This is an optimization exercise on Yosys and OpenROAD, whose aim is small area, a short achievable clock period and few clock cycles per item, not a production implementation.
Where RTL was checked, it was by simulation tests only, not by an equivalence proof against the original.
The series may have gaps, and a smaller design here may also do less where the tests do not look.
No functional check of the RTL was part of runs 2 to 7.

==> flow/design.v <==
module intensity_kernel(clk, rst_n, s_axis_tdata, s_axis_tvalid, s_axis_tuser, s_axis_tlast, s_axis_tready, m_axis_tdata, m_axis_tvalid, m_axis_tuser, m_axis_tlast, m_axis_tready, org_pixels);
    input wire clk;
    input wire rst_n;
    input wire [PXL_D_WIDTH*3-1:0] s_axis_tdata;
    input wire s_axis_tvalid;
    input wire s_axis_tuser;
    input wire s_axis_tlast;
    output wire s_axis_tready;
    output wire [PXL_D_WIDTH-1:0] m_axis_tdata;
    output wire m_axis_tvalid;
    output wire m_axis_tuser;
    output wire m_axis_tlast;
    input wire m_axis_tready;
	output wire [PXL_D_WIDTH*3-1:0] org_pixels;
parameter PXL_D_WIDTH = 8;
parameter VERT_SIZE = 720;
wire [PXL_D_WIDTH-1:0] pxl_r;
wire [PXL_D_WIDTH-1:0] pxl_g;
wire [PXL_D_WIDTH-1:0] pxl_b;
assign pxl_r = s_axis_tdata[PXL_D_WIDTH*3-1:PXL_D_WIDTH*2];
assign pxl_g = s_axis_tdata[PXL_D_WIDTH*2-1:PXL_D_WIDTH*1];
assign pxl_b = s_axis_tdata[PXL_D_WIDTH*1-1:PXL_D_WIDTH*0];
reg [PXL_D_WIDTH-1:0] r0_pxl_r;
reg [PXL_D_WIDTH-1:0] r0_pxl_g;
reg [PXL_D_WIDTH-1:0] r0_pxl_b;
reg r0_s_axis_tvalid;
reg r0_s_axis_tuser;
reg r0_s_axis_tlast;
reg [PXL_D_WIDTH*3-1:0] r0_org_pixels;
reg [PXL_D_WIDTH*2-1:0] r1_pxl_r;
reg [PXL_D_WIDTH*2-1:0] r1_pxl_g;
reg [PXL_D_WIDTH*2-1:0] r1_pxl_b;
reg r1_s_axis_tvalid;
reg r1_s_axis_tuser;
reg r1_s_axis_tlast;
reg [PXL_D_WIDTH*3-1:0] r1_org_pixels;
reg [PXL_D_WIDTH*2-1:0] s2_pxl_rg;
reg [PXL_D_WIDTH*2-1:0] p2_pxl_b;
reg r2_s_axis_tvalid;
reg r2_s_axis_tuser;
reg r2_s_axis_tlast;
reg [PXL_D_WIDTH*3-1:0] r2_org_pixels;
reg [PXL_D_WIDTH*2-1:0] s3_pxl_rgb;
reg r3_s_axis_tvalid;
reg r3_s_axis_tuser;
reg r3_s_axis_tlast;
reg [PXL_D_WIDTH*3-1:0] r3_org_pixels;
reg [PXL_D_WIDTH-1:0] r4_pxl_intense;
reg r4_s_axis_tvalid;
reg r4_s_axis_tuser;
reg r4_s_axis_tlast;
reg [PXL_D_WIDTH*3-1:0] r4_org_pixels;
wire stall;
assign stall = ~m_axis_tready;
always @(posedge clk or negedge rst_n) begin
    if (!rst_n) begin
        r0_pxl_r <=  0;
        r0_pxl_g <=  0;
        r0_pxl_b <=  0;
        r0_s_axis_tvalid <=  0;
        r0_s_axis_tuser <=  0;
        r0_s_axis_tlast <=  0;
		r0_org_pixels <=  0;
        r1_pxl_r <=  0;
        r1_pxl_g <=  0;
        r1_pxl_b <=  0;
        r1_s_axis_tvalid <=  0;
        r1_s_axis_tuser <=  0;
        r1_s_axis_tlast <=  0;
		r1_org_pixels <=  0;
        s2_pxl_rg <=  0;
        p2_pxl_b  <=  0;
        r2_s_axis_tvalid <=  0;
        r2_s_axis_tuser <=  0;
        r2_s_axis_tlast <=  0;
		r2_org_pixels <=  0;
        s3_pxl_rgb <=  0;
        r3_s_axis_tvalid <=  0;
        r3_s_axis_tuser <=  0;
        r3_s_axis_tlast <=  0;
		r3_org_pixels <=  0;
        r4_pxl_intense <=  0;
        r4_s_axis_tvalid <=  0;
        r4_s_axis_tuser <=  0;
        r4_s_axis_tlast <=  0;
		r4_org_pixels <=  0;
    end else if (!stall) begin
        r0_pxl_r <=  pxl_r;
        r0_pxl_g <=  pxl_g;
        r0_pxl_b <=  pxl_b;
        r0_s_axis_tvalid <=  s_axis_tvalid;
        r0_s_axis_tuser <=  s_axis_tuser;
        r0_s_axis_tlast <=  s_axis_tlast;
		r0_org_pixels <= s_axis_tdata;
        r1_pxl_r <=  r0_pxl_r * 8'd77;
        r1_pxl_g <=  r0_pxl_g * 8'd151;
        r1_pxl_b <=  r0_pxl_b * 8'd28;
        r1_s_axis_tvalid <=  r0_s_axis_tvalid;
        r1_s_axis_tuser <=  r0_s_axis_tuser;
        r1_s_axis_tlast <=  r0_s_axis_tlast;
		r1_org_pixels <=  r0_org_pixels;
        s2_pxl_rg <=  r1_pxl_r + r1_pxl_g;
        p2_pxl_b  <=  r1_pxl_b;
        r2_s_axis_tvalid <=  r1_s_axis_tvalid;
        r2_s_axis_tuser <=  r1_s_axis_tuser;
        r2_s_axis_tlast <=  r1_s_axis_tlast;
		r2_org_pixels <=  r1_org_pixels;
        s3_pxl_rgb <=  s2_pxl_rg + p2_pxl_b;
        r3_s_axis_tvalid <=  r2_s_axis_tvalid;
        r3_s_axis_tuser <=  r2_s_axis_tuser;
        r3_s_axis_tlast <=  r2_s_axis_tlast;
		r3_org_pixels <=  r2_org_pixels;
        r4_pxl_intense <=  s3_pxl_rgb >> 8;
        r4_s_axis_tvalid <=  r3_s_axis_tvalid;
        r4_s_axis_tuser <=  r3_s_axis_tuser;
        r4_s_axis_tlast <=  r3_s_axis_tlast;
		r4_org_pixels <=  r3_org_pixels;
    end
end
assign s_axis_tready = m_axis_tready;
assign m_axis_tdata = r4_pxl_intense;
assign m_axis_tvalid = r4_s_axis_tvalid;
assign m_axis_tuser = r4_s_axis_tuser;
assign m_axis_tlast = r4_s_axis_tlast;
assign org_pixels = r4_org_pixels;
endmodule
module stencil_buf(clk, rst_n, s_axis_tdata, s_axis_tvalid, s_axis_tuser, s_axis_tlast, s_axis_tready, do_00, do_01, do_02, do_10, do_11, do_12, do_20, do_21, do_22, m_axis_tvalid, m_axis_tuser, m_axis_tlast, m_axis_tready, in_org_pixels, out_org_pixels);
    input wire clk;
    input wire rst_n;
    input wire [7:0] s_axis_tdata;
    input wire s_axis_tvalid;
    input wire s_axis_tuser;
    input wire s_axis_tlast;
    output wire s_axis_tready;
    output wire [PXL_D_WIDTH-1:0] do_00;
    output wire [PXL_D_WIDTH-1:0] do_01;
    output wire [PXL_D_WIDTH-1:0] do_02;
    output wire [PXL_D_WIDTH-1:0] do_10;
    output wire [PXL_D_WIDTH-1:0] do_11;
    output wire [PXL_D_WIDTH-1:0] do_12;
    output wire [PXL_D_WIDTH-1:0] do_20;
    output wire [PXL_D_WIDTH-1:0] do_21;
    output wire [PXL_D_WIDTH-1:0] do_22;
    output wire m_axis_tvalid;
    output wire m_axis_tuser;
    output wire m_axis_tlast;
    input wire m_axis_tready;
	input wire [PXL_D_WIDTH*3-1:0] in_org_pixels;
	output wire [PXL_D_WIDTH*3-1:0] out_org_pixels;
parameter PXL_D_WIDTH = 8;
parameter IN_HORZ_SIZE = 1280;
parameter IN_VERT_SIZE = 720;
integer i;
reg [7:0] st_buf [IN_HORZ_SIZE*2+2:0];
reg r0_s_axis_tvalid;
reg r0_s_axis_tuser;
reg r0_s_axis_tlast;
reg [PXL_D_WIDTH*3-1:0] r0_org_pixels;
wire stall;
assign stall = ~m_axis_tready;
always @(posedge clk or negedge rst_n) begin
    if (!rst_n) begin
        r0_s_axis_tvalid <=  1'b0;
        r0_s_axis_tuser <= 1'b0;
        r0_s_axis_tlast <= 1'b0;
		r0_org_pixels <=  0;
        for (i=0; i<IN_HORZ_SIZE*2+3; i = i+1) begin
            st_buf[i] <=  8'hff;
        end
    end else if (!stall) begin
        r0_s_axis_tvalid <=  s_axis_tvalid;
        if (s_axis_tvalid) begin
            st_buf[0] <=  s_axis_tdata;
            for (i=0; i<IN_HORZ_SIZE*2+2; i = i+1) begin
                st_buf[i+1] <=  st_buf[i];
            end
            r0_s_axis_tuser <=  s_axis_tuser;
            r0_s_axis_tlast <= s_axis_tlast;
			r0_org_pixels <=  in_org_pixels;
        end
    end
end
assign s_axis_tready = m_axis_tready;
assign do_00 = st_buf[2562];
assign do_01 = st_buf[2561];
assign do_02 = st_buf[2560];
assign do_10 = st_buf[1282];
assign do_11 = st_buf[1281];
assign do_12 = st_buf[1280];
assign do_20 = st_buf[2];
assign do_21 = st_buf[1];
assign do_22 = st_buf[0];
assign m_axis_tvalid = r0_s_axis_tvalid;
assign m_axis_tuser  = r0_s_axis_tuser;
assign m_axis_tlast  = r0_s_axis_tlast;
assign out_org_pixels = r0_org_pixels;
endmodule
module sharpening_kernel(
    input wire clk,
    input wire rst_n,
    input wire s_axis_tvalid,
    input wire s_axis_tuser,
    input wire s_axis_tlast,
    output wire s_axis_tready,
    input wire [PXL_D_WIDTH-1:0] din0,  
    input wire [PXL_D_WIDTH-1:0] din1,  
    input wire [PXL_D_WIDTH-1:0] din2,  
    input wire [PXL_D_WIDTH-1:0] din3,  
    input wire [PXL_D_WIDTH-1:0] din4,  
    output wire [PXL_D_WIDTH*3-1:0] m_axis_tdata,
    output wire m_axis_tvalid,
    output wire m_axis_tuser,
    output wire m_axis_tlast,
    input wire m_axis_tready,
    input wire [PXL_D_WIDTH*3-1:0] in_org_pixels,
    input wire hwsw_sel
);
parameter PXL_D_WIDTH = 8;
reg signed [PXL_D_WIDTH+2:0] detail_val;  
reg r0_s_axis_tvalid;
reg r0_s_axis_tuser;
reg r0_s_axis_tlast;
reg [PXL_D_WIDTH*3-1:0] r0_org_pixels;
reg [PXL_D_WIDTH-1:0] sharp_r, sharp_g, sharp_b;
reg r1_s_axis_tvalid;
reg r1_s_axis_tuser;
reg r1_s_axis_tlast;
reg [PXL_D_WIDTH*3-1:0] r1_org_pixels;
wire stall;
assign stall = ~m_axis_tready;
reg signed [11:0] temp_r, temp_g, temp_b; 
always @(*) begin
        temp_r = $signed({1'b0, r0_org_pixels[23:16]}) + detail_val;
        temp_g = $signed({1'b0, r0_org_pixels[15:8]}) + detail_val;
        temp_b = $signed({1'b0, r0_org_pixels[7:0]}) + detail_val;
end
always @(posedge clk or negedge rst_n) begin
    if (!rst_n) begin
        detail_val       <= '0;
        r0_s_axis_tvalid <= 1'b0;
        r0_s_axis_tuser  <= 1'b0;
        r0_s_axis_tlast  <= 1'b0;
        r0_org_pixels    <= '0;
        sharp_r          <= '0;
        sharp_g          <= '0;
        sharp_b          <= '0;
        r1_s_axis_tvalid <= 1'b0;
        r1_s_axis_tuser  <= 1'b0;
        r1_s_axis_tlast  <= 1'b0;
        r1_org_pixels    <= '0;
    end
    else if (!stall) begin
        detail_val <=  ($signed({1'b0, din0}) * 4) - 
                         ($signed({1'b0, din1}) + $signed({1'b0, din2}) + 
                          $signed({1'b0, din3}) + $signed({1'b0, din4}));
        r0_s_axis_tvalid <=  s_axis_tvalid;
        r0_s_axis_tuser  <=  s_axis_tuser;
        r0_s_axis_tlast  <=  s_axis_tlast;
        r0_org_pixels    <=  in_org_pixels;
        if (temp_r[11]) sharp_r <=  8'd0;        
        else if (temp_r > 255) sharp_r <=  8'd255;  
        else sharp_r <=  temp_r[7:0];
        if (temp_g[11]) sharp_g <=  8'd0;
        else if (temp_g > 255) sharp_g <=  8'd255;
        else sharp_g <=  temp_g[7:0];
        if (temp_b[11]) sharp_b <=  8'd0;
        else if (temp_b > 255) sharp_b <=  8'd255;
        else sharp_b <=  temp_b[7:0];
        r1_s_axis_tvalid <=  r0_s_axis_tvalid;
        r1_s_axis_tuser  <=  r0_s_axis_tuser;
        r1_s_axis_tlast  <=  r0_s_axis_tlast;
        r1_org_pixels    <=  r0_org_pixels;
    end
end
assign s_axis_tready = m_axis_tready;
assign m_axis_tdata  = (hwsw_sel) ? {sharp_r, sharp_g, sharp_b} : r1_org_pixels;
assign m_axis_tvalid = r1_s_axis_tvalid;
assign m_axis_tuser  = r1_s_axis_tuser;
assign m_axis_tlast  = r1_s_axis_tlast;
endmodule
module sharpening_hw(clk, rst_n, s_axis_tdata, s_axis_tvalid, s_axis_tuser, s_axis_tlast, s_axis_tready, m_axis_tdata, m_axis_tvalid, m_axis_tuser, m_axis_tlast, m_axis_tready, hwsw_sel);
    input wire clk;
    input wire rst_n;
    input wire [PXL_D_WIDTH*3-1:0] s_axis_tdata;
    input wire s_axis_tvalid;
    input wire s_axis_tuser;
    input wire s_axis_tlast;
    output wire s_axis_tready;
    output wire [PXL_D_WIDTH*3-1:0] m_axis_tdata;
    output wire m_axis_tvalid;
    output wire m_axis_tuser;
    output wire m_axis_tlast;
    input wire m_axis_tready;
    input wire hwsw_sel;
    wire [PXL_D_WIDTH-1:0] wire0_axis_tdata;
    wire wire0_axis_tvalid;
    wire wire0_axis_tuser;
    wire wire0_axis_tlast;
    wire wire0_axis_tready;
    wire [PXL_D_WIDTH*3-1:0] wire0_org_pixels;
    wire [PXL_D_WIDTH-1:0] wire1_axis_tdata;
    wire wire1_axis_tvalid;
    wire wire1_axis_tuser;
    wire wire1_axis_tlast;
    wire wire1_axis_tready;
    wire [PXL_D_WIDTH*3-1:0] wire1_org_pixels;
    wire [PXL_D_WIDTH-1:0] do_00;
    wire [PXL_D_WIDTH-1:0] do_01;
    wire [PXL_D_WIDTH-1:0] do_02;
    wire [PXL_D_WIDTH-1:0] do_10;
    wire [PXL_D_WIDTH-1:0] do_11;
    wire [PXL_D_WIDTH-1:0] do_12;
    wire [PXL_D_WIDTH-1:0] do_20;
    wire [PXL_D_WIDTH-1:0] do_21;
    wire [PXL_D_WIDTH-1:0] do_22;
parameter PXL_D_WIDTH = 8;
intensity_kernel ik0(.clk(clk), .rst_n(rst_n), .s_axis_tdata(s_axis_tdata), .s_axis_tvalid(s_axis_tvalid), .s_axis_tuser(s_axis_tuser), .s_axis_tlast(s_axis_tlast), .s_axis_tready(s_axis_tready), .m_axis_tdata(wire0_axis_tdata), .m_axis_tvalid(wire0_axis_tvalid), .m_axis_tuser(wire0_axis_tuser), .m_axis_tlast(wire0_axis_tlast), .m_axis_tready(wire0_axis_tready), .org_pixels(wire0_org_pixels));
stencil_buf sb0(.clk(clk), .rst_n(rst_n), .s_axis_tdata(wire0_axis_tdata), .s_axis_tvalid(wire0_axis_tvalid), .s_axis_tuser(wire0_axis_tuser), .s_axis_tlast(wire0_axis_tlast), .s_axis_tready(wire0_axis_tready), .do_00(do_00), .do_01(do_01), .do_02(do_02), .do_10(do_10), .do_11(do_11), .do_12(do_12), .do_20(do_20), .do_21(do_21), .do_22(do_22), .m_axis_tvalid(wire1_axis_tvalid), .m_axis_tuser(wire1_axis_tuser), .m_axis_tlast(wire1_axis_tlast), .m_axis_tready(wire1_axis_tready), .in_org_pixels(wire0_org_pixels), .out_org_pixels(wire1_org_pixels));
sharpening_kernel ek0(
    .clk(clk), 
    .rst_n(rst_n), 
    .s_axis_tvalid(wire1_axis_tvalid), 
    .s_axis_tuser(wire1_axis_tuser), 
    .s_axis_tlast(wire1_axis_tlast), 
    .s_axis_tready(wire1_axis_tready), 
    .din0(do_11),  
    .din1(do_01),  
    .din2(do_21),  
    .din3(do_10),  
    .din4(do_12),  
    .m_axis_tdata(m_axis_tdata), 
    .m_axis_tvalid(m_axis_tvalid), 
    .m_axis_tuser(m_axis_tuser), 
    .m_axis_tlast(m_axis_tlast), 
    .m_axis_tready(m_axis_tready), 
    .in_org_pixels(wire1_org_pixels), 
    .hwsw_sel(hwsw_sel)
);
endmodule
==> flow/run.sh <==
#!/bin/bash
# synth_recipe.tcl (not shown) runs the flow's synth.tcl, then flattens the netlist and writes it again
# the make line also repeats each setting of config.mk as NAME=value (left out here)
make -C /OpenROAD-flow-scripts/flow DESIGN_CONFIG=/design/flow/config.mk WORK_HOME=/design/flow/orfs CLKGATE_MAP_FILE= SYNTH_SCRIPT=/design/flow/synth_recipe.tcl finish
==> flow/config.mk <==
export PLATFORM = sky130hd
export DESIGN_NAME = sharpening_hw
export DESIGN_NICKNAME = sharpening_hw
export VERILOG_FILES = /design/flow/design.v
export SDC_FILE = /design/flow/constraint.sdc
export NUM_CORES = 8
export LEC_CHECK = 0
export CAP_MARGIN = 20
export CORE_MARGIN = 2
export CORE_UTILIZATION = 55
export SLEW_MARGIN = 20
==> flow/constraint.sdc <==
create_clock -name core_clock -period 5.0 [get_ports {clk}]
set_input_delay 1.0000 -clock core_clock [delete_from_list [all_inputs] [get_ports {clk}]]
set_output_delay 1.0000 -clock core_clock [all_outputs]
set_load 0.01 [all_outputs]
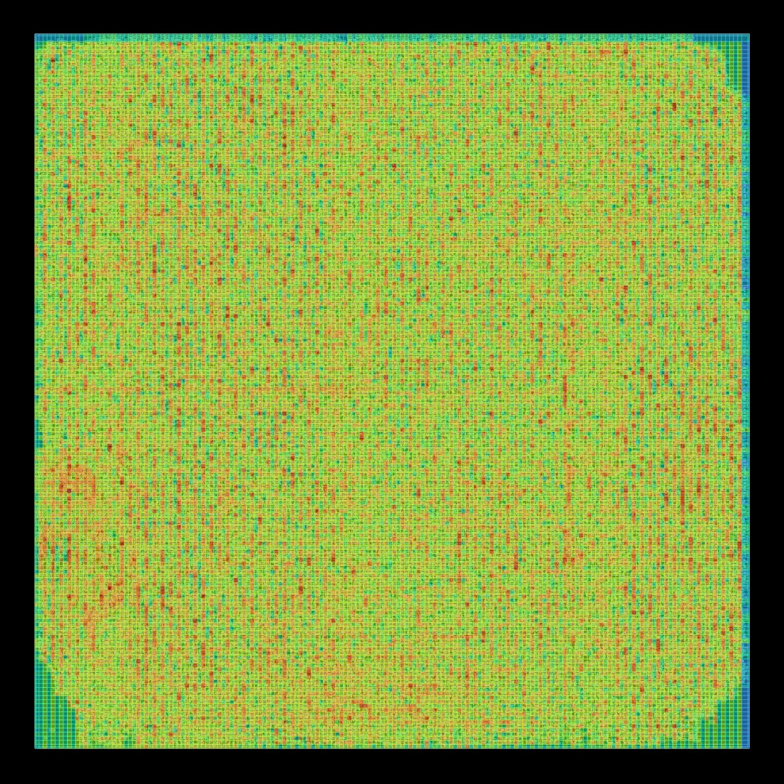
(run_1/congestion.png)
mean routed wirelength per cell: 13.0 microns
GR Layer Usage met1: 27.7%
grt met3 use: 2.32%
final core area utilization: 61.9%
layer with the highest usage: met2

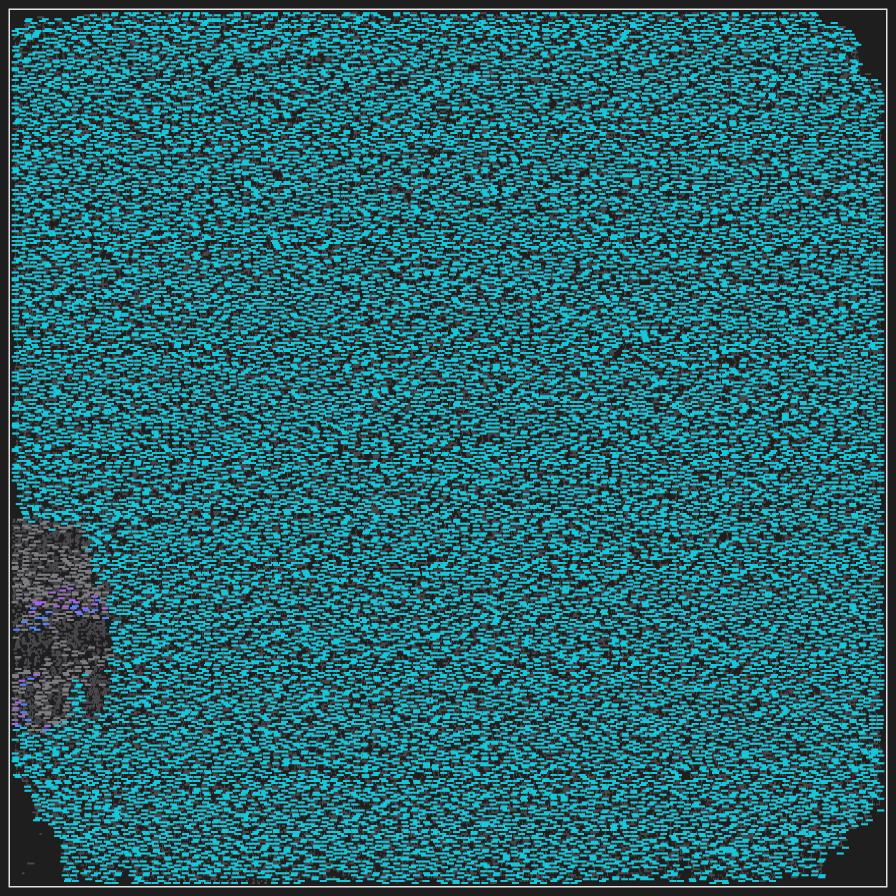
(run_1/flops_by_reg.png)
- purple: ik0.r2_org_pixels (sequential cells 24)
- blue: ik0.r1_org_pixels (sequential cells 23)
- cyan: sb0.st_buf (sequential cells 20496; where widely spread)

==> summary.md, run 1 <==
| Metric | Value |
|---|---|
| Period minus WS final | 4390 ps |
| Max clock buf depth | 6 |
| Initial antenna violation count | 6 |
| Input/output buffers | a little under 60 |
| H-Tree Depth | 8 |
| Synth warn | 4 |
| Tapcells | roughly 19000 |
| Post-route ant nets | 0 |
| Max Transition Viols Final | 0 |
| Flop2flop setup slack | just over 600 ps |
| DR iter-0 viols | 36271 |
| Average size of a mapped cell | between 9 and 10 sq um |
| Worst-Margin Slew | between 1000 and 1500 ps |
| Multi-input combinational area share | between 20% and 30% |
| Via count | approximately 520k |
| Die area | around 1.5 sq mm |
| Proportion of layout cells with a drive suffix above 1 | between 20% and 30% |
| Largest cell class by area | sequential cells |
| I/O pin total | 59 |
| Synth cell types | 61 |
| Non-clock inverter count in the final layout | ~150 |
| Final hold slack | roughly 160 ps |
| Worst Path Class, Setup | register to register |
| Seq/Total Area, Yosys | slightly below 70% |
| FF+latch count | ~21000 |
| Gr usage total | around a fifth |
| CP max FO | 3 |
| Final worst path period share | between 80 and 90% |
| Critical Path RT | just over 6000 ps |
| Filler instances | roughly 120k |
| Die Ht | between 1000 and 1500 microns |
| Post-synth top area share | 66.9% |
| GPL Wtd Cong | approximately 0.73 |
| Reg2reg start | sb0.st_buf[1][0] |
| WL met2 | 638000 microns |
| Arrival time at the worst endpoint | between 5000 and 6000 ps |
| Commonest register cell after synthesis | dfstp_2 |
| Total congestion overflow | 0 |
| Top Layer Used | met4 |
| CTS clk-pin slew, worst paths | 60 ps |
| Vias in the first global route | 531766 |
| Clock buffer count | roughly 3500 |
| Met3 WL | approximately 37000 microns |
| Slew margin rel. | ~28% |
| Min-Delay Path Class | input port to register |
| First-pass GRT wire length | ~2500000 microns |
| FFs w/ async S/R, synth | 100% |
| Clock-cell share of area | under 10% |
| EDFF count, synth | 0 |
| # setup viols final | 0 |
| Wire length on met1 | around 700000 microns |
| Outcome | finished clean |
| Commonest non-fill, non-tap cell in the layout | nand2_1 |
| Layout net count | roughly 88000 |
| CTS sink cnt | roughly 21000 |
| DRT Pass-1 Iters | 6 |
| Dpl hpwl | 790000 microns |
| Seq/total area | 60.5% |
| CP endpoint kind | register |
| Syn nets | 88301 |
| Setup skew after layout | 47.9 ps |
| Hold Crit Start | m_axis_tready |
| Starting Density | 55.1% |
| Number of non-clock buffers | 1588 |
| Setup crit start kind | register |
| Setup_tns | 0 ps |
| Post CTS Setup Buffer Count | 0 |
| CTS root buf | clkbuf_16 |
| Commonest non-fill, non-tap cells in the layout | 61594 x nand2_1, 20496 x dfstp_2, 2377 x clkbuf_16, 996 x buf_4, 574 x clkbuf_8 |
| CTS tree | done |
| Detailed Route WL | 1410000 microns |
| Clock Latency Late Sink | roughly 1300 ps |
| Area of the multi-input gates | ~0.24 sq mm |
| Total of max-cap violations | 0 |
| DR vias/cell | ~4.8 |
| #FFs+latches synth | about 21000 |
Testbench counts for the RTL of run 1, summed over its fixed seeds: cycles 41,024, pixels 40,960.
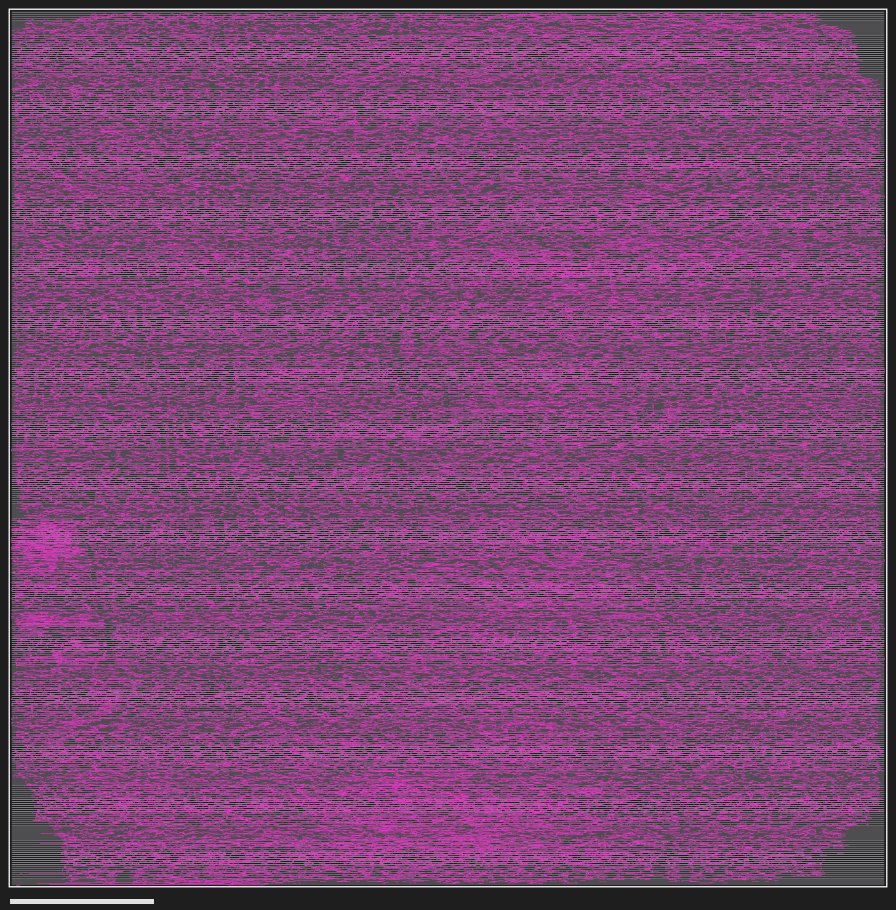
(run_1/layer_met1.png)
Bar = 200 microns. Supply wires on this layer in gray.
- main direction: horizontal
- wire length on this layer: 701 mm
- nets with wire on the layer: 80867
- share of all routed wire: 50%
- longest straight run: 301 microns

run 1: worst max-delay path, stage by stage, from the launching register on:
cell and delay [ps]:
dfstp_2 550, ha_1 160, inv_1 60, fa_1 390
inv_1 80, a21oi_1 60, o21bai_1 200, xor2_1 270
fa_1 490, fa_1 540, inv_1 50, ha_1 310
o21ai_1 90, a21boi_0 290, o21ai_1 130, a21boi_1 200
o21ai_0 140, nand4b_1 120, o311ai_1 120
run 1: per-layer routing:
layer  global-route usage (%)  vias to the layer above
li1                         -                   262579
met5                        0                        -
met2                     31.6                     4146
met1                     27.7                   255397
met4                     4.36                        0
met3                     2.32                     2319
run 1: path summary, 6_finish.rpt:
check,endpoint,cells past startpoint
min in group asynchronous,ik0.r4_pxl_intense[2],3
min reg2reg,sb0.st_buf[430][6],2
max in group asynchronous,sb0.st_buf[985][7],5
max reg2reg,ek0.detail_val[9],18
max,ek0.detail_val[9],18
min,ek0.sharp_r[0],3
run 1: through the flow:
| stage | setup WS, ps | cell area [sq um] | instances |
|---|---|---|---|
| 2_1_floorplan | 1060 | 805000 | 88067 |
| 6_report | 610 | 904000 | 108380 |
| 4_1_cts | 625 | 904000 | 108375 |
| 5_1_grt | 343 | 904000 | 108380 |
| 3_5_place_dp | 660 | 830000 | 104448 |
| 3_3_place_gp | 554 | 830000 | 104448 |
run 1: Yosys cell counts, types with 19 or more instances:
cell type / instances
dfrtp_1: 329
dfstp_2: 20496
a21oi_1: 52
nand2_1: 61595
nor2_1: 47
clkbuf_1: 3935
buf_1: 451
o21ai_0: 45
fa_1: 49
mux2_2: 263
a21o_1: 25
xnor2_1: 42
nor3_1: 19
inv_1: 154
buf_2: 220
ha_1: 154
run 1: kinds of logic after synthesis:
kind of cell,after synthesis,share of synthesized area [%]
multiplexers,264,0.369
buffers and inverters,4761,2.26
AO/OA/AOI/OAI,227,0.181
adder cells (fa/ha/maj),203,0.361
XOR/XNOR,57,0.0620
flip-flops,20825,67.9
AND/OR/NAND/NOR,61730,28.8
run 1: what timing repair did:
action / 4_1_cts / 5_1_grt
resized for setup: 0 / 0
hold endpoints to repair: 7 / 0
hold buffers: 1 / 0
--- run 2 (changed files replaced; the others as in run 1) ---
==> flow/design.v <==
module intensity_kernel(
    input  wire [23:0] rgb,
    output wire [7:0]  y
);
    wire [15:0] sum = 16'd77 * rgb[23:16] + 16'd151 * rgb[15:8] + 16'd28 * rgb[7:0];
    assign y = sum[15:8];
endmodule
module stencil_buf #(
    parameter W = 1280,
    parameter L = 40
) (
    input  wire       clk,
    input  wire       rst_n,
    input  wire       we,
    input  wire [7:0] y_in,
    output wire [7:0] y_m1,
    output wire [7:0] y_m1280,
    output wire [7:0] y_m1281,
    output wire [7:0] y_m1282,
    output wire [7:0] y_m2561
);
    localparam R = W / L;
    localparam NB = 8 * L * R;
    reg [NB-1:0] line1;
    reg [NB-1:0] line2;
    reg [7:0] ya;     
    reg [7:0] yb1;    
    reg [7:0] yb2;    
    reg [11:0] cnt;
    reg        full1;   
    reg        full2;   
    wire [7:0] tap1 = line1[NB-1 -: 8];
    wire [7:0] tap2 = line2[NB-1 -: 8];
    wire [7:0] t1m = full1 ? tap1 : 8'hff;
    wire [7:0] t2m = full2 ? tap2 : 8'hff;
    integer r, i;
    always @(posedge clk) begin
        for (r = 0; r < R; r = r + 1) begin
            for (i = 1; i < L; i = i + 1) begin
                line1[(r*L+i)*8 +: 8] <= line1[(r*L+i-1)*8 +: 8];
                line2[(r*L+i)*8 +: 8] <= line2[(r*L+i-1)*8 +: 8];
            end
            if (we) begin
                line1[(r*L)*8 +: 8] <= (r == 0) ? y_in : line1[((r-1)*L+L-1)*8 +: 8];
                line2[(r*L)*8 +: 8] <= (r == 0) ? yb1  : line2[((r-1)*L+L-1)*8 +: 8];
            end else begin
                line1[(r*L)*8 +: 8] <= line1[(r*L+L-1)*8 +: 8];
                line2[(r*L)*8 +: 8] <= line2[(r*L+L-1)*8 +: 8];
            end
        end
    end
    always @(posedge clk or negedge rst_n) begin
        if (!rst_n) begin
            ya    <= 8'hff;
            yb1   <= 8'hff;
            yb2   <= 8'hff;
            cnt   <= 12'd0;
            full1 <= 1'b0;
            full2 <= 1'b0;
        end else if (we) begin
            ya  <= y_in;
            yb1 <= t1m;
            yb2 <= yb1;
            if (!full2) cnt <= cnt + 12'd1;
            if (cnt == W - 1) full1 <= 1'b1;
            if (cnt == 2 * W) full2 <= 1'b1;
        end
    end
    assign y_m1    = ya;
    assign y_m1280 = t1m;
    assign y_m1281 = yb1;
    assign y_m1282 = yb2;
    assign y_m2561 = t2m;
endmodule
module sharpening_kernel(
    input  wire [7:0]  c,       
    input  wire [7:0]  up,      
    input  wire [7:0]  dn,      
    input  wire [7:0]  lf,      
    input  wire [7:0]  rt,      
    output wire signed [10:0] detail
);
    assign detail = $signed({1'b0, c, 2'b00}) -
                    $signed({3'b000, up} + {3'b000, dn} + {3'b000, lf} + {3'b000, rt});
endmodule
module sharpening_clamp(
    input  wire [23:0] rgb,
    input  wire signed [10:0] detail,
    output wire [23:0] sharp
);
    function [7:0] addclamp(input [7:0] v, input signed [10:0] d);
        reg signed [11:0] t;
        begin
            t = $signed({4'b0000, v}) + d;
            if (t[11]) addclamp = 8'd0;
            else if (t[10:8] != 3'b000) addclamp = 8'd255;
            else addclamp = t[7:0];
        end
    endfunction
    assign sharp = {addclamp(rgb[23:16], detail), addclamp(rgb[15:8], detail), addclamp(rgb[7:0], detail)};
endmodule
module sharpening_hw(clk, rst_n, s_axis_tdata, s_axis_tvalid, s_axis_tuser, s_axis_tlast, s_axis_tready, m_axis_tdata, m_axis_tvalid, m_axis_tuser, m_axis_tlast, m_axis_tready, hwsw_sel);
    input wire clk;
    input wire rst_n;
    input wire [23:0] s_axis_tdata;
    input wire s_axis_tvalid;
    input wire s_axis_tuser;
    input wire s_axis_tlast;
    output wire s_axis_tready;
    output wire [23:0] m_axis_tdata;
    output wire m_axis_tvalid;
    output wire m_axis_tuser;
    output wire m_axis_tlast;
    input wire m_axis_tready;
    input wire hwsw_sel;
    localparam W = 1280;
    localparam L = 40;
    reg        v0, v1, v3, ov, kv;
    reg [25:0] d0;               
    reg [25:0] d1;
    reg [7:0]  y1;
    reg [25:0] d3;
    reg signed [10:0] det3;
    reg [49:0] od, kd;           
    reg [5:0]  ph;
    reg        started;
    wire stall = kv;
    wire proc  = v1 & (ph == 6'd0) & ~stall;
    wire e1    = ~v1 | proc;
    wire e0    = ~v0 | e1;
    assign s_axis_tready = e0;
    wire [7:0] y0;
    intensity_kernel ik0(.rgb(d0[23:0]), .y(y0));
    wire [7:0] n_dn, n_rt, n_c, n_lf, n_up;
    stencil_buf #(.W(W), .L(L)) sb0(
        .clk(clk), .rst_n(rst_n), .we(proc), .y_in(y1),
        .y_m1(n_dn), .y_m1280(n_rt), .y_m1281(n_c), .y_m1282(n_lf), .y_m2561(n_up));
    wire signed [10:0] det;
    sharpening_kernel ek0(.c(n_c), .up(n_up), .dn(n_dn), .lf(n_lf), .rt(n_rt), .detail(det));
    wire [23:0] sharp3;
    sharpening_clamp ec0(.rgb(d3[23:0]), .detail(det3), .sharp(sharp3));
    wire [49:0] res3 = {d3[25:24], sharp3, d3[23:0]};
    wire pop = ov & m_axis_tready;
    wire in3 = v3 & ~stall;
    always @(posedge clk or negedge rst_n) begin
        if (!rst_n) begin
            v0 <= 1'b0;
            v1 <= 1'b0;
            v3 <= 1'b0;
            ov <= 1'b0;
            kv <= 1'b0;
            ph <= 6'd0;
            started <= 1'b0;
        end else begin
            if (e0) v0 <= s_axis_tvalid;
            if (e1) v1 <= v0;
            if (~stall) v3 <= proc;
            if (proc) started <= 1'b1;
            if (~proc & (started | (ph != 6'd0)))
                ph <= (ph == L - 1) ? 6'd0 : ph + 6'd1;
            if (~ov | pop) begin
                ov <= kv | in3;
                kv <= 1'b0;
            end else if (in3) begin
                kv <= 1'b1;
            end
        end
    end
    always @(posedge clk) begin
        if (e0) d0 <= {s_axis_tuser, s_axis_tlast, s_axis_tdata};
        if (e1) begin
            d1 <= d0;
            y1 <= y0;
        end
        if (~stall) begin
            d3 <= d1;
            det3 <= det;
        end
        if (~ov | pop) od <= kv ? kd : res3;
        else if (in3) kd <= res3;
    end
    assign m_axis_tvalid = ov;
    assign m_axis_tuser  = od[49];
    assign m_axis_tlast  = od[48];
    assign m_axis_tdata  = hwsw_sel ? od[47:24] : od[23:0];
endmodule
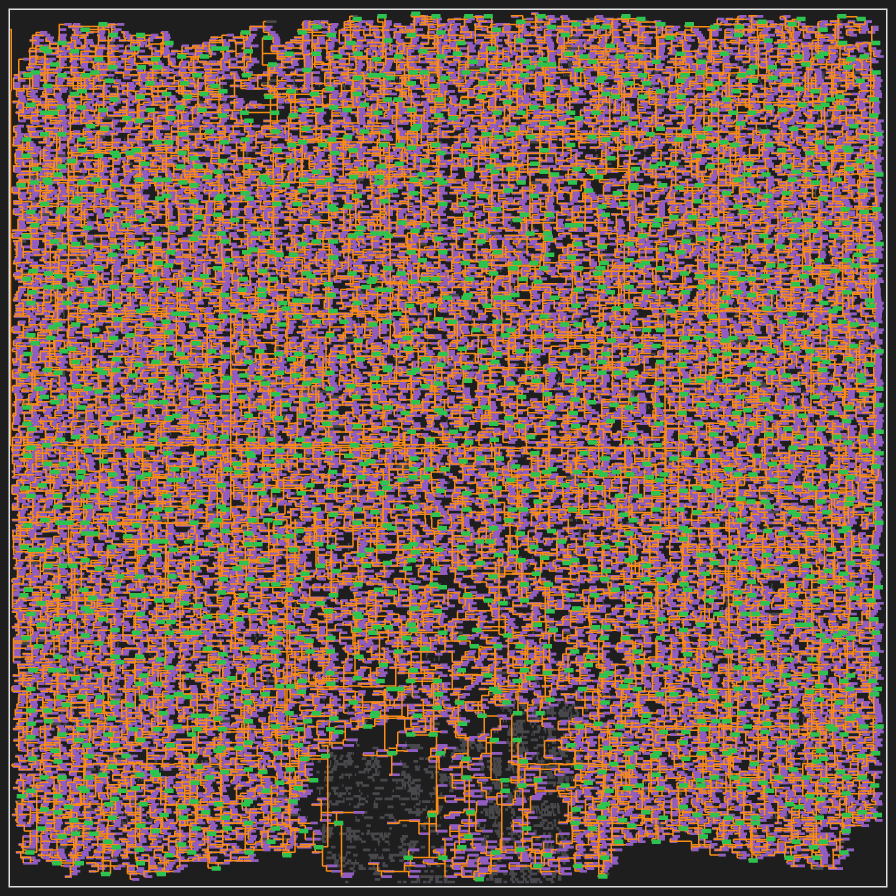
(run_2/clk_routes.png)
- purple: flip-flops (count 20727)
- orange: clock wires (length 188 mm)
- green: clock drivers (count 1848)
- routed clock nets: 1849
- flops lie: widely spread

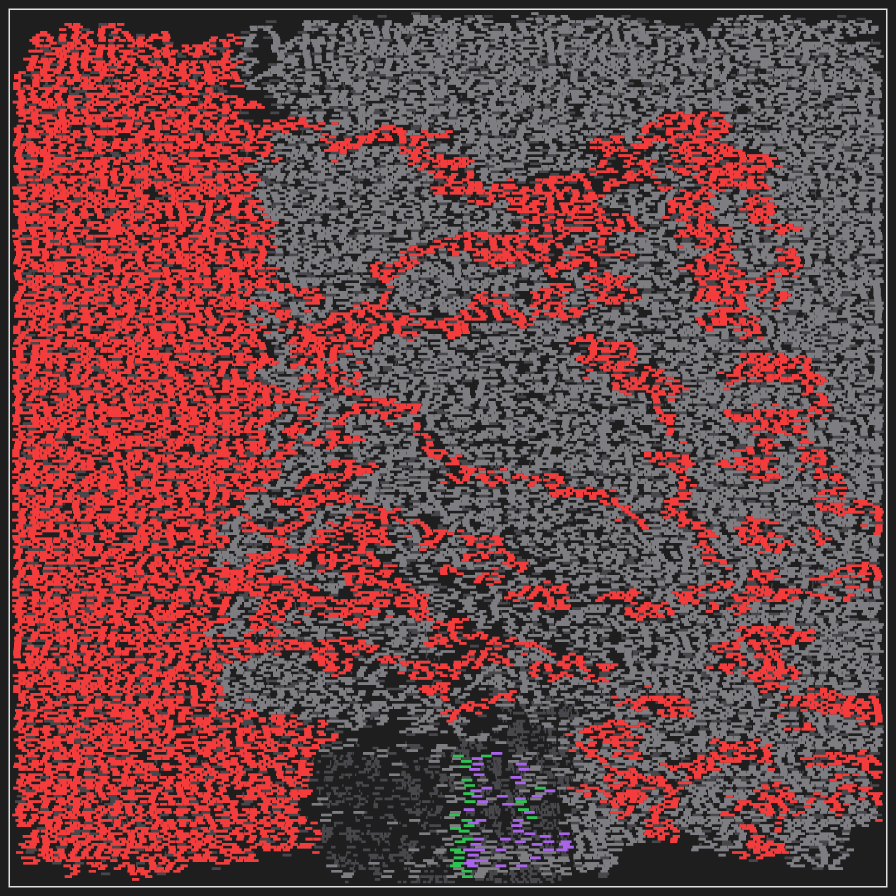
(run_2/flops_by_reg.png)
- green: d3 (sequential cells 26; where south)
- purple: kd (sequential cells 50; where south)
- red: sb0.line1 (sequential cells 10240; where widely spread)
- not colored: 10411

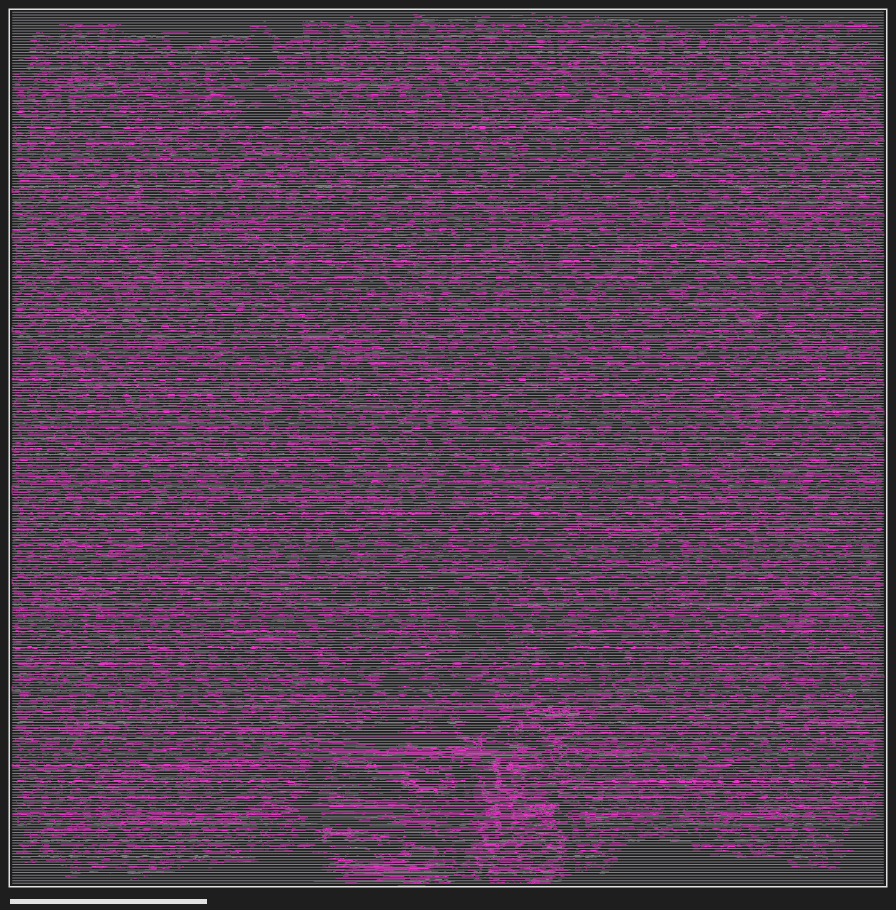
(run_2/layer_met1.png)
Bar = 200 microns. Supply wires on this layer in gray.
- main direction: horizontal
- longest straight run: 153 microns
- wire length on this layer: 258 mm

==> summary.md, run 2 <==
| Metric | Value |
|---|---|
| Outcome | finished with violations |
| SO Faults | negative setup slack |
| Setup skew after layout | 119 ps (+71.3 ps) |
| Commonest register cell after synthesis | dfxtp_1 |
| Die Ht | 889 microns (-27%) |
| Most common cell in the netlist | dfxtp_1 |
| Total congestion overflow | 0 (unchanged) |
| Reg2reg end | y1[5] |
| Arrival time at the worst endpoint | 7360 ps (+1840 ps) |
| Reg2reg start | d0[20] |
| Synth Area in XOR/XNOR | 0.128% (+0.066 points) |
| Post-synthesis mux area share | 0.151% (-0.22 points) |
| Min-Delay Path Class | register to register |
| Commonest non-fill, non-tap cells in the layout | 20480 x dfxtp_1, 1873 x clkbuf_16, 1607 x nand2_1, 464 x clkbuf_8, 371 x clkinv_2 |
| Syn nets | 23513 (-73%) |
| DRT Pass-1 Iters | 5 (-1) |
| Setup_tns | -10410 ps (-10410 ps) |
| # setup viols final | 8 (+8) |
| CP max FO | 5 (+2) |
| Die area | 0.790 sq mm (-46%) |
| Post CTS Setup Buffer Count | 4 (+4) |
| Starting Density | 55.1% (about the same) |
| Finished Layout Cells | 37068 (-66%) |
| Worst Path Class, Setup | register to register |
| Average size of a mapped cell | 18.5 sq um (+100%) |
| Dpl hpwl | 219000 microns (-72%) |
| Slew margin rel. | 30.8% (+3.0 points) |
| Largest family of logic cells by synthesized area | simple AND/OR/NAND/NOR gates |
| DP Worst Slack | -1650 ps (-2310 ps) |
| Post-synthesis compound-gate area fraction | 0.276% (+0.094 points) |
| Max Transition Viols Final | 0 (unchanged) |
| DR iter-0 viols | 6169 (-83%) |
| Via count | 149810 (-71%) |
| CP endpoint kind | register |
| Worst-Margin Slew | 1030 ps (-49.3 ps) |
| CTS sink cnt | 20727 (-0.47%) |
| Vias in the first global route | 153936 (-71%) |
| Post-Synth Adder-Cell Area | 0.724% (+0.36 points) |
| FFs w/ async S/R, synth | 0.241% (-100 points) |
| Clock Latency Late Sink | 1260 ps (-40 ps) |
| EDFF count, synth | 197 (+197) |
| Post-synth top cells | 20480 x dfxtp_1, 1608 x nand2_1, 197 x edfxtp_1 |
| Synth cell types | 76 (+25%) |
| Max frequency | around 160 MHz |
| Detailed Route WL | 478000 microns (-66%) |
| Post-cts hold buffer count | 1 (unchanged) |
| Seq/Total Area, Yosys | 96.8% (+29 points) |
| Placed cell count | 33767 (-68%) |
| CTS tree | done |
| Mean routed wirelength per cell | 12.9 microns (-0.72%) |
| Final worst slack | -1400 ps (-2010 ps) |
| Layout net count | 25397 (-71%) |
| Max clock buf depth | 5 (-1) |
| Reg2reg path depth | 24 (+6) |
| Hold Path Depth | 0 (-3) |
| CTS clk-pin slew, worst paths | 60 ps (about the same) |
| #FFs+latches synth | 20727 (-0.47%) |
| Initial antenna violation count | 6 (unchanged) |
| DR vias/cell | 4.04 (-16%) |
| I/O pin total | 59 (unchanged) |
| Post_cts resized | 11 (+11) |
| Setup crit start kind | register |
| GPL Wtd Cong | 0.711 (-2.5%) |
| Final worst path period share | 128% (+40 points) |
| Flop2flop setup slack | -1400 ps (-2010 ps) |
==> run 2: cell types whose count changed after synthesis, moves of 197 or more <==
cell | previous run | this run
dfxtp_1 | 0 | 20480
nand2_1 | 61595 | 1608
dfstp_2 | 20496 | 24
clkbuf_1 | 3935 | 37
edfxtp_1 | 0 | 197
mux2_2 | 263 | 56
dfrtp_1 | 329 | 26
buf_1 | 451 | 1
==> run 2: worst max path at each step <==
stage | end | slack [ps] | cells past startpoint
detailed placement | y1[7] | -1650 | 24
global route | y1[5] | -1640 | 24
CTS | y1[5] | -1430 | 24
finish | y1[5] | -1400 | 24
global placement | y1[7] | -1660 | 24
floorplan | y1[5] | -1280 | 24
==> run 2: cell families after synthesis <==
kind of cell,Yosys count
DFF,20727
and+or+nand+nor,1780
buffers and inverters,272
adders and majority gates,206
AOI/OAI and AO/OA,170
xor gates and xnor gates,63
muxes,58
==> run 2: layer usage <==
layer  global-route usage [%]  up-vias  wire length [microns]
met4                     5.92        0                  17600
met1                     18.7    70371                 258000
met3                     3.08     1451                  18700
met2                     16.5     2019                 184000
li1                         -    75969                      -
met5                        0        -                      0
==> run 2: final cells by class <==
class	instances	share of cell area (%)
flip-flops and latches	20727	82.2
well taps	10464	2.58
inverters	138	0.102
clock buffers	2637	10.7
clock inverters	653	1.60
multi-input cells	2277	2.51
repair buffers	168	0.306
diodes	4	0.00197
==> run 2: critical path: stages (launching register included) <==
cell	delay, ps
edfxtp_1	460
ha_1	330
ha_2	180
inv_2	40
fa_1	460
fa_1	510
inv_2	50
ha_4	210
buf_4	140
a311o_1	290
xor2_1	160
ha_1	310
ha_4	270
inv_2	30
fa_1	540
inv_2	40
fa_1	500
fa_1	460
ha_4	320
nand4_1	100
and3_4	200
a21oi_4	220
o31a_1	210
nor2_2	50
xnor2_1	120
==> run 2: per-stage QoR <==
stage	cell area, sq um	hold slack, ps	utilization (%)
2_1_floorplan	431000	310	-
3_3_place_gp	445000	310	56.9
3_5_place_dp	445000	312	56.9
4_1_cts	507000	185	64.9
5_1_grt	508000	233	64.9
6_report	508000	267	64.9
==> run 3: a larger rewrite; changed files in full <==
==> flow/design.v <==
module intensity_kernel(
    input  wire [23:0] rgb,
    output wire [14:0] pr,      
    output wire [15:0] pg,      
    output wire [10:0] pb       
);
    assign pr = 15'd77  * rgb[23:16];
    assign pg = 16'd151 * rgb[15:8];
    assign pb = 11'd7   * rgb[7:0];
endmodule
module intensity_sum(
    input  wire [14:0] pr,
    input  wire [15:0] pg,
    input  wire [10:0] pb,
    output wire [7:0]  y
);
    wire [15:0] sum = {1'b0, pr} + pg + {3'b000, pb, 2'b00};
    assign y = sum[15:8];
endmodule
module stencil_buf #(
    parameter W = 1280,
    parameter L = 40
) (
    input  wire       clk,
    input  wire       rst_n,
    input  wire       we,
    input  wire [7:0] y_in,
    output wire [7:0] y_m1,
    output wire [7:0] y_m1280,
    output wire [7:0] y_m1281,
    output wire [7:0] y_m1282,
    output wire [7:0] y_m2561
);
    localparam R = W / L;
    localparam NB = 8 * L * R;
    reg [NB-1:0] line1;
    reg [NB-1:0] line2;
    reg [7:0] ya0;    
    reg [7:0] ya1;    
    reg [7:0] yb0;    
    reg [7:0] yb1;    
    reg [7:0] yb2;    
    reg [7:0] yc;     
    reg [11:0] cnt;
    reg        full1;   
    reg        full2;   
    wire [7:0] tap1 = line1[NB-1 -: 8];
    wire [7:0] tap2 = line2[NB-1 -: 8];
    integer r, i;
    always @(posedge clk) begin
        for (r = 0; r < R; r = r + 1) begin
            for (i = 1; i < L; i = i + 1) begin
                line1[(r*L+i)*8 +: 8] <= line1[(r*L+i-1)*8 +: 8];
                line2[(r*L+i)*8 +: 8] <= line2[(r*L+i-1)*8 +: 8];
            end
            if (we) begin
                line1[(r*L)*8 +: 8] <= (r == 0) ? y_in : line1[((r-1)*L+L-1)*8 +: 8];
                line2[(r*L)*8 +: 8] <= (r == 0) ? yb0  : line2[((r-1)*L+L-1)*8 +: 8];
            end else begin
                line1[(r*L)*8 +: 8] <= line1[(r*L+L-1)*8 +: 8];
                line2[(r*L)*8 +: 8] <= line2[(r*L+L-1)*8 +: 8];
            end
        end
    end
    always @(posedge clk or negedge rst_n) begin
        if (!rst_n) begin
            ya0   <= 8'hff;
            ya1   <= 8'hff;
            yb0   <= 8'hff;
            yb1   <= 8'hff;
            yb2   <= 8'hff;
            yc    <= 8'hff;
            cnt   <= 12'd0;
            full1 <= 1'b0;
            full2 <= 1'b0;
        end else if (we) begin
            ya0 <= y_in;
            ya1 <= ya0;
            yb0 <= full1 ? tap1 : 8'hff;
            yb1 <= yb0;
            yb2 <= yb1;
            yc  <= full2 ? tap2 : 8'hff;
            if (!full2) cnt <= cnt + 12'd1;
            if (cnt == W - 1) full1 <= 1'b1;
            if (cnt == 2 * W) full2 <= 1'b1;
        end
    end
    assign y_m1    = ya1;
    assign y_m1280 = yb0;
    assign y_m1281 = yb1;
    assign y_m1282 = yb2;
    assign y_m2561 = yc;
endmodule
module sharpening_kernel(
    input  wire [7:0]  c,       
    input  wire [7:0]  up,      
    input  wire [7:0]  dn,      
    input  wire [7:0]  lf,      
    input  wire [7:0]  rt,      
    output wire signed [10:0] detail
);
    assign detail = $signed({1'b0, c, 2'b00}) -
                    $signed({3'b000, up} + {3'b000, dn} + {3'b000, lf} + {3'b000, rt});
endmodule
module sharpening_clamp(
    input  wire [23:0] rgb,
    input  wire signed [10:0] detail,
    output wire [23:0] sharp
);
    function [7:0] addclamp(input [7:0] v, input signed [10:0] d);
        reg signed [11:0] t;
        begin
            t = $signed({4'b0000, v}) + d;
            if (t[11]) addclamp = 8'd0;
            else if (t[10:8] != 3'b000) addclamp = 8'd255;
            else addclamp = t[7:0];
        end
    endfunction
    assign sharp = {addclamp(rgb[23:16], detail), addclamp(rgb[15:8], detail), addclamp(rgb[7:0], detail)};
endmodule
module sharpening_hw(clk, rst_n, s_axis_tdata, s_axis_tvalid, s_axis_tuser, s_axis_tlast, s_axis_tready, m_axis_tdata, m_axis_tvalid, m_axis_tuser, m_axis_tlast, m_axis_tready, hwsw_sel);
    input wire clk;
    input wire rst_n;
    input wire [23:0] s_axis_tdata;
    input wire s_axis_tvalid;
    input wire s_axis_tuser;
    input wire s_axis_tlast;
    output wire s_axis_tready;
    output wire [23:0] m_axis_tdata;
    output wire m_axis_tvalid;
    output wire m_axis_tuser;
    output wire m_axis_tlast;
    input wire m_axis_tready;
    input wire hwsw_sel;
    localparam W = 1280;
    localparam L = 40;
    reg        va, vb, v3, v4, ov, kv;
    reg [25:0] da, db, d3, d4;       
    reg [14:0] pra;
    reg [15:0] pga;
    reg [10:0] pba;
    reg [7:0]  yb;
    reg signed [10:0] det4;
    reg [49:0] od, kd;               
    reg [5:0]  ph;                   
    reg        started;
    reg        adv;                  
    reg        proc;                 
    wire [14:0] pr;
    wire [15:0] pg;
    wire [10:0] pb;
    intensity_kernel ik0(.rgb(s_axis_tdata), .pr(pr), .pg(pg), .pb(pb));
    wire [7:0] ysum;
    intensity_sum is0(.pr(pra), .pg(pga), .pb(pba), .y(ysum));
    wire [7:0] n_dn, n_rt, n_c, n_lf, n_up;
    stencil_buf #(.W(W), .L(L)) sb0(
        .clk(clk), .rst_n(rst_n), .we(proc), .y_in(yb),
        .y_m1(n_dn), .y_m1280(n_rt), .y_m1281(n_c), .y_m1282(n_lf), .y_m2561(n_up));
    wire signed [10:0] det;
    sharpening_kernel ek0(.c(n_c), .up(n_up), .dn(n_dn), .lf(n_lf), .rt(n_rt), .detail(det));
    wire [23:0] sharp4;
    sharpening_clamp ec0(.rgb(d4[23:0]), .detail(det4), .sharp(sharp4));
    wire [49:0] res4 = {d4[25:24], sharp4, d4[23:0]};
    wire pop  = ov & m_axis_tready;
    wire in_o = v4 & ~kv;
    wire load_o = ~ov | pop;
    wire       kv_n = load_o ? 1'b0 : (kv | in_o);
    wire       vb_n = adv ? va : vb;
    wire       ph_hold = proc | (~started & (ph == 6'd0));
    wire [5:0] ph_n = ph_hold ? ph : ((ph == L - 1) ? 6'd0 : ph + 6'd1);
    wire       ok_n = (ph_n == 6'd0) & ~kv_n;
    always @(posedge clk or negedge rst_n) begin
        if (!rst_n) begin
            va <= 1'b0;
            vb <= 1'b0;
            v3 <= 1'b0;
            v4 <= 1'b0;
            ov <= 1'b0;
            kv <= 1'b0;
            ph <= 6'd0;
            started <= 1'b0;
            adv <= 1'b1;
            proc <= 1'b0;
        end else begin
            if (adv) begin
                va <= s_axis_tvalid;
                vb <= va;
            end
            if (~kv) begin
                v3 <= proc;
                v4 <= v3;
            end
            if (proc) started <= 1'b1;
            ph <= ph_n;
            ov <= load_o ? (kv | in_o) : 1'b1;
            kv <= kv_n;
            adv  <= ~vb_n | ok_n;
            proc <= vb_n & ok_n;
        end
    end
    always @(posedge clk) begin
        if (adv) begin
            da  <= {s_axis_tuser, s_axis_tlast, s_axis_tdata};
            pra <= pr;
            pga <= pg;
            pba <= pb;
            db  <= da;
            yb  <= ysum;
        end
        if (~kv) begin
            d3   <= db;
            d4   <= d3;
            det4 <= det;
        end
        if (load_o) od <= kv ? kd : res4;
        else if (in_o) kd <= res4;
    end
    assign s_axis_tready = adv;
    assign m_axis_tvalid = ov;
    assign m_axis_tuser  = od[49];
    assign m_axis_tlast  = od[48];
    assign m_axis_tdata  = hwsw_sel ? od[47:24] : od[23:0];
endmodule
==> flow/config.mk <==
export PLATFORM = sky130hd
export DESIGN_NAME = sharpening_hw
export DESIGN_NICKNAME = sharpening_hw
export VERILOG_FILES = /design/flow/design.v
export SDC_FILE = /design/flow/constraint.sdc
export NUM_CORES = 8
export LEC_CHECK = 0
export CAP_MARGIN = 20
export CORE_MARGIN = 2
export CORE_UTILIZATION = 55
export SETUP_SLACK_MARGIN = 2.2
export SLEW_MARGIN = 20
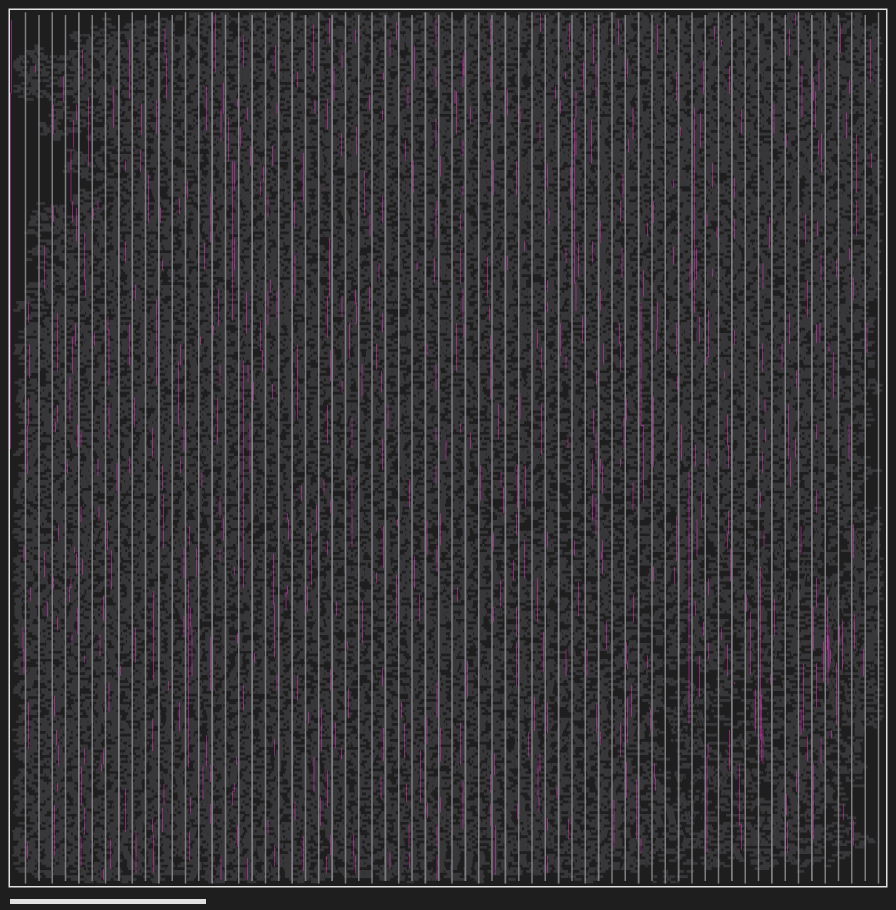
(run_3/layer_met4.png)
Bar = 200 microns. Supply wires on this layer in gray. Cells faint in the background.
- longest straight run: 362 microns
- nets with wire on the layer: 210
- main direction: vertical

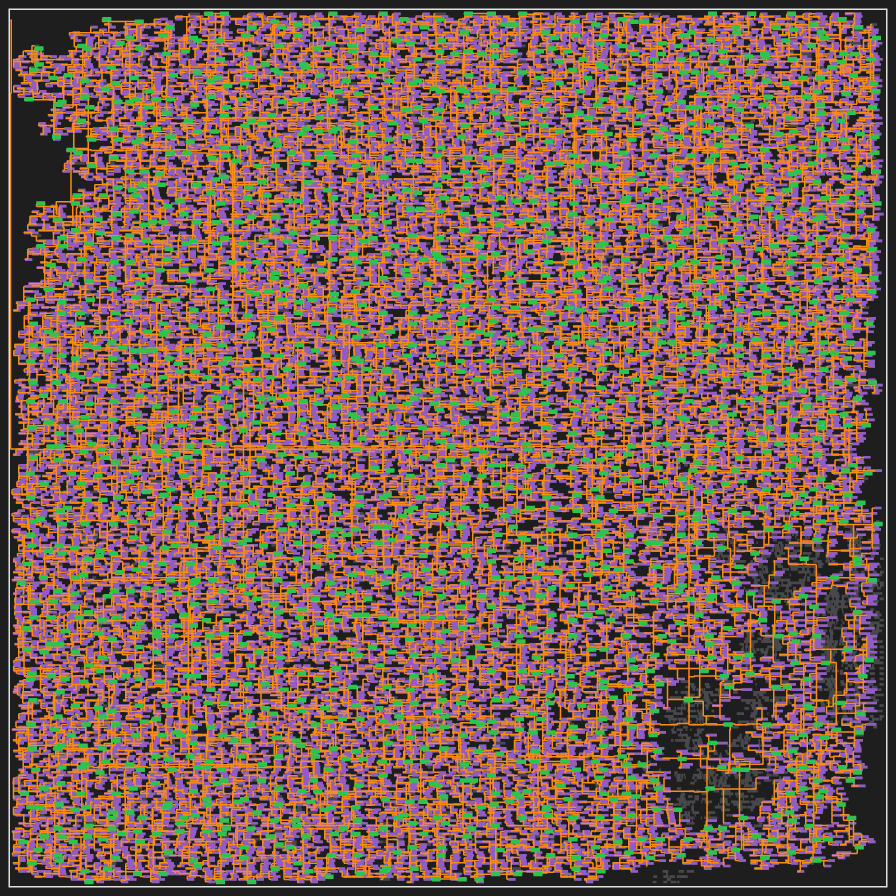
(run_3/clk_routes.png)
- orange: clock wires (length 190 mm)
- purple: flip-flops (count 20818)
- green: clock drivers (count 1866)
- routed clock nets: 1867

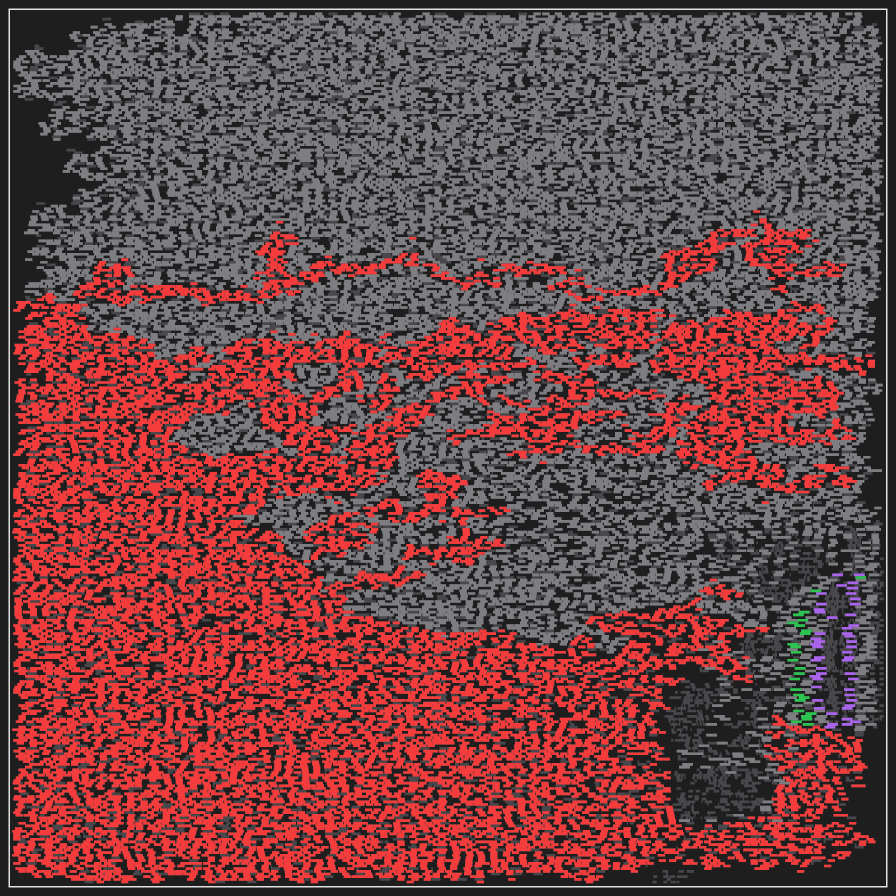
(run_3/flops_by_reg.png)
- green: d3 (sequential cells 26; where south-east)
- red: sb0.line1 (sequential cells 10240)
- purple: kd (sequential cells 50; where south-east)
- not colored: 10502

==> summary.md, run 3 <==
| Metric | Value |
|---|---|
| Outcome | finished clean |
| Clock Latency Late Sink | 1270 ps (about the same) |
| CTS root buf | clkbuf_16 |
| Area contributors post-synth | dfxtp_1 95%, edfxtp_1 1.8%, mux2_2 1.4%, ha_1 0.43%, dfstp_2 0.30% |
| Dpl hpwl | 212000 microns (-3.2%) |
| Slew margin rel. | 36.4% (+5.6 points) |
| Post-synth top cells | 20480 x dfxtp_1, 549 x mux2_2, 261 x edfxtp_1 |
| FFs w/ async S/R, synth | 0.370% (+0.13 points) |
| GPL Wtd Cong | 0.690 (-3.0%) |
| Final core area utilization | 65.1% (+0.16 points) |
| Die Ht | 892 microns (+0.33%) |
| Seq/Total Area, Yosys | 96.8% (about the same) |
| Final hold viol count | 0 |
| Worst-Margin Slew | 954 ps (-79.0 ps) |
| Most common cell in the netlist | dfxtp_1 |
| Placed cell count | 32932 (-2.5%) |
| Synth cell types | 77 (+1.3%) |
| Final worst path period share | 76.6% (-51 points) |
| Setup skew after layout | 102 ps (-17.5 ps) |
| Die area | 0.796 sq mm (+0.66%) |
| Total of max-cap violations | 0 |
| Setup_tns | 0 ps (+10410 ps) |
| Syn Inst Count | around 22000 |
| Detailed Route WL | 461000 microns (-3.6%) |
| EDFF count, synth | 261 (+32%) |
| Setup crit start kind | register |
| Post-route DRC | 0 |
| Commonest register cell after synthesis | dfxtp_1 |
| Family with the most delay on the worst path | adder cells |
| Min-Delay Path Class | input port to register |
| Finished Layout Cells | 36322 (-2.0%) |
| RSZ-0062 raised after global routing | true |
| CTS tree | done |
| CTS sink cnt | 20818 (+0.44%) |
| Layout net count | 24576 (-3.2%) |
| Via count | 146641 (-2.1%) |
| Starting Density | 55.1% (about the same) |
| Max clock buf depth | 5 (unchanged) |
| Vias in the first global route | 150421 (-2.3%) |
| CTS buffer count | about 1900 |
| CP bufs+invs | 1 (-4) |
| Syn nets | 22656 (-3.6%) |
| DRT Pass-1 Iters | 7 (+2) |
| DP Worst Slack | -154 ps (+1500 ps) |
| Mean routed wirelength per cell | 12.7 microns (-1.6%) |
| CP max stage delay | 560 ps (+20 ps) |
| Total congestion overflow | 0 (unchanged) |
| CTS clk-pin slew, worst paths | 60 ps (about the same) |
| #FFs+latches synth | 20818 (+0.44%) |
| Leading area contributor after synthesis | dfxtp_1 |
| Arrival time at the worst endpoint | 4730 ps (-2630 ps) |
| Area post-placement | 0.448 sq mm (+0.72%) |
| Max frequency | 261 MHz (+67%) |
| Commonest non-fill, non-tap cells in the layout | 20480 x dfxtp_1, 1891 x clkbuf_16, 529 x mux2_2, 451 x clkbuf_8, 376 x clkinv_2 |
| DR vias/cell | 4.04 (-0.10%) |
| Average size of a mapped cell | 19.3 sq um (+4.5%) |
| Post-route cell area | 0.512 sq mm (+0.88%) |
| Final worst slack | 1170 ps (+2570 ps) |
| Critical-path cell list | ha_4, a21o_1, a21oi_2, nor2b_1, o21a_1, o41ai_2, xnor2_1, fa_1, fa_1, inv_2, ha_4, or3_1, o21ai_1, a21oi_1, xor2_1 |
| CP max FO | 5 (unchanged) |
| Worst Path Class, Setup | register to register |
| CP endpoint kind | register |
| Top flop regs | sb0.line1: 10240 flops, sb0.line2: 10240 flops |
| Max Transition Viols Final | 0 (unchanged) |
| Final hold slack | 148 ps (-119 ps) |
| Slowest CP cell | dfstp_2 |
| DR iter-0 viols | 6327 (+2.6%) |
| # setup viols final | 0 (-8) |
| Area of the core | a little under 0.8 sq mm |
| Synthesized area | between 0.4 and 0.5 sq mm |
| Initial antenna violation count | 27 (+21) |
| I/O pin total | 59 (unchanged) |
==> run 3: cell types whose count changed in the layout (fill, tap and decap cells not counted), moves of 40 or more <==
cell / before / now
clkdlybuf4s50_1: 57 / 13
nand2_1: 1607 / 77
edfxtp_1: 197 / 261
mux2_2: 56 / 529
clkbuf_1: 300 / 353
buf_4: 95 / 55
==> run 3: path summary, 6_finish.rpt <==
kind | slack, ps | cells past startpoint | from | to
max in group asynchronous | 3670 | 3 | rst_n | sb0.yc[5]
min in group asynchronous | 350 | 2 | rst_n | ph[2]
max | 1170 | 15 | sb0.yc[1] | det4[9]
max reg2reg | 1170 | 15 | sb0.yc[1] | det4[9]
min reg2reg | 250 | 0 | sb0.line2[4534] | sb0.line2[4542]
min | 150 | 1 | s_axis_tdata[23] | da[23]
==> run 3: final cells by class <==
cell class              instances  area [sq um]
well taps                   10496         13100
flip-flops and latches      20818        420000
clock buffers                2695         54900
clock inverters               651          8250
multi-input cells            1350         13900
inverters                     161           607
fillers                     53361        275000
repair buffers                138          1430
diodes                         13          32.5
==> run 3: repair_timing <==
item,CTS,global route
buffers inserted,23,5
setup endpoints to repair,75,79
endpoints found under the hold margin,14,0
pin swaps,46,33
resized for setup,258,62
hold buffers,1,0
gates cloned,1,1
==> run 3: worst reg2reg max path, delay by kind of cell (launching register included) <==
kind / cells / cell delay (ps)
xor gates and xnor gates: 2 / 320
adders and majority gates: 4 / 1330
AOI/OAI and AO/OA: 6 / 910
DFF: 1 / 560
buffers and inverters: 1 / 50
and+or+nand+nor: 2 / 420
==> run 3: kinds of logic after synthesis <==
| kind of cell | after synthesis | share of synthesized area (%) |
|---|---|---|
| AO/OA/AOI/OAI | 257 | 0.402 |
| XOR/XNOR | 74 | 0.149 |
| adder cells (fa/ha/maj) | 210 | 0.710 |
| buffers and inverters | 248 | 0.218 |
| flip-flops | 20818 | 96.8 |
| multiplexers | 553 | 1.44 |
| AND/OR/NAND/NOR | 255 | 0.285 |
==> run 3: routing by layer <==
metal  global-route usage (%)  wire length (microns)  up-vias
li1                         -                      -    74322
met1                     18.6                 255000    68741
met2                     15.0                 169000     2099
met3                     3.17                  20200     1475
met4                     5.70                  17100        4
met5                        0                     24        -
==> run 4, diff against run 3 <==
--- a/flow/design.v
+++ b/flow/design.v
@@ -26,9 +26,6 @@
     input  wire       we,
     input  wire [7:0] y_in,
-    output wire [7:0] y_m1,
-    output wire [7:0] y_m1280,
-    output wire [7:0] y_m1281,
-    output wire [7:0] y_m1282,
-    output wire [7:0] y_m2561
+    output wire signed [10:0] d_p,
+    output wire [8:0] d_q
 );
     localparam R = W / L;
@@ -37,9 +34,8 @@
     reg [NB-1:0] line2;
     reg [7:0] ya0;    
-    reg [7:0] ya1;    
     reg [7:0] yb0;    
     reg [7:0] yb1;    
-    reg [7:0] yb2;    
-    reg [7:0] yc;     
+    reg signed [10:0] dp;    
+    reg [8:0]  dq;           
     reg [11:0] cnt;
     reg        full1;   
@@ -47,4 +43,6 @@
     wire [7:0] tap1 = line1[NB-1 -: 8];
     wire [7:0] tap2 = line2[NB-1 -: 8];
+    wire [7:0] t1m = full1 ? tap1 : 8'hff;
+    wire [7:0] t2m = full2 ? tap2 : 8'hff;
     integer r, i;
     always @(posedge clk) begin
@@ -66,9 +64,8 @@
         if (!rst_n) begin
             ya0   <= 8'hff;
-            ya1   <= 8'hff;
             yb0   <= 8'hff;
             yb1   <= 8'hff;
-            yb2   <= 8'hff;
-            yc    <= 8'hff;
+            dp    <= 11'sd0;
+            dq    <= 9'd0;
             cnt   <= 12'd0;
             full1 <= 1'b0;
@@ -76,9 +73,8 @@
         end else if (we) begin
             ya0 <= y_in;
-            ya1 <= ya0;
-            yb0 <= full1 ? tap1 : 8'hff;
+            yb0 <= t1m;
             yb1 <= yb0;
-            yb2 <= yb1;
-            yc  <= full2 ? tap2 : 8'hff;
+            dp  <= $signed({1'b0, yb0, 2'b00}) - $signed({3'b000, ya0} + {3'b000, yb1});
+            dq  <= {1'b0, t1m} + {1'b0, t2m};
             if (!full2) cnt <= cnt + 12'd1;
             if (cnt == W - 1) full1 <= 1'b1;
@@ -86,20 +82,13 @@
         end
     end
-    assign y_m1    = ya1;
-    assign y_m1280 = yb0;
-    assign y_m1281 = yb1;
-    assign y_m1282 = yb2;
-    assign y_m2561 = yc;
+    assign d_p = dp;
+    assign d_q = dq;
 endmodule
 module sharpening_kernel(
-    input  wire [7:0]  c,       
-    input  wire [7:0]  up,      
-    input  wire [7:0]  dn,      
-    input  wire [7:0]  lf,      
-    input  wire [7:0]  rt,      
+    input  wire signed [10:0] d_p,    
+    input  wire [8:0]  d_q,           
     output wire signed [10:0] detail
 );
-    assign detail = $signed({1'b0, c, 2'b00}) -
-                    $signed({3'b000, up} + {3'b000, dn} + {3'b000, lf} + {3'b000, rt});
+    assign detail = d_p - $signed({2'b00, d_q});
 endmodule
 module sharpening_clamp(
@@ -153,10 +142,10 @@
     wire [7:0] ysum;
     intensity_sum is0(.pr(pra), .pg(pga), .pb(pba), .y(ysum));
-    wire [7:0] n_dn, n_rt, n_c, n_lf, n_up;
+    wire signed [10:0] n_p;
+    wire [8:0] n_q;
     stencil_buf #(.W(W), .L(L)) sb0(
-        .clk(clk), .rst_n(rst_n), .we(proc), .y_in(yb),
-        .y_m1(n_dn), .y_m1280(n_rt), .y_m1281(n_c), .y_m1282(n_lf), .y_m2561(n_up));
+        .clk(clk), .rst_n(rst_n), .we(proc), .y_in(yb), .d_p(n_p), .d_q(n_q));
     wire signed [10:0] det;
-    sharpening_kernel ek0(.c(n_c), .up(n_up), .dn(n_dn), .lf(n_lf), .rt(n_rt), .detail(det));
+    sharpening_kernel ek0(.d_p(n_p), .d_q(n_q), .detail(det));
     wire [23:0] sharp4;
     sharpening_clamp ec0(.rgb(d4[23:0]), .detail(det4), .sharp(sharp4));
--- a/flow/config.mk
+++ b/flow/config.mk
@@ -6,7 +6,10 @@
 export NUM_CORES = 8
 export LEC_CHECK = 0
+export ABC_CLOCK_PERIOD_IN_PS = 2500
 export CAP_MARGIN = 20
 export CORE_MARGIN = 2
-export CORE_UTILIZATION = 55
-export SETUP_SLACK_MARGIN = 2.2
+export CORE_UTILIZATION = 70
+export CTS_CLUSTER_DIAMETER = 100
+export CTS_CLUSTER_SIZE = 28
+export SETUP_SLACK_MARGIN = 2.5
 export SLEW_MARGIN = 20
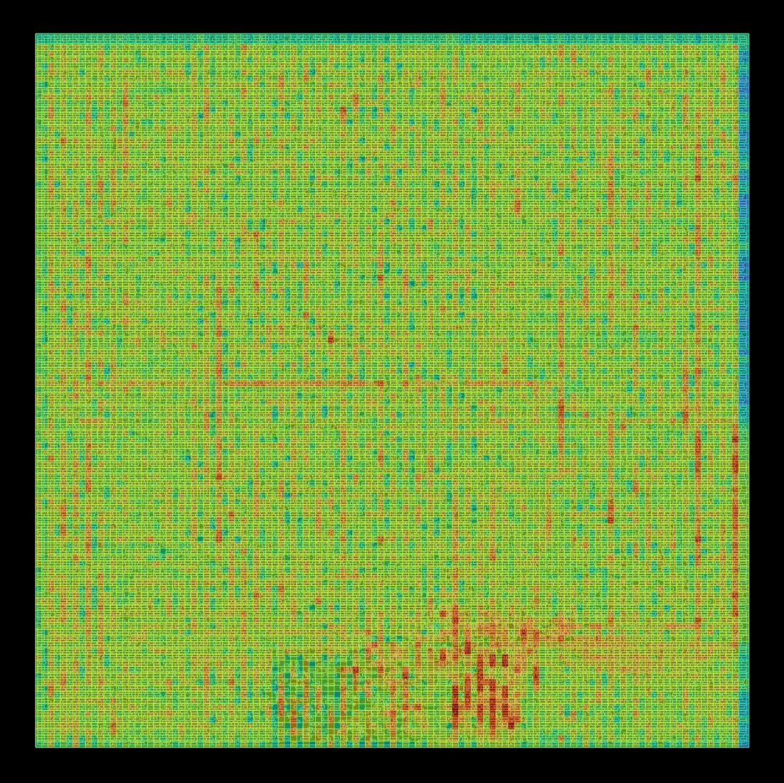
(run_4/congestion.png)
GR Layer Usage met1: 23.7%
met2 usage in global routing: 20.5%

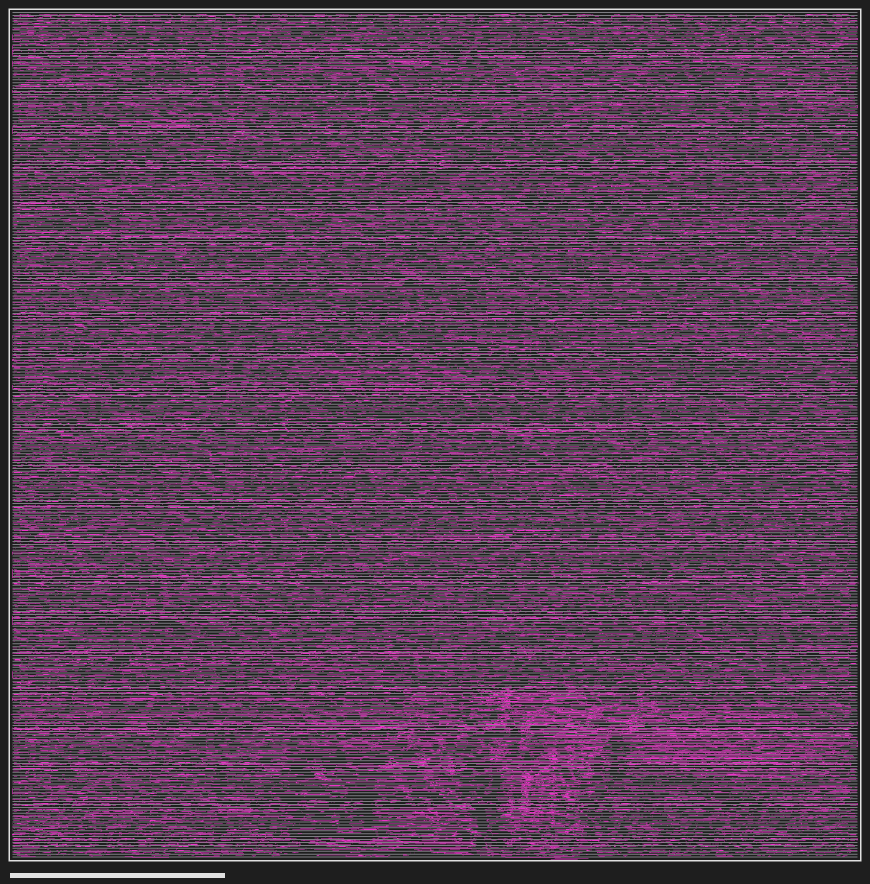
(run_4/layer_met1.png)
Bar = 200 microns. Supply wires on this layer in gray.
Detailed Route WL: 463000 microns
via count: 137629

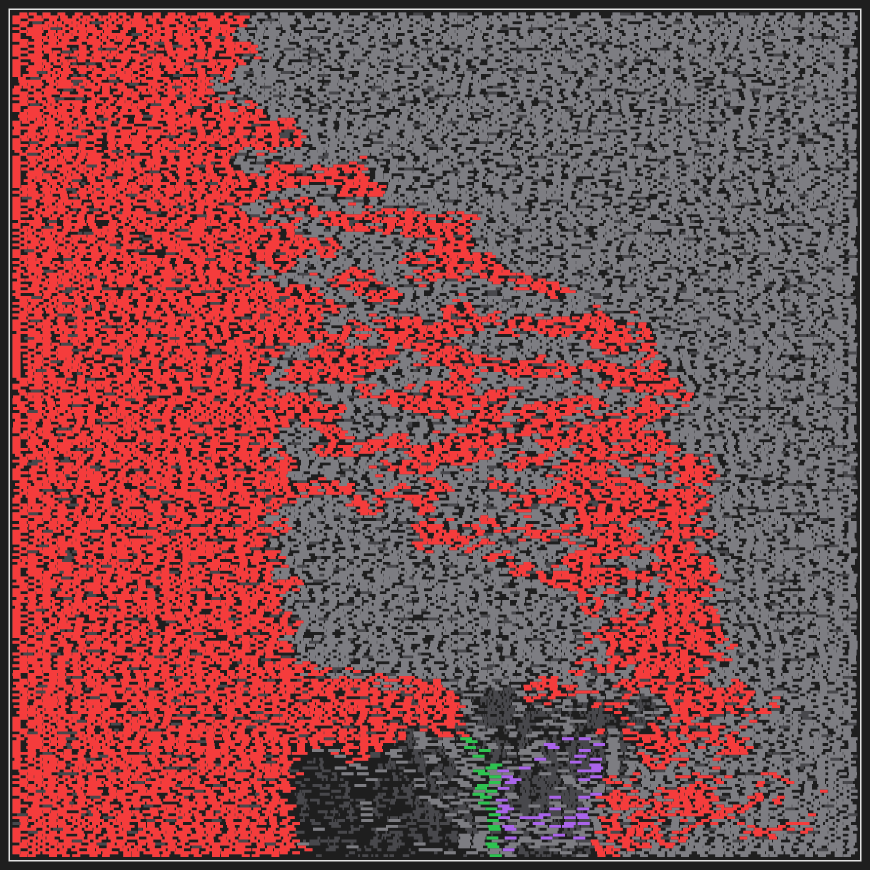
(run_4/flops_by_reg.png)
- green: d3 (sequential cells 26; where south)
- purple: kd (sequential cells 50)
- red: sb0.line1 (sequential cells 10240; where widely spread)
- not colored: 10498

==> summary.md, run 4 <==
| Metric | Value |
|---|---|
| Outcome | finished clean |
| Most common cell in the netlist | dfxtp_1 |
| CP endpoint kind | register |
| Area delta synth->final | 8.01% |
| Area of the core | 0.618 sq mm (-21%) |
| CTS tree | done |
| CP max stage delay | 550 ps (about the same) |
| Period minus WS final | between 3000 and 4000 ps |
| GPL Wtd Cong | 0.721 (+4.6%) |
| DP Worst Slack | 164 ps (+317 ps) |
| Area post-placement | 0.445 sq mm (-0.66%) |
| Max clock buf depth | 4 (-1) |
| Final worst slack | 1720 ps (+553 ps) |
| DRT Pass-1 Iters | 5 (-2) |
| Placed cell count | 30600 (-7.1%) |
| Max Transition Viols Final | 0 (unchanged) |
| FFs w/ async S/R, synth | 0.351% (-0.019 points) |
| Total of max-cap violations | 0 (unchanged) |
| Post-synth top cells | 20480 x dfxtp_1, 560 x mux2_2, 261 x edfxtp_1 |
| # setup viols final | 0 (unchanged) |
| Final core area utilization | 75.8% (+11 points) |
| Top flop regs | sb0.line1: 10240 flops, sb0.line2: 10240 flops |
| H-Tree Depth | 6 |
| CP max FO | 2 (-3) |
| Filler instances | 35081 (-34%) |
| Starting Density | 70.2% (+15 points) |
| DR vias/cell | 4.36 (+7.9%) |
| Post-route cell area | 0.469 sq mm (-8.5%) |
| Seq/Total Area, Yosys | 96.7% (about the same) |
| DR iter-0 viols | 6636 (+4.9%) |
| #FFs+latches synth | 20814 (-0.019%) |
| Arrival time at the worst endpoint | 4130 ps (-600 ps) |
| Setup crit start kind | input port |
| Setup_tns | 0 ps (unchanged) |
| Post-route ant nets | 0 |
| Input/output buffers | 58 |
| I/O pin total | 59 (unchanged) |
| CTS clk-pin slew, worst paths | 100 ps (+40 ps) |
| Die Ht | 791 microns (-11%) |
| Post-synth top area share | a little over nine tenths |
| Die span in x | slightly below 800 microns |
| Post-route DRC | 0 (unchanged) |
| Gr usage total | between 10 and 15% |
| Mean routed wirelength per cell | 14.7 microns (+16%) |
| Final hold viol count | 0 (unchanged) |
| Commonest register cell after synthesis | dfxtp_1 |
| Die area | 0.626 sq mm (-21%) |
| Pin count of the biggest net entering global routing | just over 100 |
| Leading area contributor after synthesis | dfxtp_1 |
| Slew margin rel. | 30.1% (-6.3 points) |
| Final worst path period share | 65.5% (-11 points) |
| Min-Delay Path Class | input port to register |
| CP bufs+invs | 4 (+3) |
| Syn Inst Count | 22438 (+0.10%) |
| Layout net count | 23587 (-4.0%) |
| Synthesized area | 0.434 sq mm (about the same) |
| Area contributors post-synth | dfxtp_1 95%, edfxtp_1 1.8%, mux2_2 1.5%, ha_1 0.47%, dfrtp_1 0.28% |
| Commonest non-fill, non-tap cells in the layout | 20480 x dfxtp_1, 837 x clkbuf_16, 533 x mux2_2, 261 x edfxtp_1, 134 x inv_1 |
| RSZ-0062 raised after global routing | true |
| CTS root buf | clkbuf_16 |
| Worst Path Class, Setup | input port to register |
| Critical-path cell list | buf_8, fa_1, inv_2, fa_2, inv_2, fa_2, ha_4, ha_4, buf_12, a21oi_4, o21bai_4, a211oi_4, a21oi_2, xor2_1 |
| Worst-Margin Slew | 1050 ps (+91.1 ps) |
| Site row count | around 290 |
| Family with the most delay on the worst path | adder cells |
| Average size of a mapped cell | 19.3 sq um (about the same) |
| Final hold slack | 151 ps (+3.12 ps) |
| Clock Latency Late Sink | 1130 ps (-140 ps) |
| CTS buffer count | 815 (-56%) |
| Layer with the highest usage | met1 |
| Syn nets | 22679 (+0.10%) |
| Total congestion overflow | 0 (unchanged) |
| First-pass GRT wire length | ~750000 microns |
| Slowest CP cell | fa_1 |
| Vias in the first global route | 139097 (-7.5%) |
| Synth warn | 3 |
| Critical Path RT | about 5900 ps |
| EDFF count, synth | 261 (unchanged) |
| Grt met3 use | 2.25% (-0.92 points) |
| Max frequency | 305 MHz (+17%) |
| Setup skew after layout | 46.1 ps (-55.6 ps) |
| Proportion of layout cells with a drive suffix above 1 | 7.92% |
| Synth cell types | 71 (-7.8%) |
| Commonest non-fill, non-tap cell in the layout | dfxtp_1 |
| CTS sink cnt | 20814 (-0.019%) |
| Initial antenna violation count | 21 (-22%) |
| Dpl hpwl | 232000 microns (+9.5%) |
| Finished Layout Cells | 31584 (-13%) |
run 4: changes by cell type after synthesis, sizes merged, moves of 16 or more:
cell | before | now
dfstp | 49 | 25
buf | 6 | 36
nand2 | 78 | 56
clkbuf | 81 | 53
dfrtp | 28 | 48
a21oi | 64 | 80
run 4: logic make-up after synthesis:
logic type,after synthesis,synth area share (%)
flip-flops,20814,96.7
multiplexers,569,1.47
AO/OA/AOI/OAI,258,0.391
AND/OR/NAND/NOR,251,0.290
buffers and inverters,246,0.226
adder cells (fa/ha/maj),210,0.687
XOR/XNOR,90,0.182
run 4: routing by layer:
layer | up-vias | wire length (microns)
li1 | 70870 | -
met1 | 64645 | 255000
met2 | 1226 | 181000
met3 | 886 | 14900
met4 | 2 | 12000
met5 | - | 13
run 4: final timing paths:
| check | from | end | slack, ps | cells after the start |
|---|---|---|---|---|
| max reg2reg | sb0.yb1[0] | sb0.dp[8] | 1910 | 14 |
| min reg2reg | sb0.line1[8901] | sb0.line1[8909] | 290 | 0 |
| max | s_axis_tdata[15] | pga[14] | 1720 | 14 |
| max in group asynchronous | rst_n | proc | 3520 | 3 |
| min in group asynchronous | rst_n | ov | 410 | 2 |
| min | s_axis_tdata[19] | da[19] | 150 | 1 |
run 4: worst register-to-register path: stages, from the launching register on:
cell     delay [ps]
dfstp_2         570
ha_4            140
inv_2            40
fa_2            390
inv_2            60
a21oi_2          50
o21ai_2         140
buf_4           130
xnor2_1         110
ha_1            260
nor2b_1         140
o21a_1          190
o41a_1          360
xor2_1          160
mux2_2          260
run 4: final cells by class:
class	count	area, sq um	share of cell area, %
antenna	4	10.0	0.00214
clock buffer	863	21000	4.49
clock inverter	40	624	0.133
inverter	157	597	0.127
multi-input combinational	1378	14500	3.10
sequential	20814	420000	89.6
tap	8148	10200	2.18
timing repair buffer	180	1860	0.396
run 4: what timing repair did:
item / CTS / global route
setup endpoints to repair: 145 / 180
setup buffers: 49 / 24
hold buffers: 1 / 0
pin swaps: 95 / 59
hold endpoints to repair: 19 / 0
cloned: 3 / 0
gates resized for setup: 375 / 70
==> run 5, diff against run 4 <==
--- a/flow/config.mk
+++ b/flow/config.mk
@@ -9,7 +9,7 @@
 export CAP_MARGIN = 20
 export CORE_MARGIN = 2
-export CORE_UTILIZATION = 70
-export CTS_CLUSTER_DIAMETER = 100
-export CTS_CLUSTER_SIZE = 28
+export CORE_UTILIZATION = 80
+export CTS_CLUSTER_DIAMETER = 80
+export CTS_CLUSTER_SIZE = 24
 export SETUP_SLACK_MARGIN = 2.5
 export SLEW_MARGIN = 20
==> summary.md, run 5 <==
| Metric | Value |
|---|---|
| Outcome | aborted with a tool error |
| Failing step | detailed placement |
| Run Error | [ERROR DPL-0033] detailed placement checks failed during check placement. |
| Most common cell in the netlist | dfxtp_1 |
| Post-synth top area share | 94.5% (unchanged) |
| EDFF count, synth | 261 (unchanged) |
| Syn Inst Count | 22438 (unchanged) |
| Site row count | 270 (-6.6%) |
| Seq/Total Area, Yosys | 96.7% (unchanged) |
| Synthesized area | 0.434 sq mm (unchanged) |
| Die Ht | 740 microns (-6.4%) |
| Input/output buffers | 58 (unchanged) |
| I/O pin total | 59 (unchanged) |
| #FFs+latches synth | 20814 (unchanged) |
| Dpl hpwl | 376000 microns (+62%) |
| Starting Density | 80.3% (+10 points) |
| GPL Wtd Cong | 0.756 (+4.8%) |
| Leading area contributor after synthesis | dfxtp_1 |
| Synth warn | 3 (unchanged) |
| Average size of a mapped cell | 19.3 sq um (unchanged) |
| Syn nets | 22679 (unchanged) |
| Area contributors post-synth | dfxtp_1 95%, edfxtp_1 1.8%, mux2_2 1.5%, ha_1 0.47%, dfrtp_1 0.28% |
| FFs w/ async S/R, synth | 0.351% (unchanged) |
| Synth cell types | 71 (unchanged) |
| Post-synth top cells | 20480 x dfxtp_1, 560 x mux2_2, 261 x edfxtp_1 |
| Commonest register cell after synthesis | dfxtp_1 |
| Die span in x | 740 microns (-6.4%) |
==> run 5: cell families after synthesis <==
group	share of synthesized area, %
muxes	1.47
DFF	96.7
xor gates and xnor gates	0.182
AOI/OAI and AO/OA	0.391
adders and majority gates	0.687
buffers and inverters	0.226
and+or+nand+nor	0.290
==> run 5: worst max path at each step <==
stage,to,cells after the start,startpoint
3_3_place_gp,pga[14],16,s_axis_tdata[14]
2_1_floorplan,pga[13],12,s_axis_tdata[13]
==> run 5: per-stage QoR <==
step              cells  cell area [sq um]
global placement  29659             444000
floorplan         22438             434000
--- run 6 (changed files replaced; the others as in run 5) ---
==> flow/design.v <==
module intensity_kernel(
    input  wire [23:0] rgb,
    output wire [7:0]  y
);
    wire [15:0] sum = 16'd77 * rgb[23:16] + 16'd151 * rgb[15:8] + 16'd28 * rgb[7:0];
    assign y = sum[15:8];
endmodule
module stencil_buf #(
    parameter W = 1280,
    parameter L = 40
) (
    input  wire       clk,
    input  wire       rst_n,
    input  wire       we,
    input  wire [7:0] y_in,
    output wire signed [10:0] detail
);
    localparam R = W / L;
    localparam NB = 8 * L * R;
    reg [NB-1:0] line1;
    reg [NB-1:0] line2;
    reg [7:0] yc;                
    reg [8:0] sh;                
    reg [8:0] sv;                
    reg signed [10:0] det;
    reg [11:0] cnt;
    reg        full1;   
    reg        full2;   
    wire       full1_n = full1 | (we & (cnt == W - 1));
    wire       full2_n = full2 | (we & (cnt == 2 * W));
    wire [7:0] pre1 = full1_n ? line1[NB-9 -: 8] : 8'hff;
    wire [7:0] pre2 = full2_n ? line2[NB-9 -: 8] : 8'hff;
    wire [7:0] t1m  = full1 ? line1[NB-1 -: 8] : 8'hff;
    integer r, i;
    always @(posedge clk) begin
        for (r = 0; r < R; r = r + 1) begin
            for (i = 1; i < L; i = i + 1) begin
                line1[(r*L+i)*8 +: 8] <= line1[(r*L+i-1)*8 +: 8];
                line2[(r*L+i)*8 +: 8] <= line2[(r*L+i-1)*8 +: 8];
            end
            if (we) begin
                line1[(r*L)*8 +: 8] <= (r == 0) ? y_in : line1[((r-1)*L+L-1)*8 +: 8];
                line2[(r*L)*8 +: 8] <= (r == 0) ? yc   : line2[((r-1)*L+L-1)*8 +: 8];
            end else begin
                line1[(r*L)*8 +: 8] <= line1[(r*L+L-1)*8 +: 8];
                line2[(r*L)*8 +: 8] <= line2[(r*L+L-1)*8 +: 8];
            end
        end
        sv <= {1'b0, pre1} + {1'b0, pre2};
        if (we) det <= $signed({1'b0, yc, 2'b00}) - $signed({2'b00, sh}) - $signed({2'b00, sv});
    end
    always @(posedge clk or negedge rst_n) begin
        if (!rst_n) begin
            yc    <= 8'hff;
            sh    <= 9'd510;
            cnt   <= 12'd0;
            full1 <= 1'b0;
            full2 <= 1'b0;
        end else if (we) begin
            yc <= t1m;
            sh <= {1'b0, y_in} + {1'b0, yc};
            if (!full2) cnt <= cnt + 12'd1;
            full1 <= full1_n;
            full2 <= full2_n;
        end
    end
    assign detail = det;
endmodule
module sharpening_kernel(
    input  wire [23:0] rgb,
    input  wire signed [10:0] detail,
    output wire [23:0] sharp
);
    function [7:0] addclamp(input [7:0] v, input signed [10:0] d);
        reg signed [11:0] t;
        begin
            t = $signed({4'b0000, v}) + d;
            if (t[11]) addclamp = 8'd0;
            else if (t[10:8] != 3'b000) addclamp = 8'd255;
            else addclamp = t[7:0];
        end
    endfunction
    assign sharp = {addclamp(rgb[23:16], detail), addclamp(rgb[15:8], detail), addclamp(rgb[7:0], detail)};
endmodule
module sharpening_hw(clk, rst_n, s_axis_tdata, s_axis_tvalid, s_axis_tuser, s_axis_tlast, s_axis_tready, m_axis_tdata, m_axis_tvalid, m_axis_tuser, m_axis_tlast, m_axis_tready, hwsw_sel);
    input wire clk;
    input wire rst_n;
    input wire [23:0] s_axis_tdata;
    input wire s_axis_tvalid;
    input wire s_axis_tuser;
    input wire s_axis_tlast;
    output wire s_axis_tready;
    output wire [23:0] m_axis_tdata;
    output wire m_axis_tvalid;
    output wire m_axis_tuser;
    output wire m_axis_tlast;
    input wire m_axis_tready;
    input wire hwsw_sel;
    localparam W = 1280;
    localparam L = 40;
    reg        vb, v3, ov, kv;
    reg [25:0] db, d3;               
    reg [7:0]  yb;
    reg [49:0] od, kd;               
    reg [5:0]  ph;                   
    reg        started;
    reg        adv;                  
    reg        proc;                 
    wire [7:0] y;
    intensity_kernel ik0(.rgb(s_axis_tdata), .y(y));
    wire signed [10:0] det3;
    stencil_buf #(.W(W), .L(L)) sb0(
        .clk(clk), .rst_n(rst_n), .we(proc), .y_in(yb), .detail(det3));
    wire [23:0] sharp3;
    sharpening_kernel ek0(.rgb(d3[23:0]), .detail(det3), .sharp(sharp3));
    wire [49:0] res3 = {d3[25:24], sharp3, d3[23:0]};
    wire pop  = ov & m_axis_tready;
    wire in_o = v3 & ~kv;
    wire load_o = ~ov | pop;
    wire       kv_n = load_o ? 1'b0 : (kv | in_o);
    wire       vb_n = adv ? s_axis_tvalid : vb;
    wire       ph_hold = proc | (~started & (ph == 6'd0));
    wire [5:0] ph_n = ph_hold ? ph : ((ph == L - 1) ? 6'd0 : ph + 6'd1);
    wire       ok_n = (ph_n == 6'd0) & ~kv_n;
    always @(posedge clk or negedge rst_n) begin
        if (!rst_n) begin
            vb <= 1'b0;
            v3 <= 1'b0;
            ov <= 1'b0;
            kv <= 1'b0;
            ph <= 6'd0;
            started <= 1'b0;
            adv <= 1'b1;
            proc <= 1'b0;
        end else begin
            vb <= vb_n;
            if (~kv) v3 <= proc;
            if (proc) started <= 1'b1;
            ph <= ph_n;
            ov <= load_o ? (kv | in_o) : 1'b1;
            kv <= kv_n;
            adv  <= ~vb_n | ok_n;
            proc <= vb_n & ok_n;
        end
    end
    always @(posedge clk) begin
        if (adv) begin
            db <= {s_axis_tuser, s_axis_tlast, s_axis_tdata};
            yb <= y;
        end
        if (~kv) d3 <= db;
        if (load_o) od <= kv ? kd : res3;
        else if (in_o) kd <= res3;
    end
    assign s_axis_tready = adv;
    assign m_axis_tvalid = ov;
    assign m_axis_tuser  = od[49];
    assign m_axis_tlast  = od[48];
    assign m_axis_tdata  = hwsw_sel ? od[47:24] : od[23:0];
endmodule
==> flow/config.mk <==
export PLATFORM = sky130hd
export DESIGN_NAME = sharpening_hw
export DESIGN_NICKNAME = sharpening_hw
export VERILOG_FILES = /design/flow/design.v
export SDC_FILE = /design/flow/constraint.sdc
export NUM_CORES = 8
export LEC_CHECK = 0
export ABC_CLOCK_PERIOD_IN_PS = 2500
export CAP_MARGIN = 20
export CORE_MARGIN = 2
export CORE_UTILIZATION = 70
export CTS_CLUSTER_DIAMETER = 100
export CTS_CLUSTER_SIZE = 24
export SETUP_SLACK_MARGIN = 2.5
export SLEW_MARGIN = 20
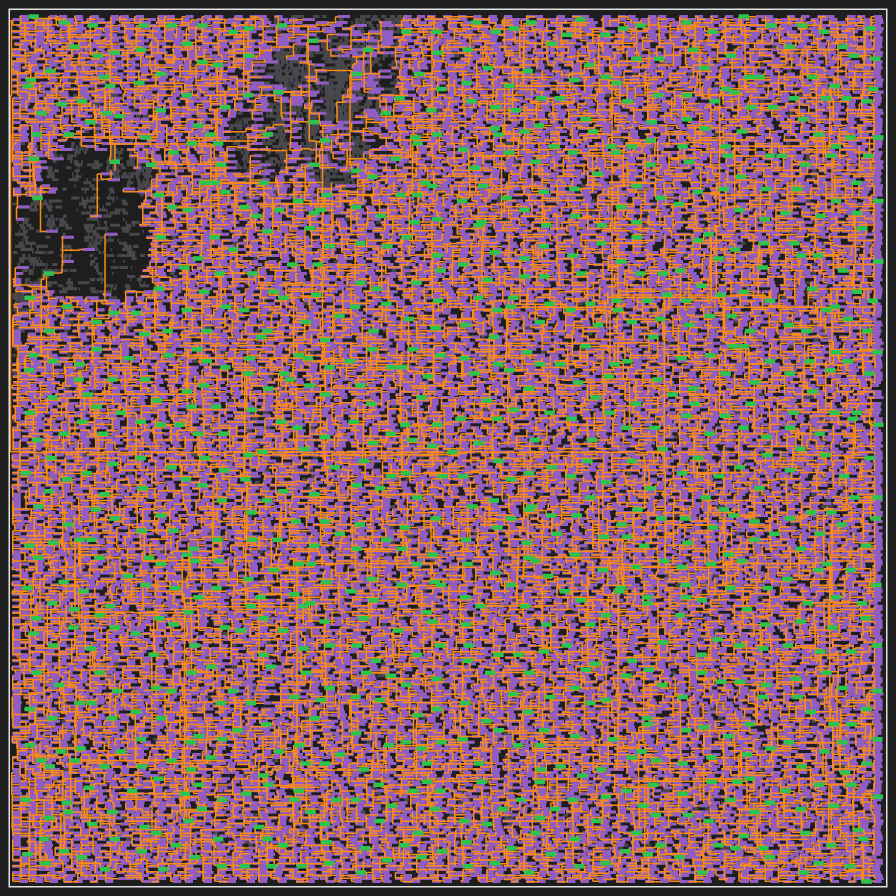
(run_6/clk_routes.png)
- green: clock drivers (count 933)
- orange: clock wires (length 163 mm)
- purple: flip-flops (count 20704)
- flops lie: widely spread
- routed clock nets: 934

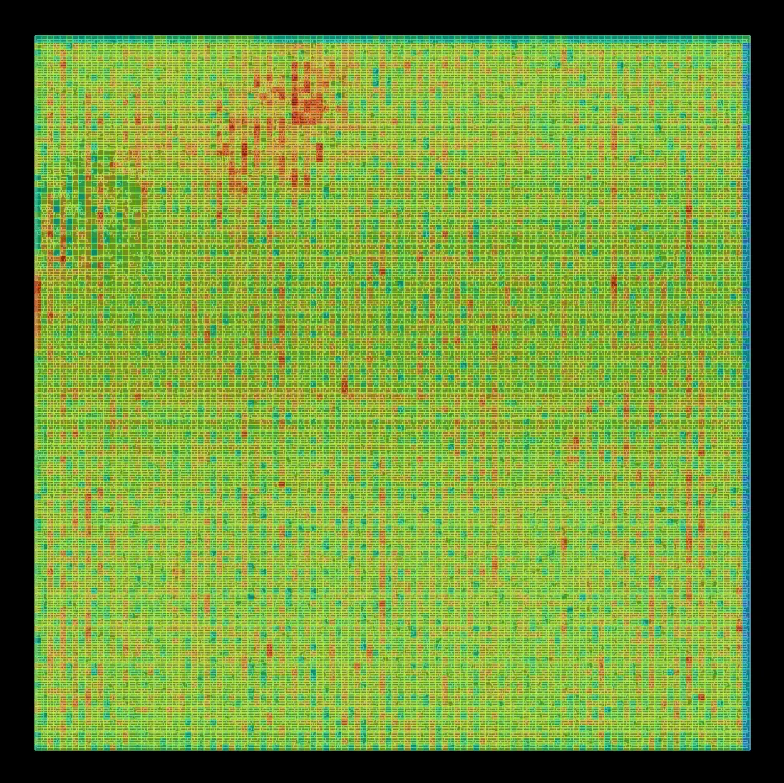
(run_6/congestion.png)
grt met3 use: 2.37%
mean routed wirelength per cell: 14.8 microns
GR Layer Usage met1: 24.0%

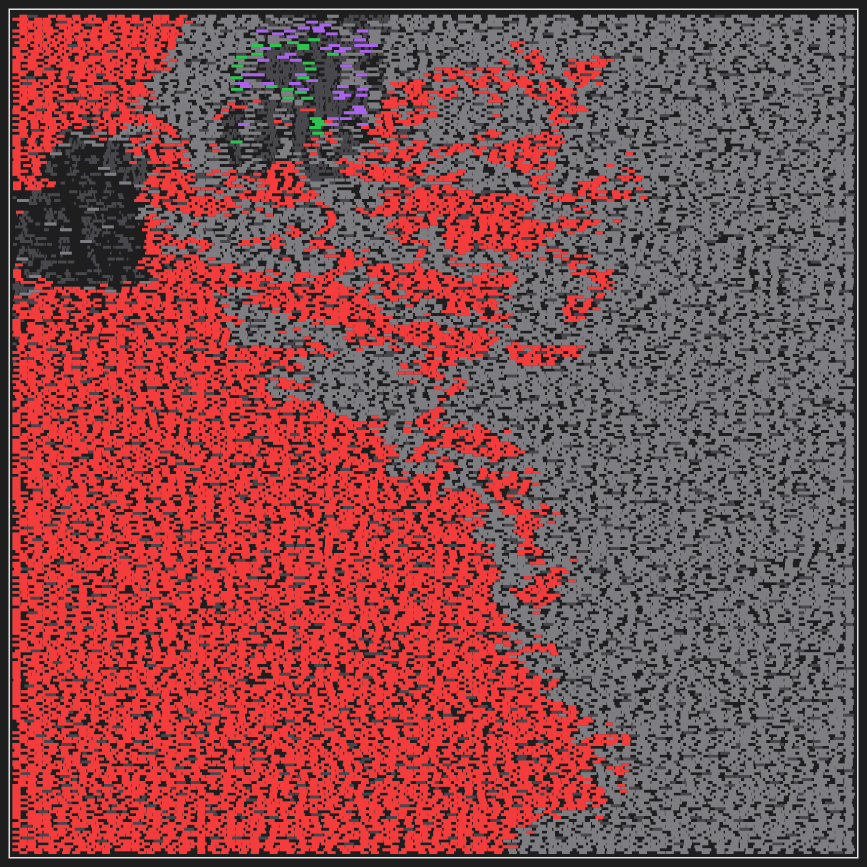
(run_6/flops_by_reg.png)
- red: sb0.line1 (sequential cells 10240)
- green: d3 (sequential cells 26)
- purple: kd (sequential cells 50)

==> summary.md, run 6 <==
| Metric | Value |
|---|---|
| Outcome | finished with violations |
| SO Faults | antenna violations, negative setup slack |
| FFs w/ async S/R, synth | 0.213% (-0.14 points) |
| Slowest CP cell | fa_2 |
| Initial antenna violation count | 30 |
| Critical Path RT | 5900 ps |
| Synthesized area | 0.430 sq mm (-0.85%) |
| Input/output buffers | 58 (unchanged) |
| Max clock buf depth | 4 |
| Starting Density | 70.3% (-9.9 points) |
| Setup_tns | -2100 ps |
| Setup skew after layout | between 40 and 50 ps |
| # setup viols final | 8 |
| Largest family of logic cells by synthesized area | multiplexers |
| Clock Latency Late Sink | between 1000 and 1500 ps |
| Reg2reg path depth | 12 |
| CP max stage delay | 550 ps |
| Layout net count | between 20000 and 25000 |
| Area contributors post-synth | dfxtp_1 95%, mux2_2 1.5%, edfxtp_1 1.2%, ha_1 0.41%, fa_1 0.31% |
| Detailed Route WL | about 470000 microns |
| CP max FO | 4 |
| CTS root buf | clkbuf_16 |
| Setup crit start kind | input port |
| Post-synth top cells | 20489 x dfxtp_1, 561 x mux2_2, 174 x inv_1 |
| Final worst path period share | 107% |
| #FFs+latches synth | 20704 (-0.53%) |
| Die Ht | 788 microns (+6.4%) |
| Post-synthesis mux area share | 1.48% (+0.0059 points) |
| CP bufs+invs | 9 |
| I/O pin total | 59 (unchanged) |
| Post-Synth Adder-Cell Area | 0.717% (+0.030 points) |
| Via count | approximately 140k |
| Synth Area in XOR/XNOR | 0.143% (-0.039 points) |
| H-Tree Depth | 6 |
| Placed cell count | between 30000 and 40000 |
| Post-route ant nets | 1 |
| DRT Pass-1 Iters | 5 |
| Commonest register cell after synthesis | dfxtp_1 |
| Gr usage total | roughly 15% |
| Final hold slack | 194 ps |
| Final worst slack | -352 ps |
| Syn Inst Count | 22199 (-1.1%) |
| Slew margin rel. | between 40% and 50% |
| Final hold viol count | 0 |
| Max frequency | about 190 MHz |
| Die area | 0.621 sq mm |
| Proportion of layout cells with a drive suffix above 1 | between 8 and 9% |
| Pin count of the biggest net entering global routing | 96 |
| EDFF count, synth | 171 (-34%) |
| Vias in the first global route | 139737 |
| DR iter-0 viols | 6469 |
| Critical-path cell list | buf_6, buf_12, fa_1, ha_2, inv_2, fa_2, inv_2, ha_4, inv_2, fa_1, fa_1, inv_2, fa_1, inv_2, fa_1, inv_1, ha_2, or3_4, o22a_1, o21ai_4, o21bai_1, buf_4, xor2_1 |
| Area delta synth->final | 8.81% |
| Die span in x | 788 microns (+6.4%) |
| Arrival time at the worst endpoint | 6250 ps |
| Area of the core | approximately 0.61 sq mm |
| Commonest non-fill, non-tap cells in the layout | 20489 x dfxtp_1, 949 x clkbuf_16, 537 x mux2_2, 171 x edfxtp_1, 156 x inv_1 |
| Leading area contributor after synthesis | dfxtp_1 |
| Family with the most delay on the worst path | adder cells |
| DR vias/cell | around 4.4 |
| Period minus WS final | around 5400 ps |
| RSZ-0062 raised after global routing | true |
| Total of max-cap violations | 0 |
| Post-route DRC | 0 |
| Commonest non-fill, non-tap cell in the layout | dfxtp_1 |
| Min-Delay Path Class | input port to register |
| Post-synth top area share | 95.4% (+0.85 points) |
| Most common cell in the netlist | dfxtp_1 |
| Synth cell types | 73 (+2.8%) |
| Seq/Total Area, Yosys | 96.8% (about the same) |
| Dpl hpwl | 230000 microns (-39%) |
| Site row count | 287 (+6.3%) |
| Top flop regs | sb0.line1: 10240 flops, sb0.line2: 10240 flops |
| CTS buffer count | about 930 |
| Average size of a mapped cell | 19.4 sq um (+0.22%) |
| Finished Layout Cells | roughly 31000 |
| First-pass GRT wire length | between 700000 and 800000 microns |
| CTS clk-pin slew, worst paths | 100 ps |
| Total congestion overflow | 0 |
| Synth warn | 3 (unchanged) |
| CTS tree | done |
| Worst Path Class, Setup | input port to register |
| CP endpoint kind | register |
| Hold Path Depth | 2 |
| Critical path depth | 23 |
| Worst-Margin Slew | 810 ps |
| Post-Synth Simple-Gate Area | 0.248% (-0.042 points) |
| CTS sink cnt | between 20000 and 25000 |
| GPL Wtd Cong | 0.740 (-2.2%) |
| Max Transition Viols Final | 0 |
| Syn nets | 22437 (-1.1%) |
| Post-synthesis compound-gate area fraction | 0.347% (-0.044 points) |
-- run 6: path summary, 6_finish.rpt --
path / startpoint / endpoint / slack, ps
setup / recovery: s_axis_tdata[2] / yb[4] / -350
hold / removal: s_axis_tdata[2] / db[2] / 190
setup reg to reg: sb0.det[0] / od[44] / 2320
hold reg to reg: sb0.line1[809] / sb0.line1[817] / 300
max in group asynchronous: rst_n / proc / 4000
min in group asynchronous: rst_n / ov / 500
-- run 6: cell families after synthesis --
logic type	Yosys count
xor gates and xnor gates	70
and+or+nand+nor	202
muxes	566
buffers and inverters	253
DFF	20704
AOI/OAI and AO/OA	197
adders and majority gates	207
-- run 6: routing by layer --
| metal | vias up | part of all wire [%] | track usage (%) |
|---|---|---|---|
| met4 | 0 | 2.6 | 4.01 |
| li1 | 70394 | - | - |
| met1 | 64421 | 55 | 24.0 |
| met3 | 925 | 3.3 | 2.37 |
| met5 | - | 0 | 0 |
| met2 | 1291 | 39 | 21.0 |
-- run 6: layout make-up --
| class | instances | area, sq um |
|---|---|---|
| clock inverters | 46 | 801 |
| well taps | 8092 | 10100 |
| diodes | 12 | 30.0 |
| clock buffers | 972 | 23800 |
| repair buffers | 245 | 2320 |
| multi-input cells | 1245 | 13800 |
| flip-flops and latches | 20704 | 416000 |
| fillers | 34262 | 144000 |
| inverters | 174 | 656 |
-- run 6: through the flow --
stage | area (sq um) | util (%) | setup WS, ps
finish | 468000 | 76.5 | -352
global route | 468000 | 76.5 | -411
CTS | 467000 | 76.4 | -399
global placement | 442000 | 72.2 | -2090
floorplan | 430000 | - | -970
detailed placement | 442000 | 72.2 | -2060
-- run 6: timing repair --
| action | 4_1_cts | 5_1_grt |
|---|---|---|
| buffers inserted | 53 | 24 |
| endpoints found under the setup margin | 362 | 190 |
| pin swaps | 70 | 66 |
| gates resized for setup | 294 | 76 |
| hold buffers | 1 | 0 |
| gates cloned | 3 | 2 |
| endpoints found under the hold margin | 27 | 0 |
==> run 7, diff against run 6 <==
--- a/flow/design.v
+++ b/flow/design.v
@@ -1,7 +1,53 @@
 module intensity_kernel(
     input  wire [23:0] rgb,
+    output wire [15:0] s,
+    output wire [15:0] c
+);
+    function [10:0] m77(input [3:0] n);
+        case (n)
+            4'd0: m77 = 11'd0;     4'd1: m77 = 11'd77;    4'd2: m77 = 11'd154;   4'd3: m77 = 11'd231;
+            4'd4: m77 = 11'd308;   4'd5: m77 = 11'd385;   4'd6: m77 = 11'd462;   4'd7: m77 = 11'd539;
+            4'd8: m77 = 11'd616;   4'd9: m77 = 11'd693;   4'd10: m77 = 11'd770;  4'd11: m77 = 11'd847;
+            4'd12: m77 = 11'd924;  4'd13: m77 = 11'd1001; 4'd14: m77 = 11'd1078; default: m77 = 11'd1155;
+        endcase
+    endfunction
+    function [11:0] m151(input [3:0] n);
+        case (n)
+            4'd0: m151 = 12'd0;     4'd1: m151 = 12'd151;   4'd2: m151 = 12'd302;   4'd3: m151 = 12'd453;
+            4'd4: m151 = 12'd604;   4'd5: m151 = 12'd755;   4'd6: m151 = 12'd906;   4'd7: m151 = 12'd1057;
+            4'd8: m151 = 12'd1208;  4'd9: m151 = 12'd1359;  4'd10: m151 = 12'd1510; 4'd11: m151 = 12'd1661;
+            4'd12: m151 = 12'd1812; 4'd13: m151 = 12'd1963; 4'd14: m151 = 12'd2114; default: m151 = 12'd2265;
+        endcase
+    endfunction
+    function [8:0] m28(input [3:0] n);
+        case (n)
+            4'd0: m28 = 9'd0;    4'd1: m28 = 9'd28;   4'd2: m28 = 9'd56;   4'd3: m28 = 9'd84;
+            4'd4: m28 = 9'd112;  4'd5: m28 = 9'd140;  4'd6: m28 = 9'd168;  4'd7: m28 = 9'd196;
+            4'd8: m28 = 9'd224;  4'd9: m28 = 9'd252;  4'd10: m28 = 9'd280; 4'd11: m28 = 9'd308;
+            4'd12: m28 = 9'd336; 4'd13: m28 = 9'd364; 4'd14: m28 = 9'd392; default: m28 = 9'd420;
+        endcase
+    endfunction
+    function [31:0] csa(input [15:0] a, input [15:0] b, input [15:0] d);
+        csa = {(a & b | a & d | b & d) << 1, a ^ b ^ d};
+    endfunction
+    wire [15:0] t0 = {1'b0, m77(rgb[23:20]), 4'b0000};
+    wire [15:0] t1 = {5'b00000, m77(rgb[19:16])};
+    wire [15:0] t2 = {m151(rgb[15:12]), 4'b0000};
+    wire [15:0] t3 = {4'b0000, m151(rgb[11:8])};
+    wire [15:0] t4 = {3'b000, m28(rgb[7:4]), 4'b0000};
+    wire [15:0] t5 = {7'b0000000, m28(rgb[3:0])};
+    wire [31:0] l1a = csa(t0, t1, t2);
+    wire [31:0] l1b = csa(t3, t4, t5);
+    wire [31:0] l2  = csa(l1a[15:0], l1a[31:16], l1b[15:0]);
+    wire [31:0] l3  = csa(l2[15:0], l2[31:16], l1b[31:16]);
+    assign s = l3[15:0];
+    assign c = l3[31:16];
+endmodule
+module intensity_sum(
+    input  wire [15:0] s,
+    input  wire [15:0] c,
     output wire [7:0]  y
 );
-    wire [15:0] sum = 16'd77 * rgb[23:16] + 16'd151 * rgb[15:8] + 16'd28 * rgb[7:0];
+    wire [15:0] sum = s + c;
     assign y = sum[15:8];
 endmodule
@@ -99,6 +145,7 @@
     localparam W = 1280;
     localparam L = 40;
-    reg        vb, v3, ov, kv;
-    reg [25:0] db, d3;               
+    reg        va, vb, v3, ov, kv;
+    reg [25:0] da, db, d3;           
+    reg [15:0] sa, ca;
     reg [7:0]  yb;
     reg [49:0] od, kd;               
@@ -107,6 +154,8 @@
     reg        adv;                  
     reg        proc;                 
+    wire [15:0] ls, lc;
+    intensity_kernel ik0(.rgb(s_axis_tdata), .s(ls), .c(lc));
     wire [7:0] y;
-    intensity_kernel ik0(.rgb(s_axis_tdata), .y(y));
+    intensity_sum is0(.s(sa), .c(ca), .y(y));
     wire signed [10:0] det3;
     stencil_buf #(.W(W), .L(L)) sb0(
@@ -119,5 +168,5 @@
     wire load_o = ~ov | pop;
     wire       kv_n = load_o ? 1'b0 : (kv | in_o);
-    wire       vb_n = adv ? s_axis_tvalid : vb;
+    wire       vb_n = adv ? va : vb;
     wire       ph_hold = proc | (~started & (ph == 6'd0));
     wire [5:0] ph_n = ph_hold ? ph : ((ph == L - 1) ? 6'd0 : ph + 6'd1);
@@ -125,4 +174,5 @@
     always @(posedge clk or negedge rst_n) begin
         if (!rst_n) begin
+            va <= 1'b0;
             vb <= 1'b0;
             v3 <= 1'b0;
@@ -134,4 +184,5 @@
             proc <= 1'b0;
         end else begin
+            if (adv) va <= s_axis_tvalid;
             vb <= vb_n;
             if (~kv) v3 <= proc;
@@ -146,5 +197,8 @@
     always @(posedge clk) begin
         if (adv) begin
-            db <= {s_axis_tuser, s_axis_tlast, s_axis_tdata};
+            da <= {s_axis_tuser, s_axis_tlast, s_axis_tdata};
+            sa <= ls;
+            ca <= lc;
+            db <= da;
             yb <= y;
         end
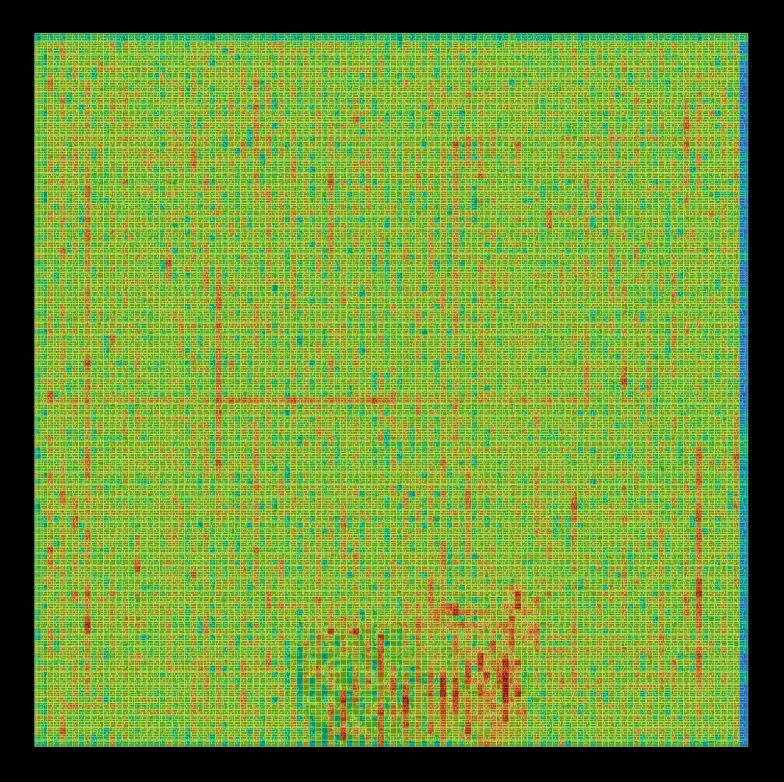
(run_7/congestion.png)
grt met3 use: 2.36%
layer with the highest usage: met1
mean routed wirelength per cell: 14.5 microns

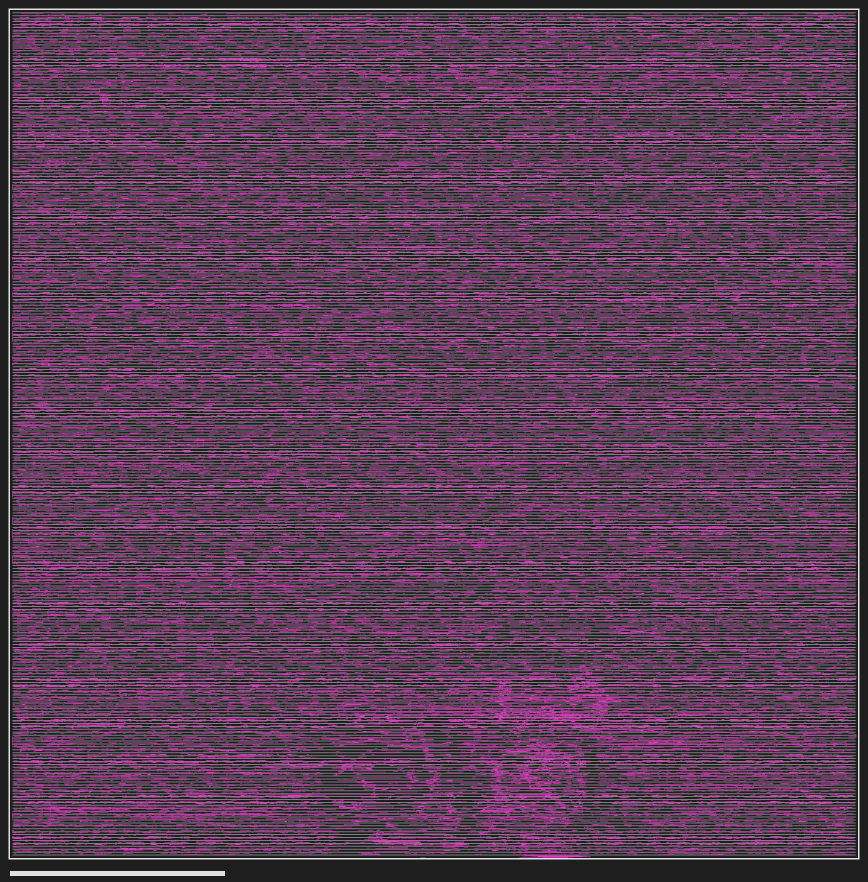
(run_7/layer_met1.png)
Bar = 200 microns. Supply wires on this layer in gray.
- nets with wire on the layer: 23350
- share of all routed wire: 55%

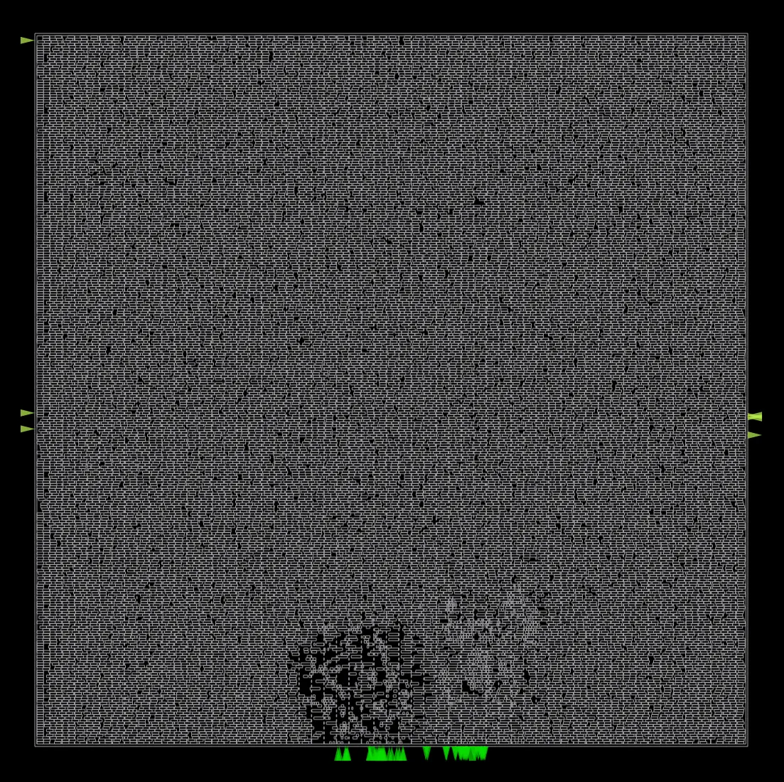
(run_7/placement.png)
Tapcells: 8120
site row count: 288
area of the core: 0.614 sq mm
Finished Layout Cells: 31463
FF+latch count: 20759

==> summary.md, run 7 <==
| Metric | Value |
|---|---|
| Outcome | finished clean |
| Final worst path period share | 62.9% (-44 points) |
| Reg2reg end | od[47] |
| H-Tree Depth | 6 (unchanged) |
| Detailed Route WL | 455000 microns (-2.2%) |
| Reg2reg start | sb0.det[0] |
| Proportion of layout cells with a drive suffix above 1 | 8.54% (+0.074 points) |
| Commonest non-fill, non-tap cell in the layout | dfxtp_1 |
| Final worst slack | 1860 ps (+2210 ps) |
| Post-route cell area | 0.469 sq mm (+0.15%) |
| Setup_tns | 0 ps (+2100 ps) |
| Hold Crit Start | s_axis_tdata[1] |
| Commonest register cell after synthesis | dfxtp_1 |
| Worst-Margin Slew | 938 ps (+127 ps) |
| Synth warn | 4 (+1) |
| Die area | 0.622 sq mm (+0.21%) |
| Final hold viol count | 0 (unchanged) |
| Area delta synth->final | 8.75% (about the same) |
| Critical Path RT | 4000 ps (-1900 ps) |
| CTS tree | done |
| Dpl hpwl | 221000 microns (-4.0%) |
| Setup skew after layout | 54.5 ps (+10.3 ps) |
| Met2 usage in global routing | 20.5% (-0.48 points) |
| Min-Delay Path Class | input port to register |
| Area contributors post-synth | dfxtp_1 95%, edfxtp_1 1.6%, mux2_2 1.5%, ha_1 0.38%, fa_1 0.19% |
| Worst Path Class, Setup | input port to output port |
| # setup viols final | 0 (-8) |
| Final core area utilization | 76.3% (-0.24 points) |
| CTS sink cnt | 20759 (+0.27%) |
| Gr usage total | 14.6% (-0.27 points) |
| Final hold slack | 145 ps (-49.9 ps) |
| Post-synth top cells | 20489 x dfxtp_1, 570 x mux2_2, 225 x edfxtp_1 |
| CTS buffer count | 935 (+0.21%) |
| Reg2reg path depth | 12 (unchanged) |
| Syn nets | 22405 (-0.14%) |
| Average size of a mapped cell | 19.4 sq um (+0.19%) |
| Clock Latency Late Sink | 1160 ps (about the same) |
| CTS clk-pin slew, worst paths | 90 ps (about the same) |
| Total of max-cap violations | 0 (unchanged) |
| DR vias/cell | 4.35 (about the same) |
| Most common cell in the netlist | dfxtp_1 |
| RSZ-0062 raised after global routing | true |
| CP max FO | 12 (+8) |
| Input/output buffers | 58 (unchanged) |
| FFs w/ async S/R, synth | 0.217% (+0.0043 points) |
| Setup crit start kind | input port |
| DRT Pass-1 Iters | 5 (unchanged) |
| Hold Path Sink | da[1] |
| Initial antenna violation count | 23 (-23%) |
| Total congestion overflow | 0 (unchanged) |
| Leading area contributor after synthesis | dfxtp_1 |
| DR iter-0 viols | 6630 (+2.5%) |
| Synth cell types | 67 (-8.2%) |
| Post-route ant nets | 0 (-1) |
| EDFF count, synth | 225 (+32%) |
| Commonest non-fill, non-tap cells in the layout | 20489 x dfxtp_1, 955 x clkbuf_16, 538 x mux2_2, 225 x edfxtp_1, 94 x ha_1 |
| Die span in x | 789 microns (+0.10%) |
| Die Ht | 789 microns (+0.10%) |
| Area post-placement | 0.442 sq mm (about the same) |
| CTS root buf | clkbuf_16 |
| CP endpoint kind | output port |
| Pin count of the biggest net entering global routing | 80 (-17%) |
| Vias in the first global route | 139738 (+0.00072%) |
| Post-route DRC | 0 (unchanged) |
| Max clock buf depth | 4 (unchanged) |
| Layout net count | 23450 (-0.39%) |
| Top flop regs | sb0.line1: 10240 flops, sb0.line2: 10240 flops |
| Via count | 136787 (-0.18%) |
| GR Layer Usage met1 | 23.6% (-0.39 points) |
| Slew margin rel. | 37.3% (-8.7 points) |
| I/O pin total | 59 (unchanged) |
| Arrival time at the worst endpoint | 2140 ps (-4110 ps) |
| DP Worst Slack | 742 ps (+2800 ps) |
| GPL Wtd Cong | 0.729 (-1.4%) |
| Max Transition Viols Final | 0 (unchanged) |
| Starting Density | 70.2% (-0.18 points) |
| Period minus WS final | 3140 ps (-2210 ps) |
| Max frequency | 318 MHz (+70%) |
| First-pass GRT wire length | 745000 microns (-1.1%) |
| Syn Inst Count | 22202 (+0.014%) |
| Flop2flop setup slack | 2250 ps (-70 ps) |
| Seq/Total Area, Yosys | 97.0% (+0.18 points) |
| Synthesized area | 0.431 sq mm (+0.21%) |
| Post-synth top area share | 95.2% (-0.20 points) |
| #FFs+latches synth | 20759 (+0.27%) |
| Hold Path Depth | 1 (-1) |
[run 7: worst max-delay path, cell delays in order]
cell and delay, ps:
clkdlybuf4s15_1 320, buf_12 210, mux2_4 420, buf_6 160
[run 7: how the worst max path moves through the flow]
stage                     slack (ps)        startpoint  cells after the start              end
after floorplan                 1550  s_axis_tdata[20]                      6            sa[9]
after global placement           710  s_axis_tdata[20]                     11            sa[8]
after detailed placement         740  s_axis_tdata[20]                     11            sa[8]
after CTS                       1780             od[7]                      2  m_axis_tdata[7]
after global routing            1810             od[7]                      2  m_axis_tdata[7]
final                           1860          hwsw_sel                      4  m_axis_tdata[7]
[run 7: metal layers]
metal	up-vias	share of wire, %
li1	70417	-
met1	64219	55
met2	1282	40
met3	869	3.3
met4	0	2.5
met5	-	0
[run 7: area by class of cell]
cell class | instances | area [sq um]
Multi-Input combinational cell | 1261 | 13500
Inverter | 99 | 402
Fill cell | 34462 | 146000
Clock inverter | 40 | 704
Tap cell | 8120 | 10200
Antenna cell | 8 | 20.0
Sequential cell | 20759 | 418000
Clock buffer | 985 | 24000
Timing Repair Buffer | 191 | 1810
[run 7: logic make-up (layout without fill, tap and decap cells)]
kind of cell,count (synthesis),count (layout),synth area share (%)
multiplexers,593,593,1.56
XOR/XNOR,71,71,0.144
AO/OA/AOI/OAI,207,210,0.314
AND/OR/NAND/NOR,215,215,0.246
adder cells (fa/ha/maj),172,172,0.571
buffers and inverters,185,1315,0.165
flip-flops,20759,20759,97.0
other,0,8,0
[run 7: through the flow]
step           std cells
5_1_grt            31456
2_1_floorplan      22202
4_1_cts            31418
3_3_place_gp       30322
6_report           31463
3_5_place_dp       30322
[run 7: repair_timing]
item                                   4_1_cts  5_1_grt
hold buffers                                 1        0
setup buffers                               66       36
endpoints found under the hold margin       28        0
pin swaps                                   39       64
cloned                                       4        1
resized for setup                          334      151
setup endpoints to repair                  435      192

-- re-timing with driven ports --
The results above use ideal ports. As a check the final layouts listed here were re-extracted and re-timed, cells and wires unchanged. Step 1 (the two cells are an assumption about what drives the block):
set clk [get_ports {clk}]
set_driving_cell -lib_cell sky130_fd_sc_hd__clkbuf_16 $clk
set_driving_cell -lib_cell sky130_fd_sc_hd__buf_2 [delete_from_list [all_inputs] $clk]
Step 2, shift: input delay + t, output delay - t, t = (earliest + latest rising clock arrival at the registers) / 2. This alone moves slack from input paths to output paths. Slacks: ideal ports / drivers / drivers and shift; pairs: ideal ports / drivers.
run	t, ns	setup WS [ns]	hold slack, ns	worst register clock-pin slew, ns	cell pins on the clock port's net
run 1	1.441	0.610 / 0.610 / 0.610	0.155 / 0.023 / 0.406	0.06 / 0.06	1
run 2	1.331	-1.400 / -1.400 / -1.400	0.267 / 0.267 / 0.267	0.07 / 0.07	1
run 3	1.324	1.171 / 1.171 / 0.279	0.148 / 0.083 / 0.250	0.07 / 0.07	1
run 4	1.226	1.724 / 1.644 / 0.579	0.151 / 0.067 / 0.294	0.12 / 0.12	1
run 6	1.256	-0.352 / -0.315 / -1.570	0.194 / 0.107 / 0.303	0.10 / 0.10	1
run 7	1.253	1.856 / 1.814 / 1.304	0.145 / 0.040 / 0.286	0.11 / 0.11	1
The setup slack of run 6, which loses most, moves by +0.037 ns with the drivers and by -1.218 ns with both steps.
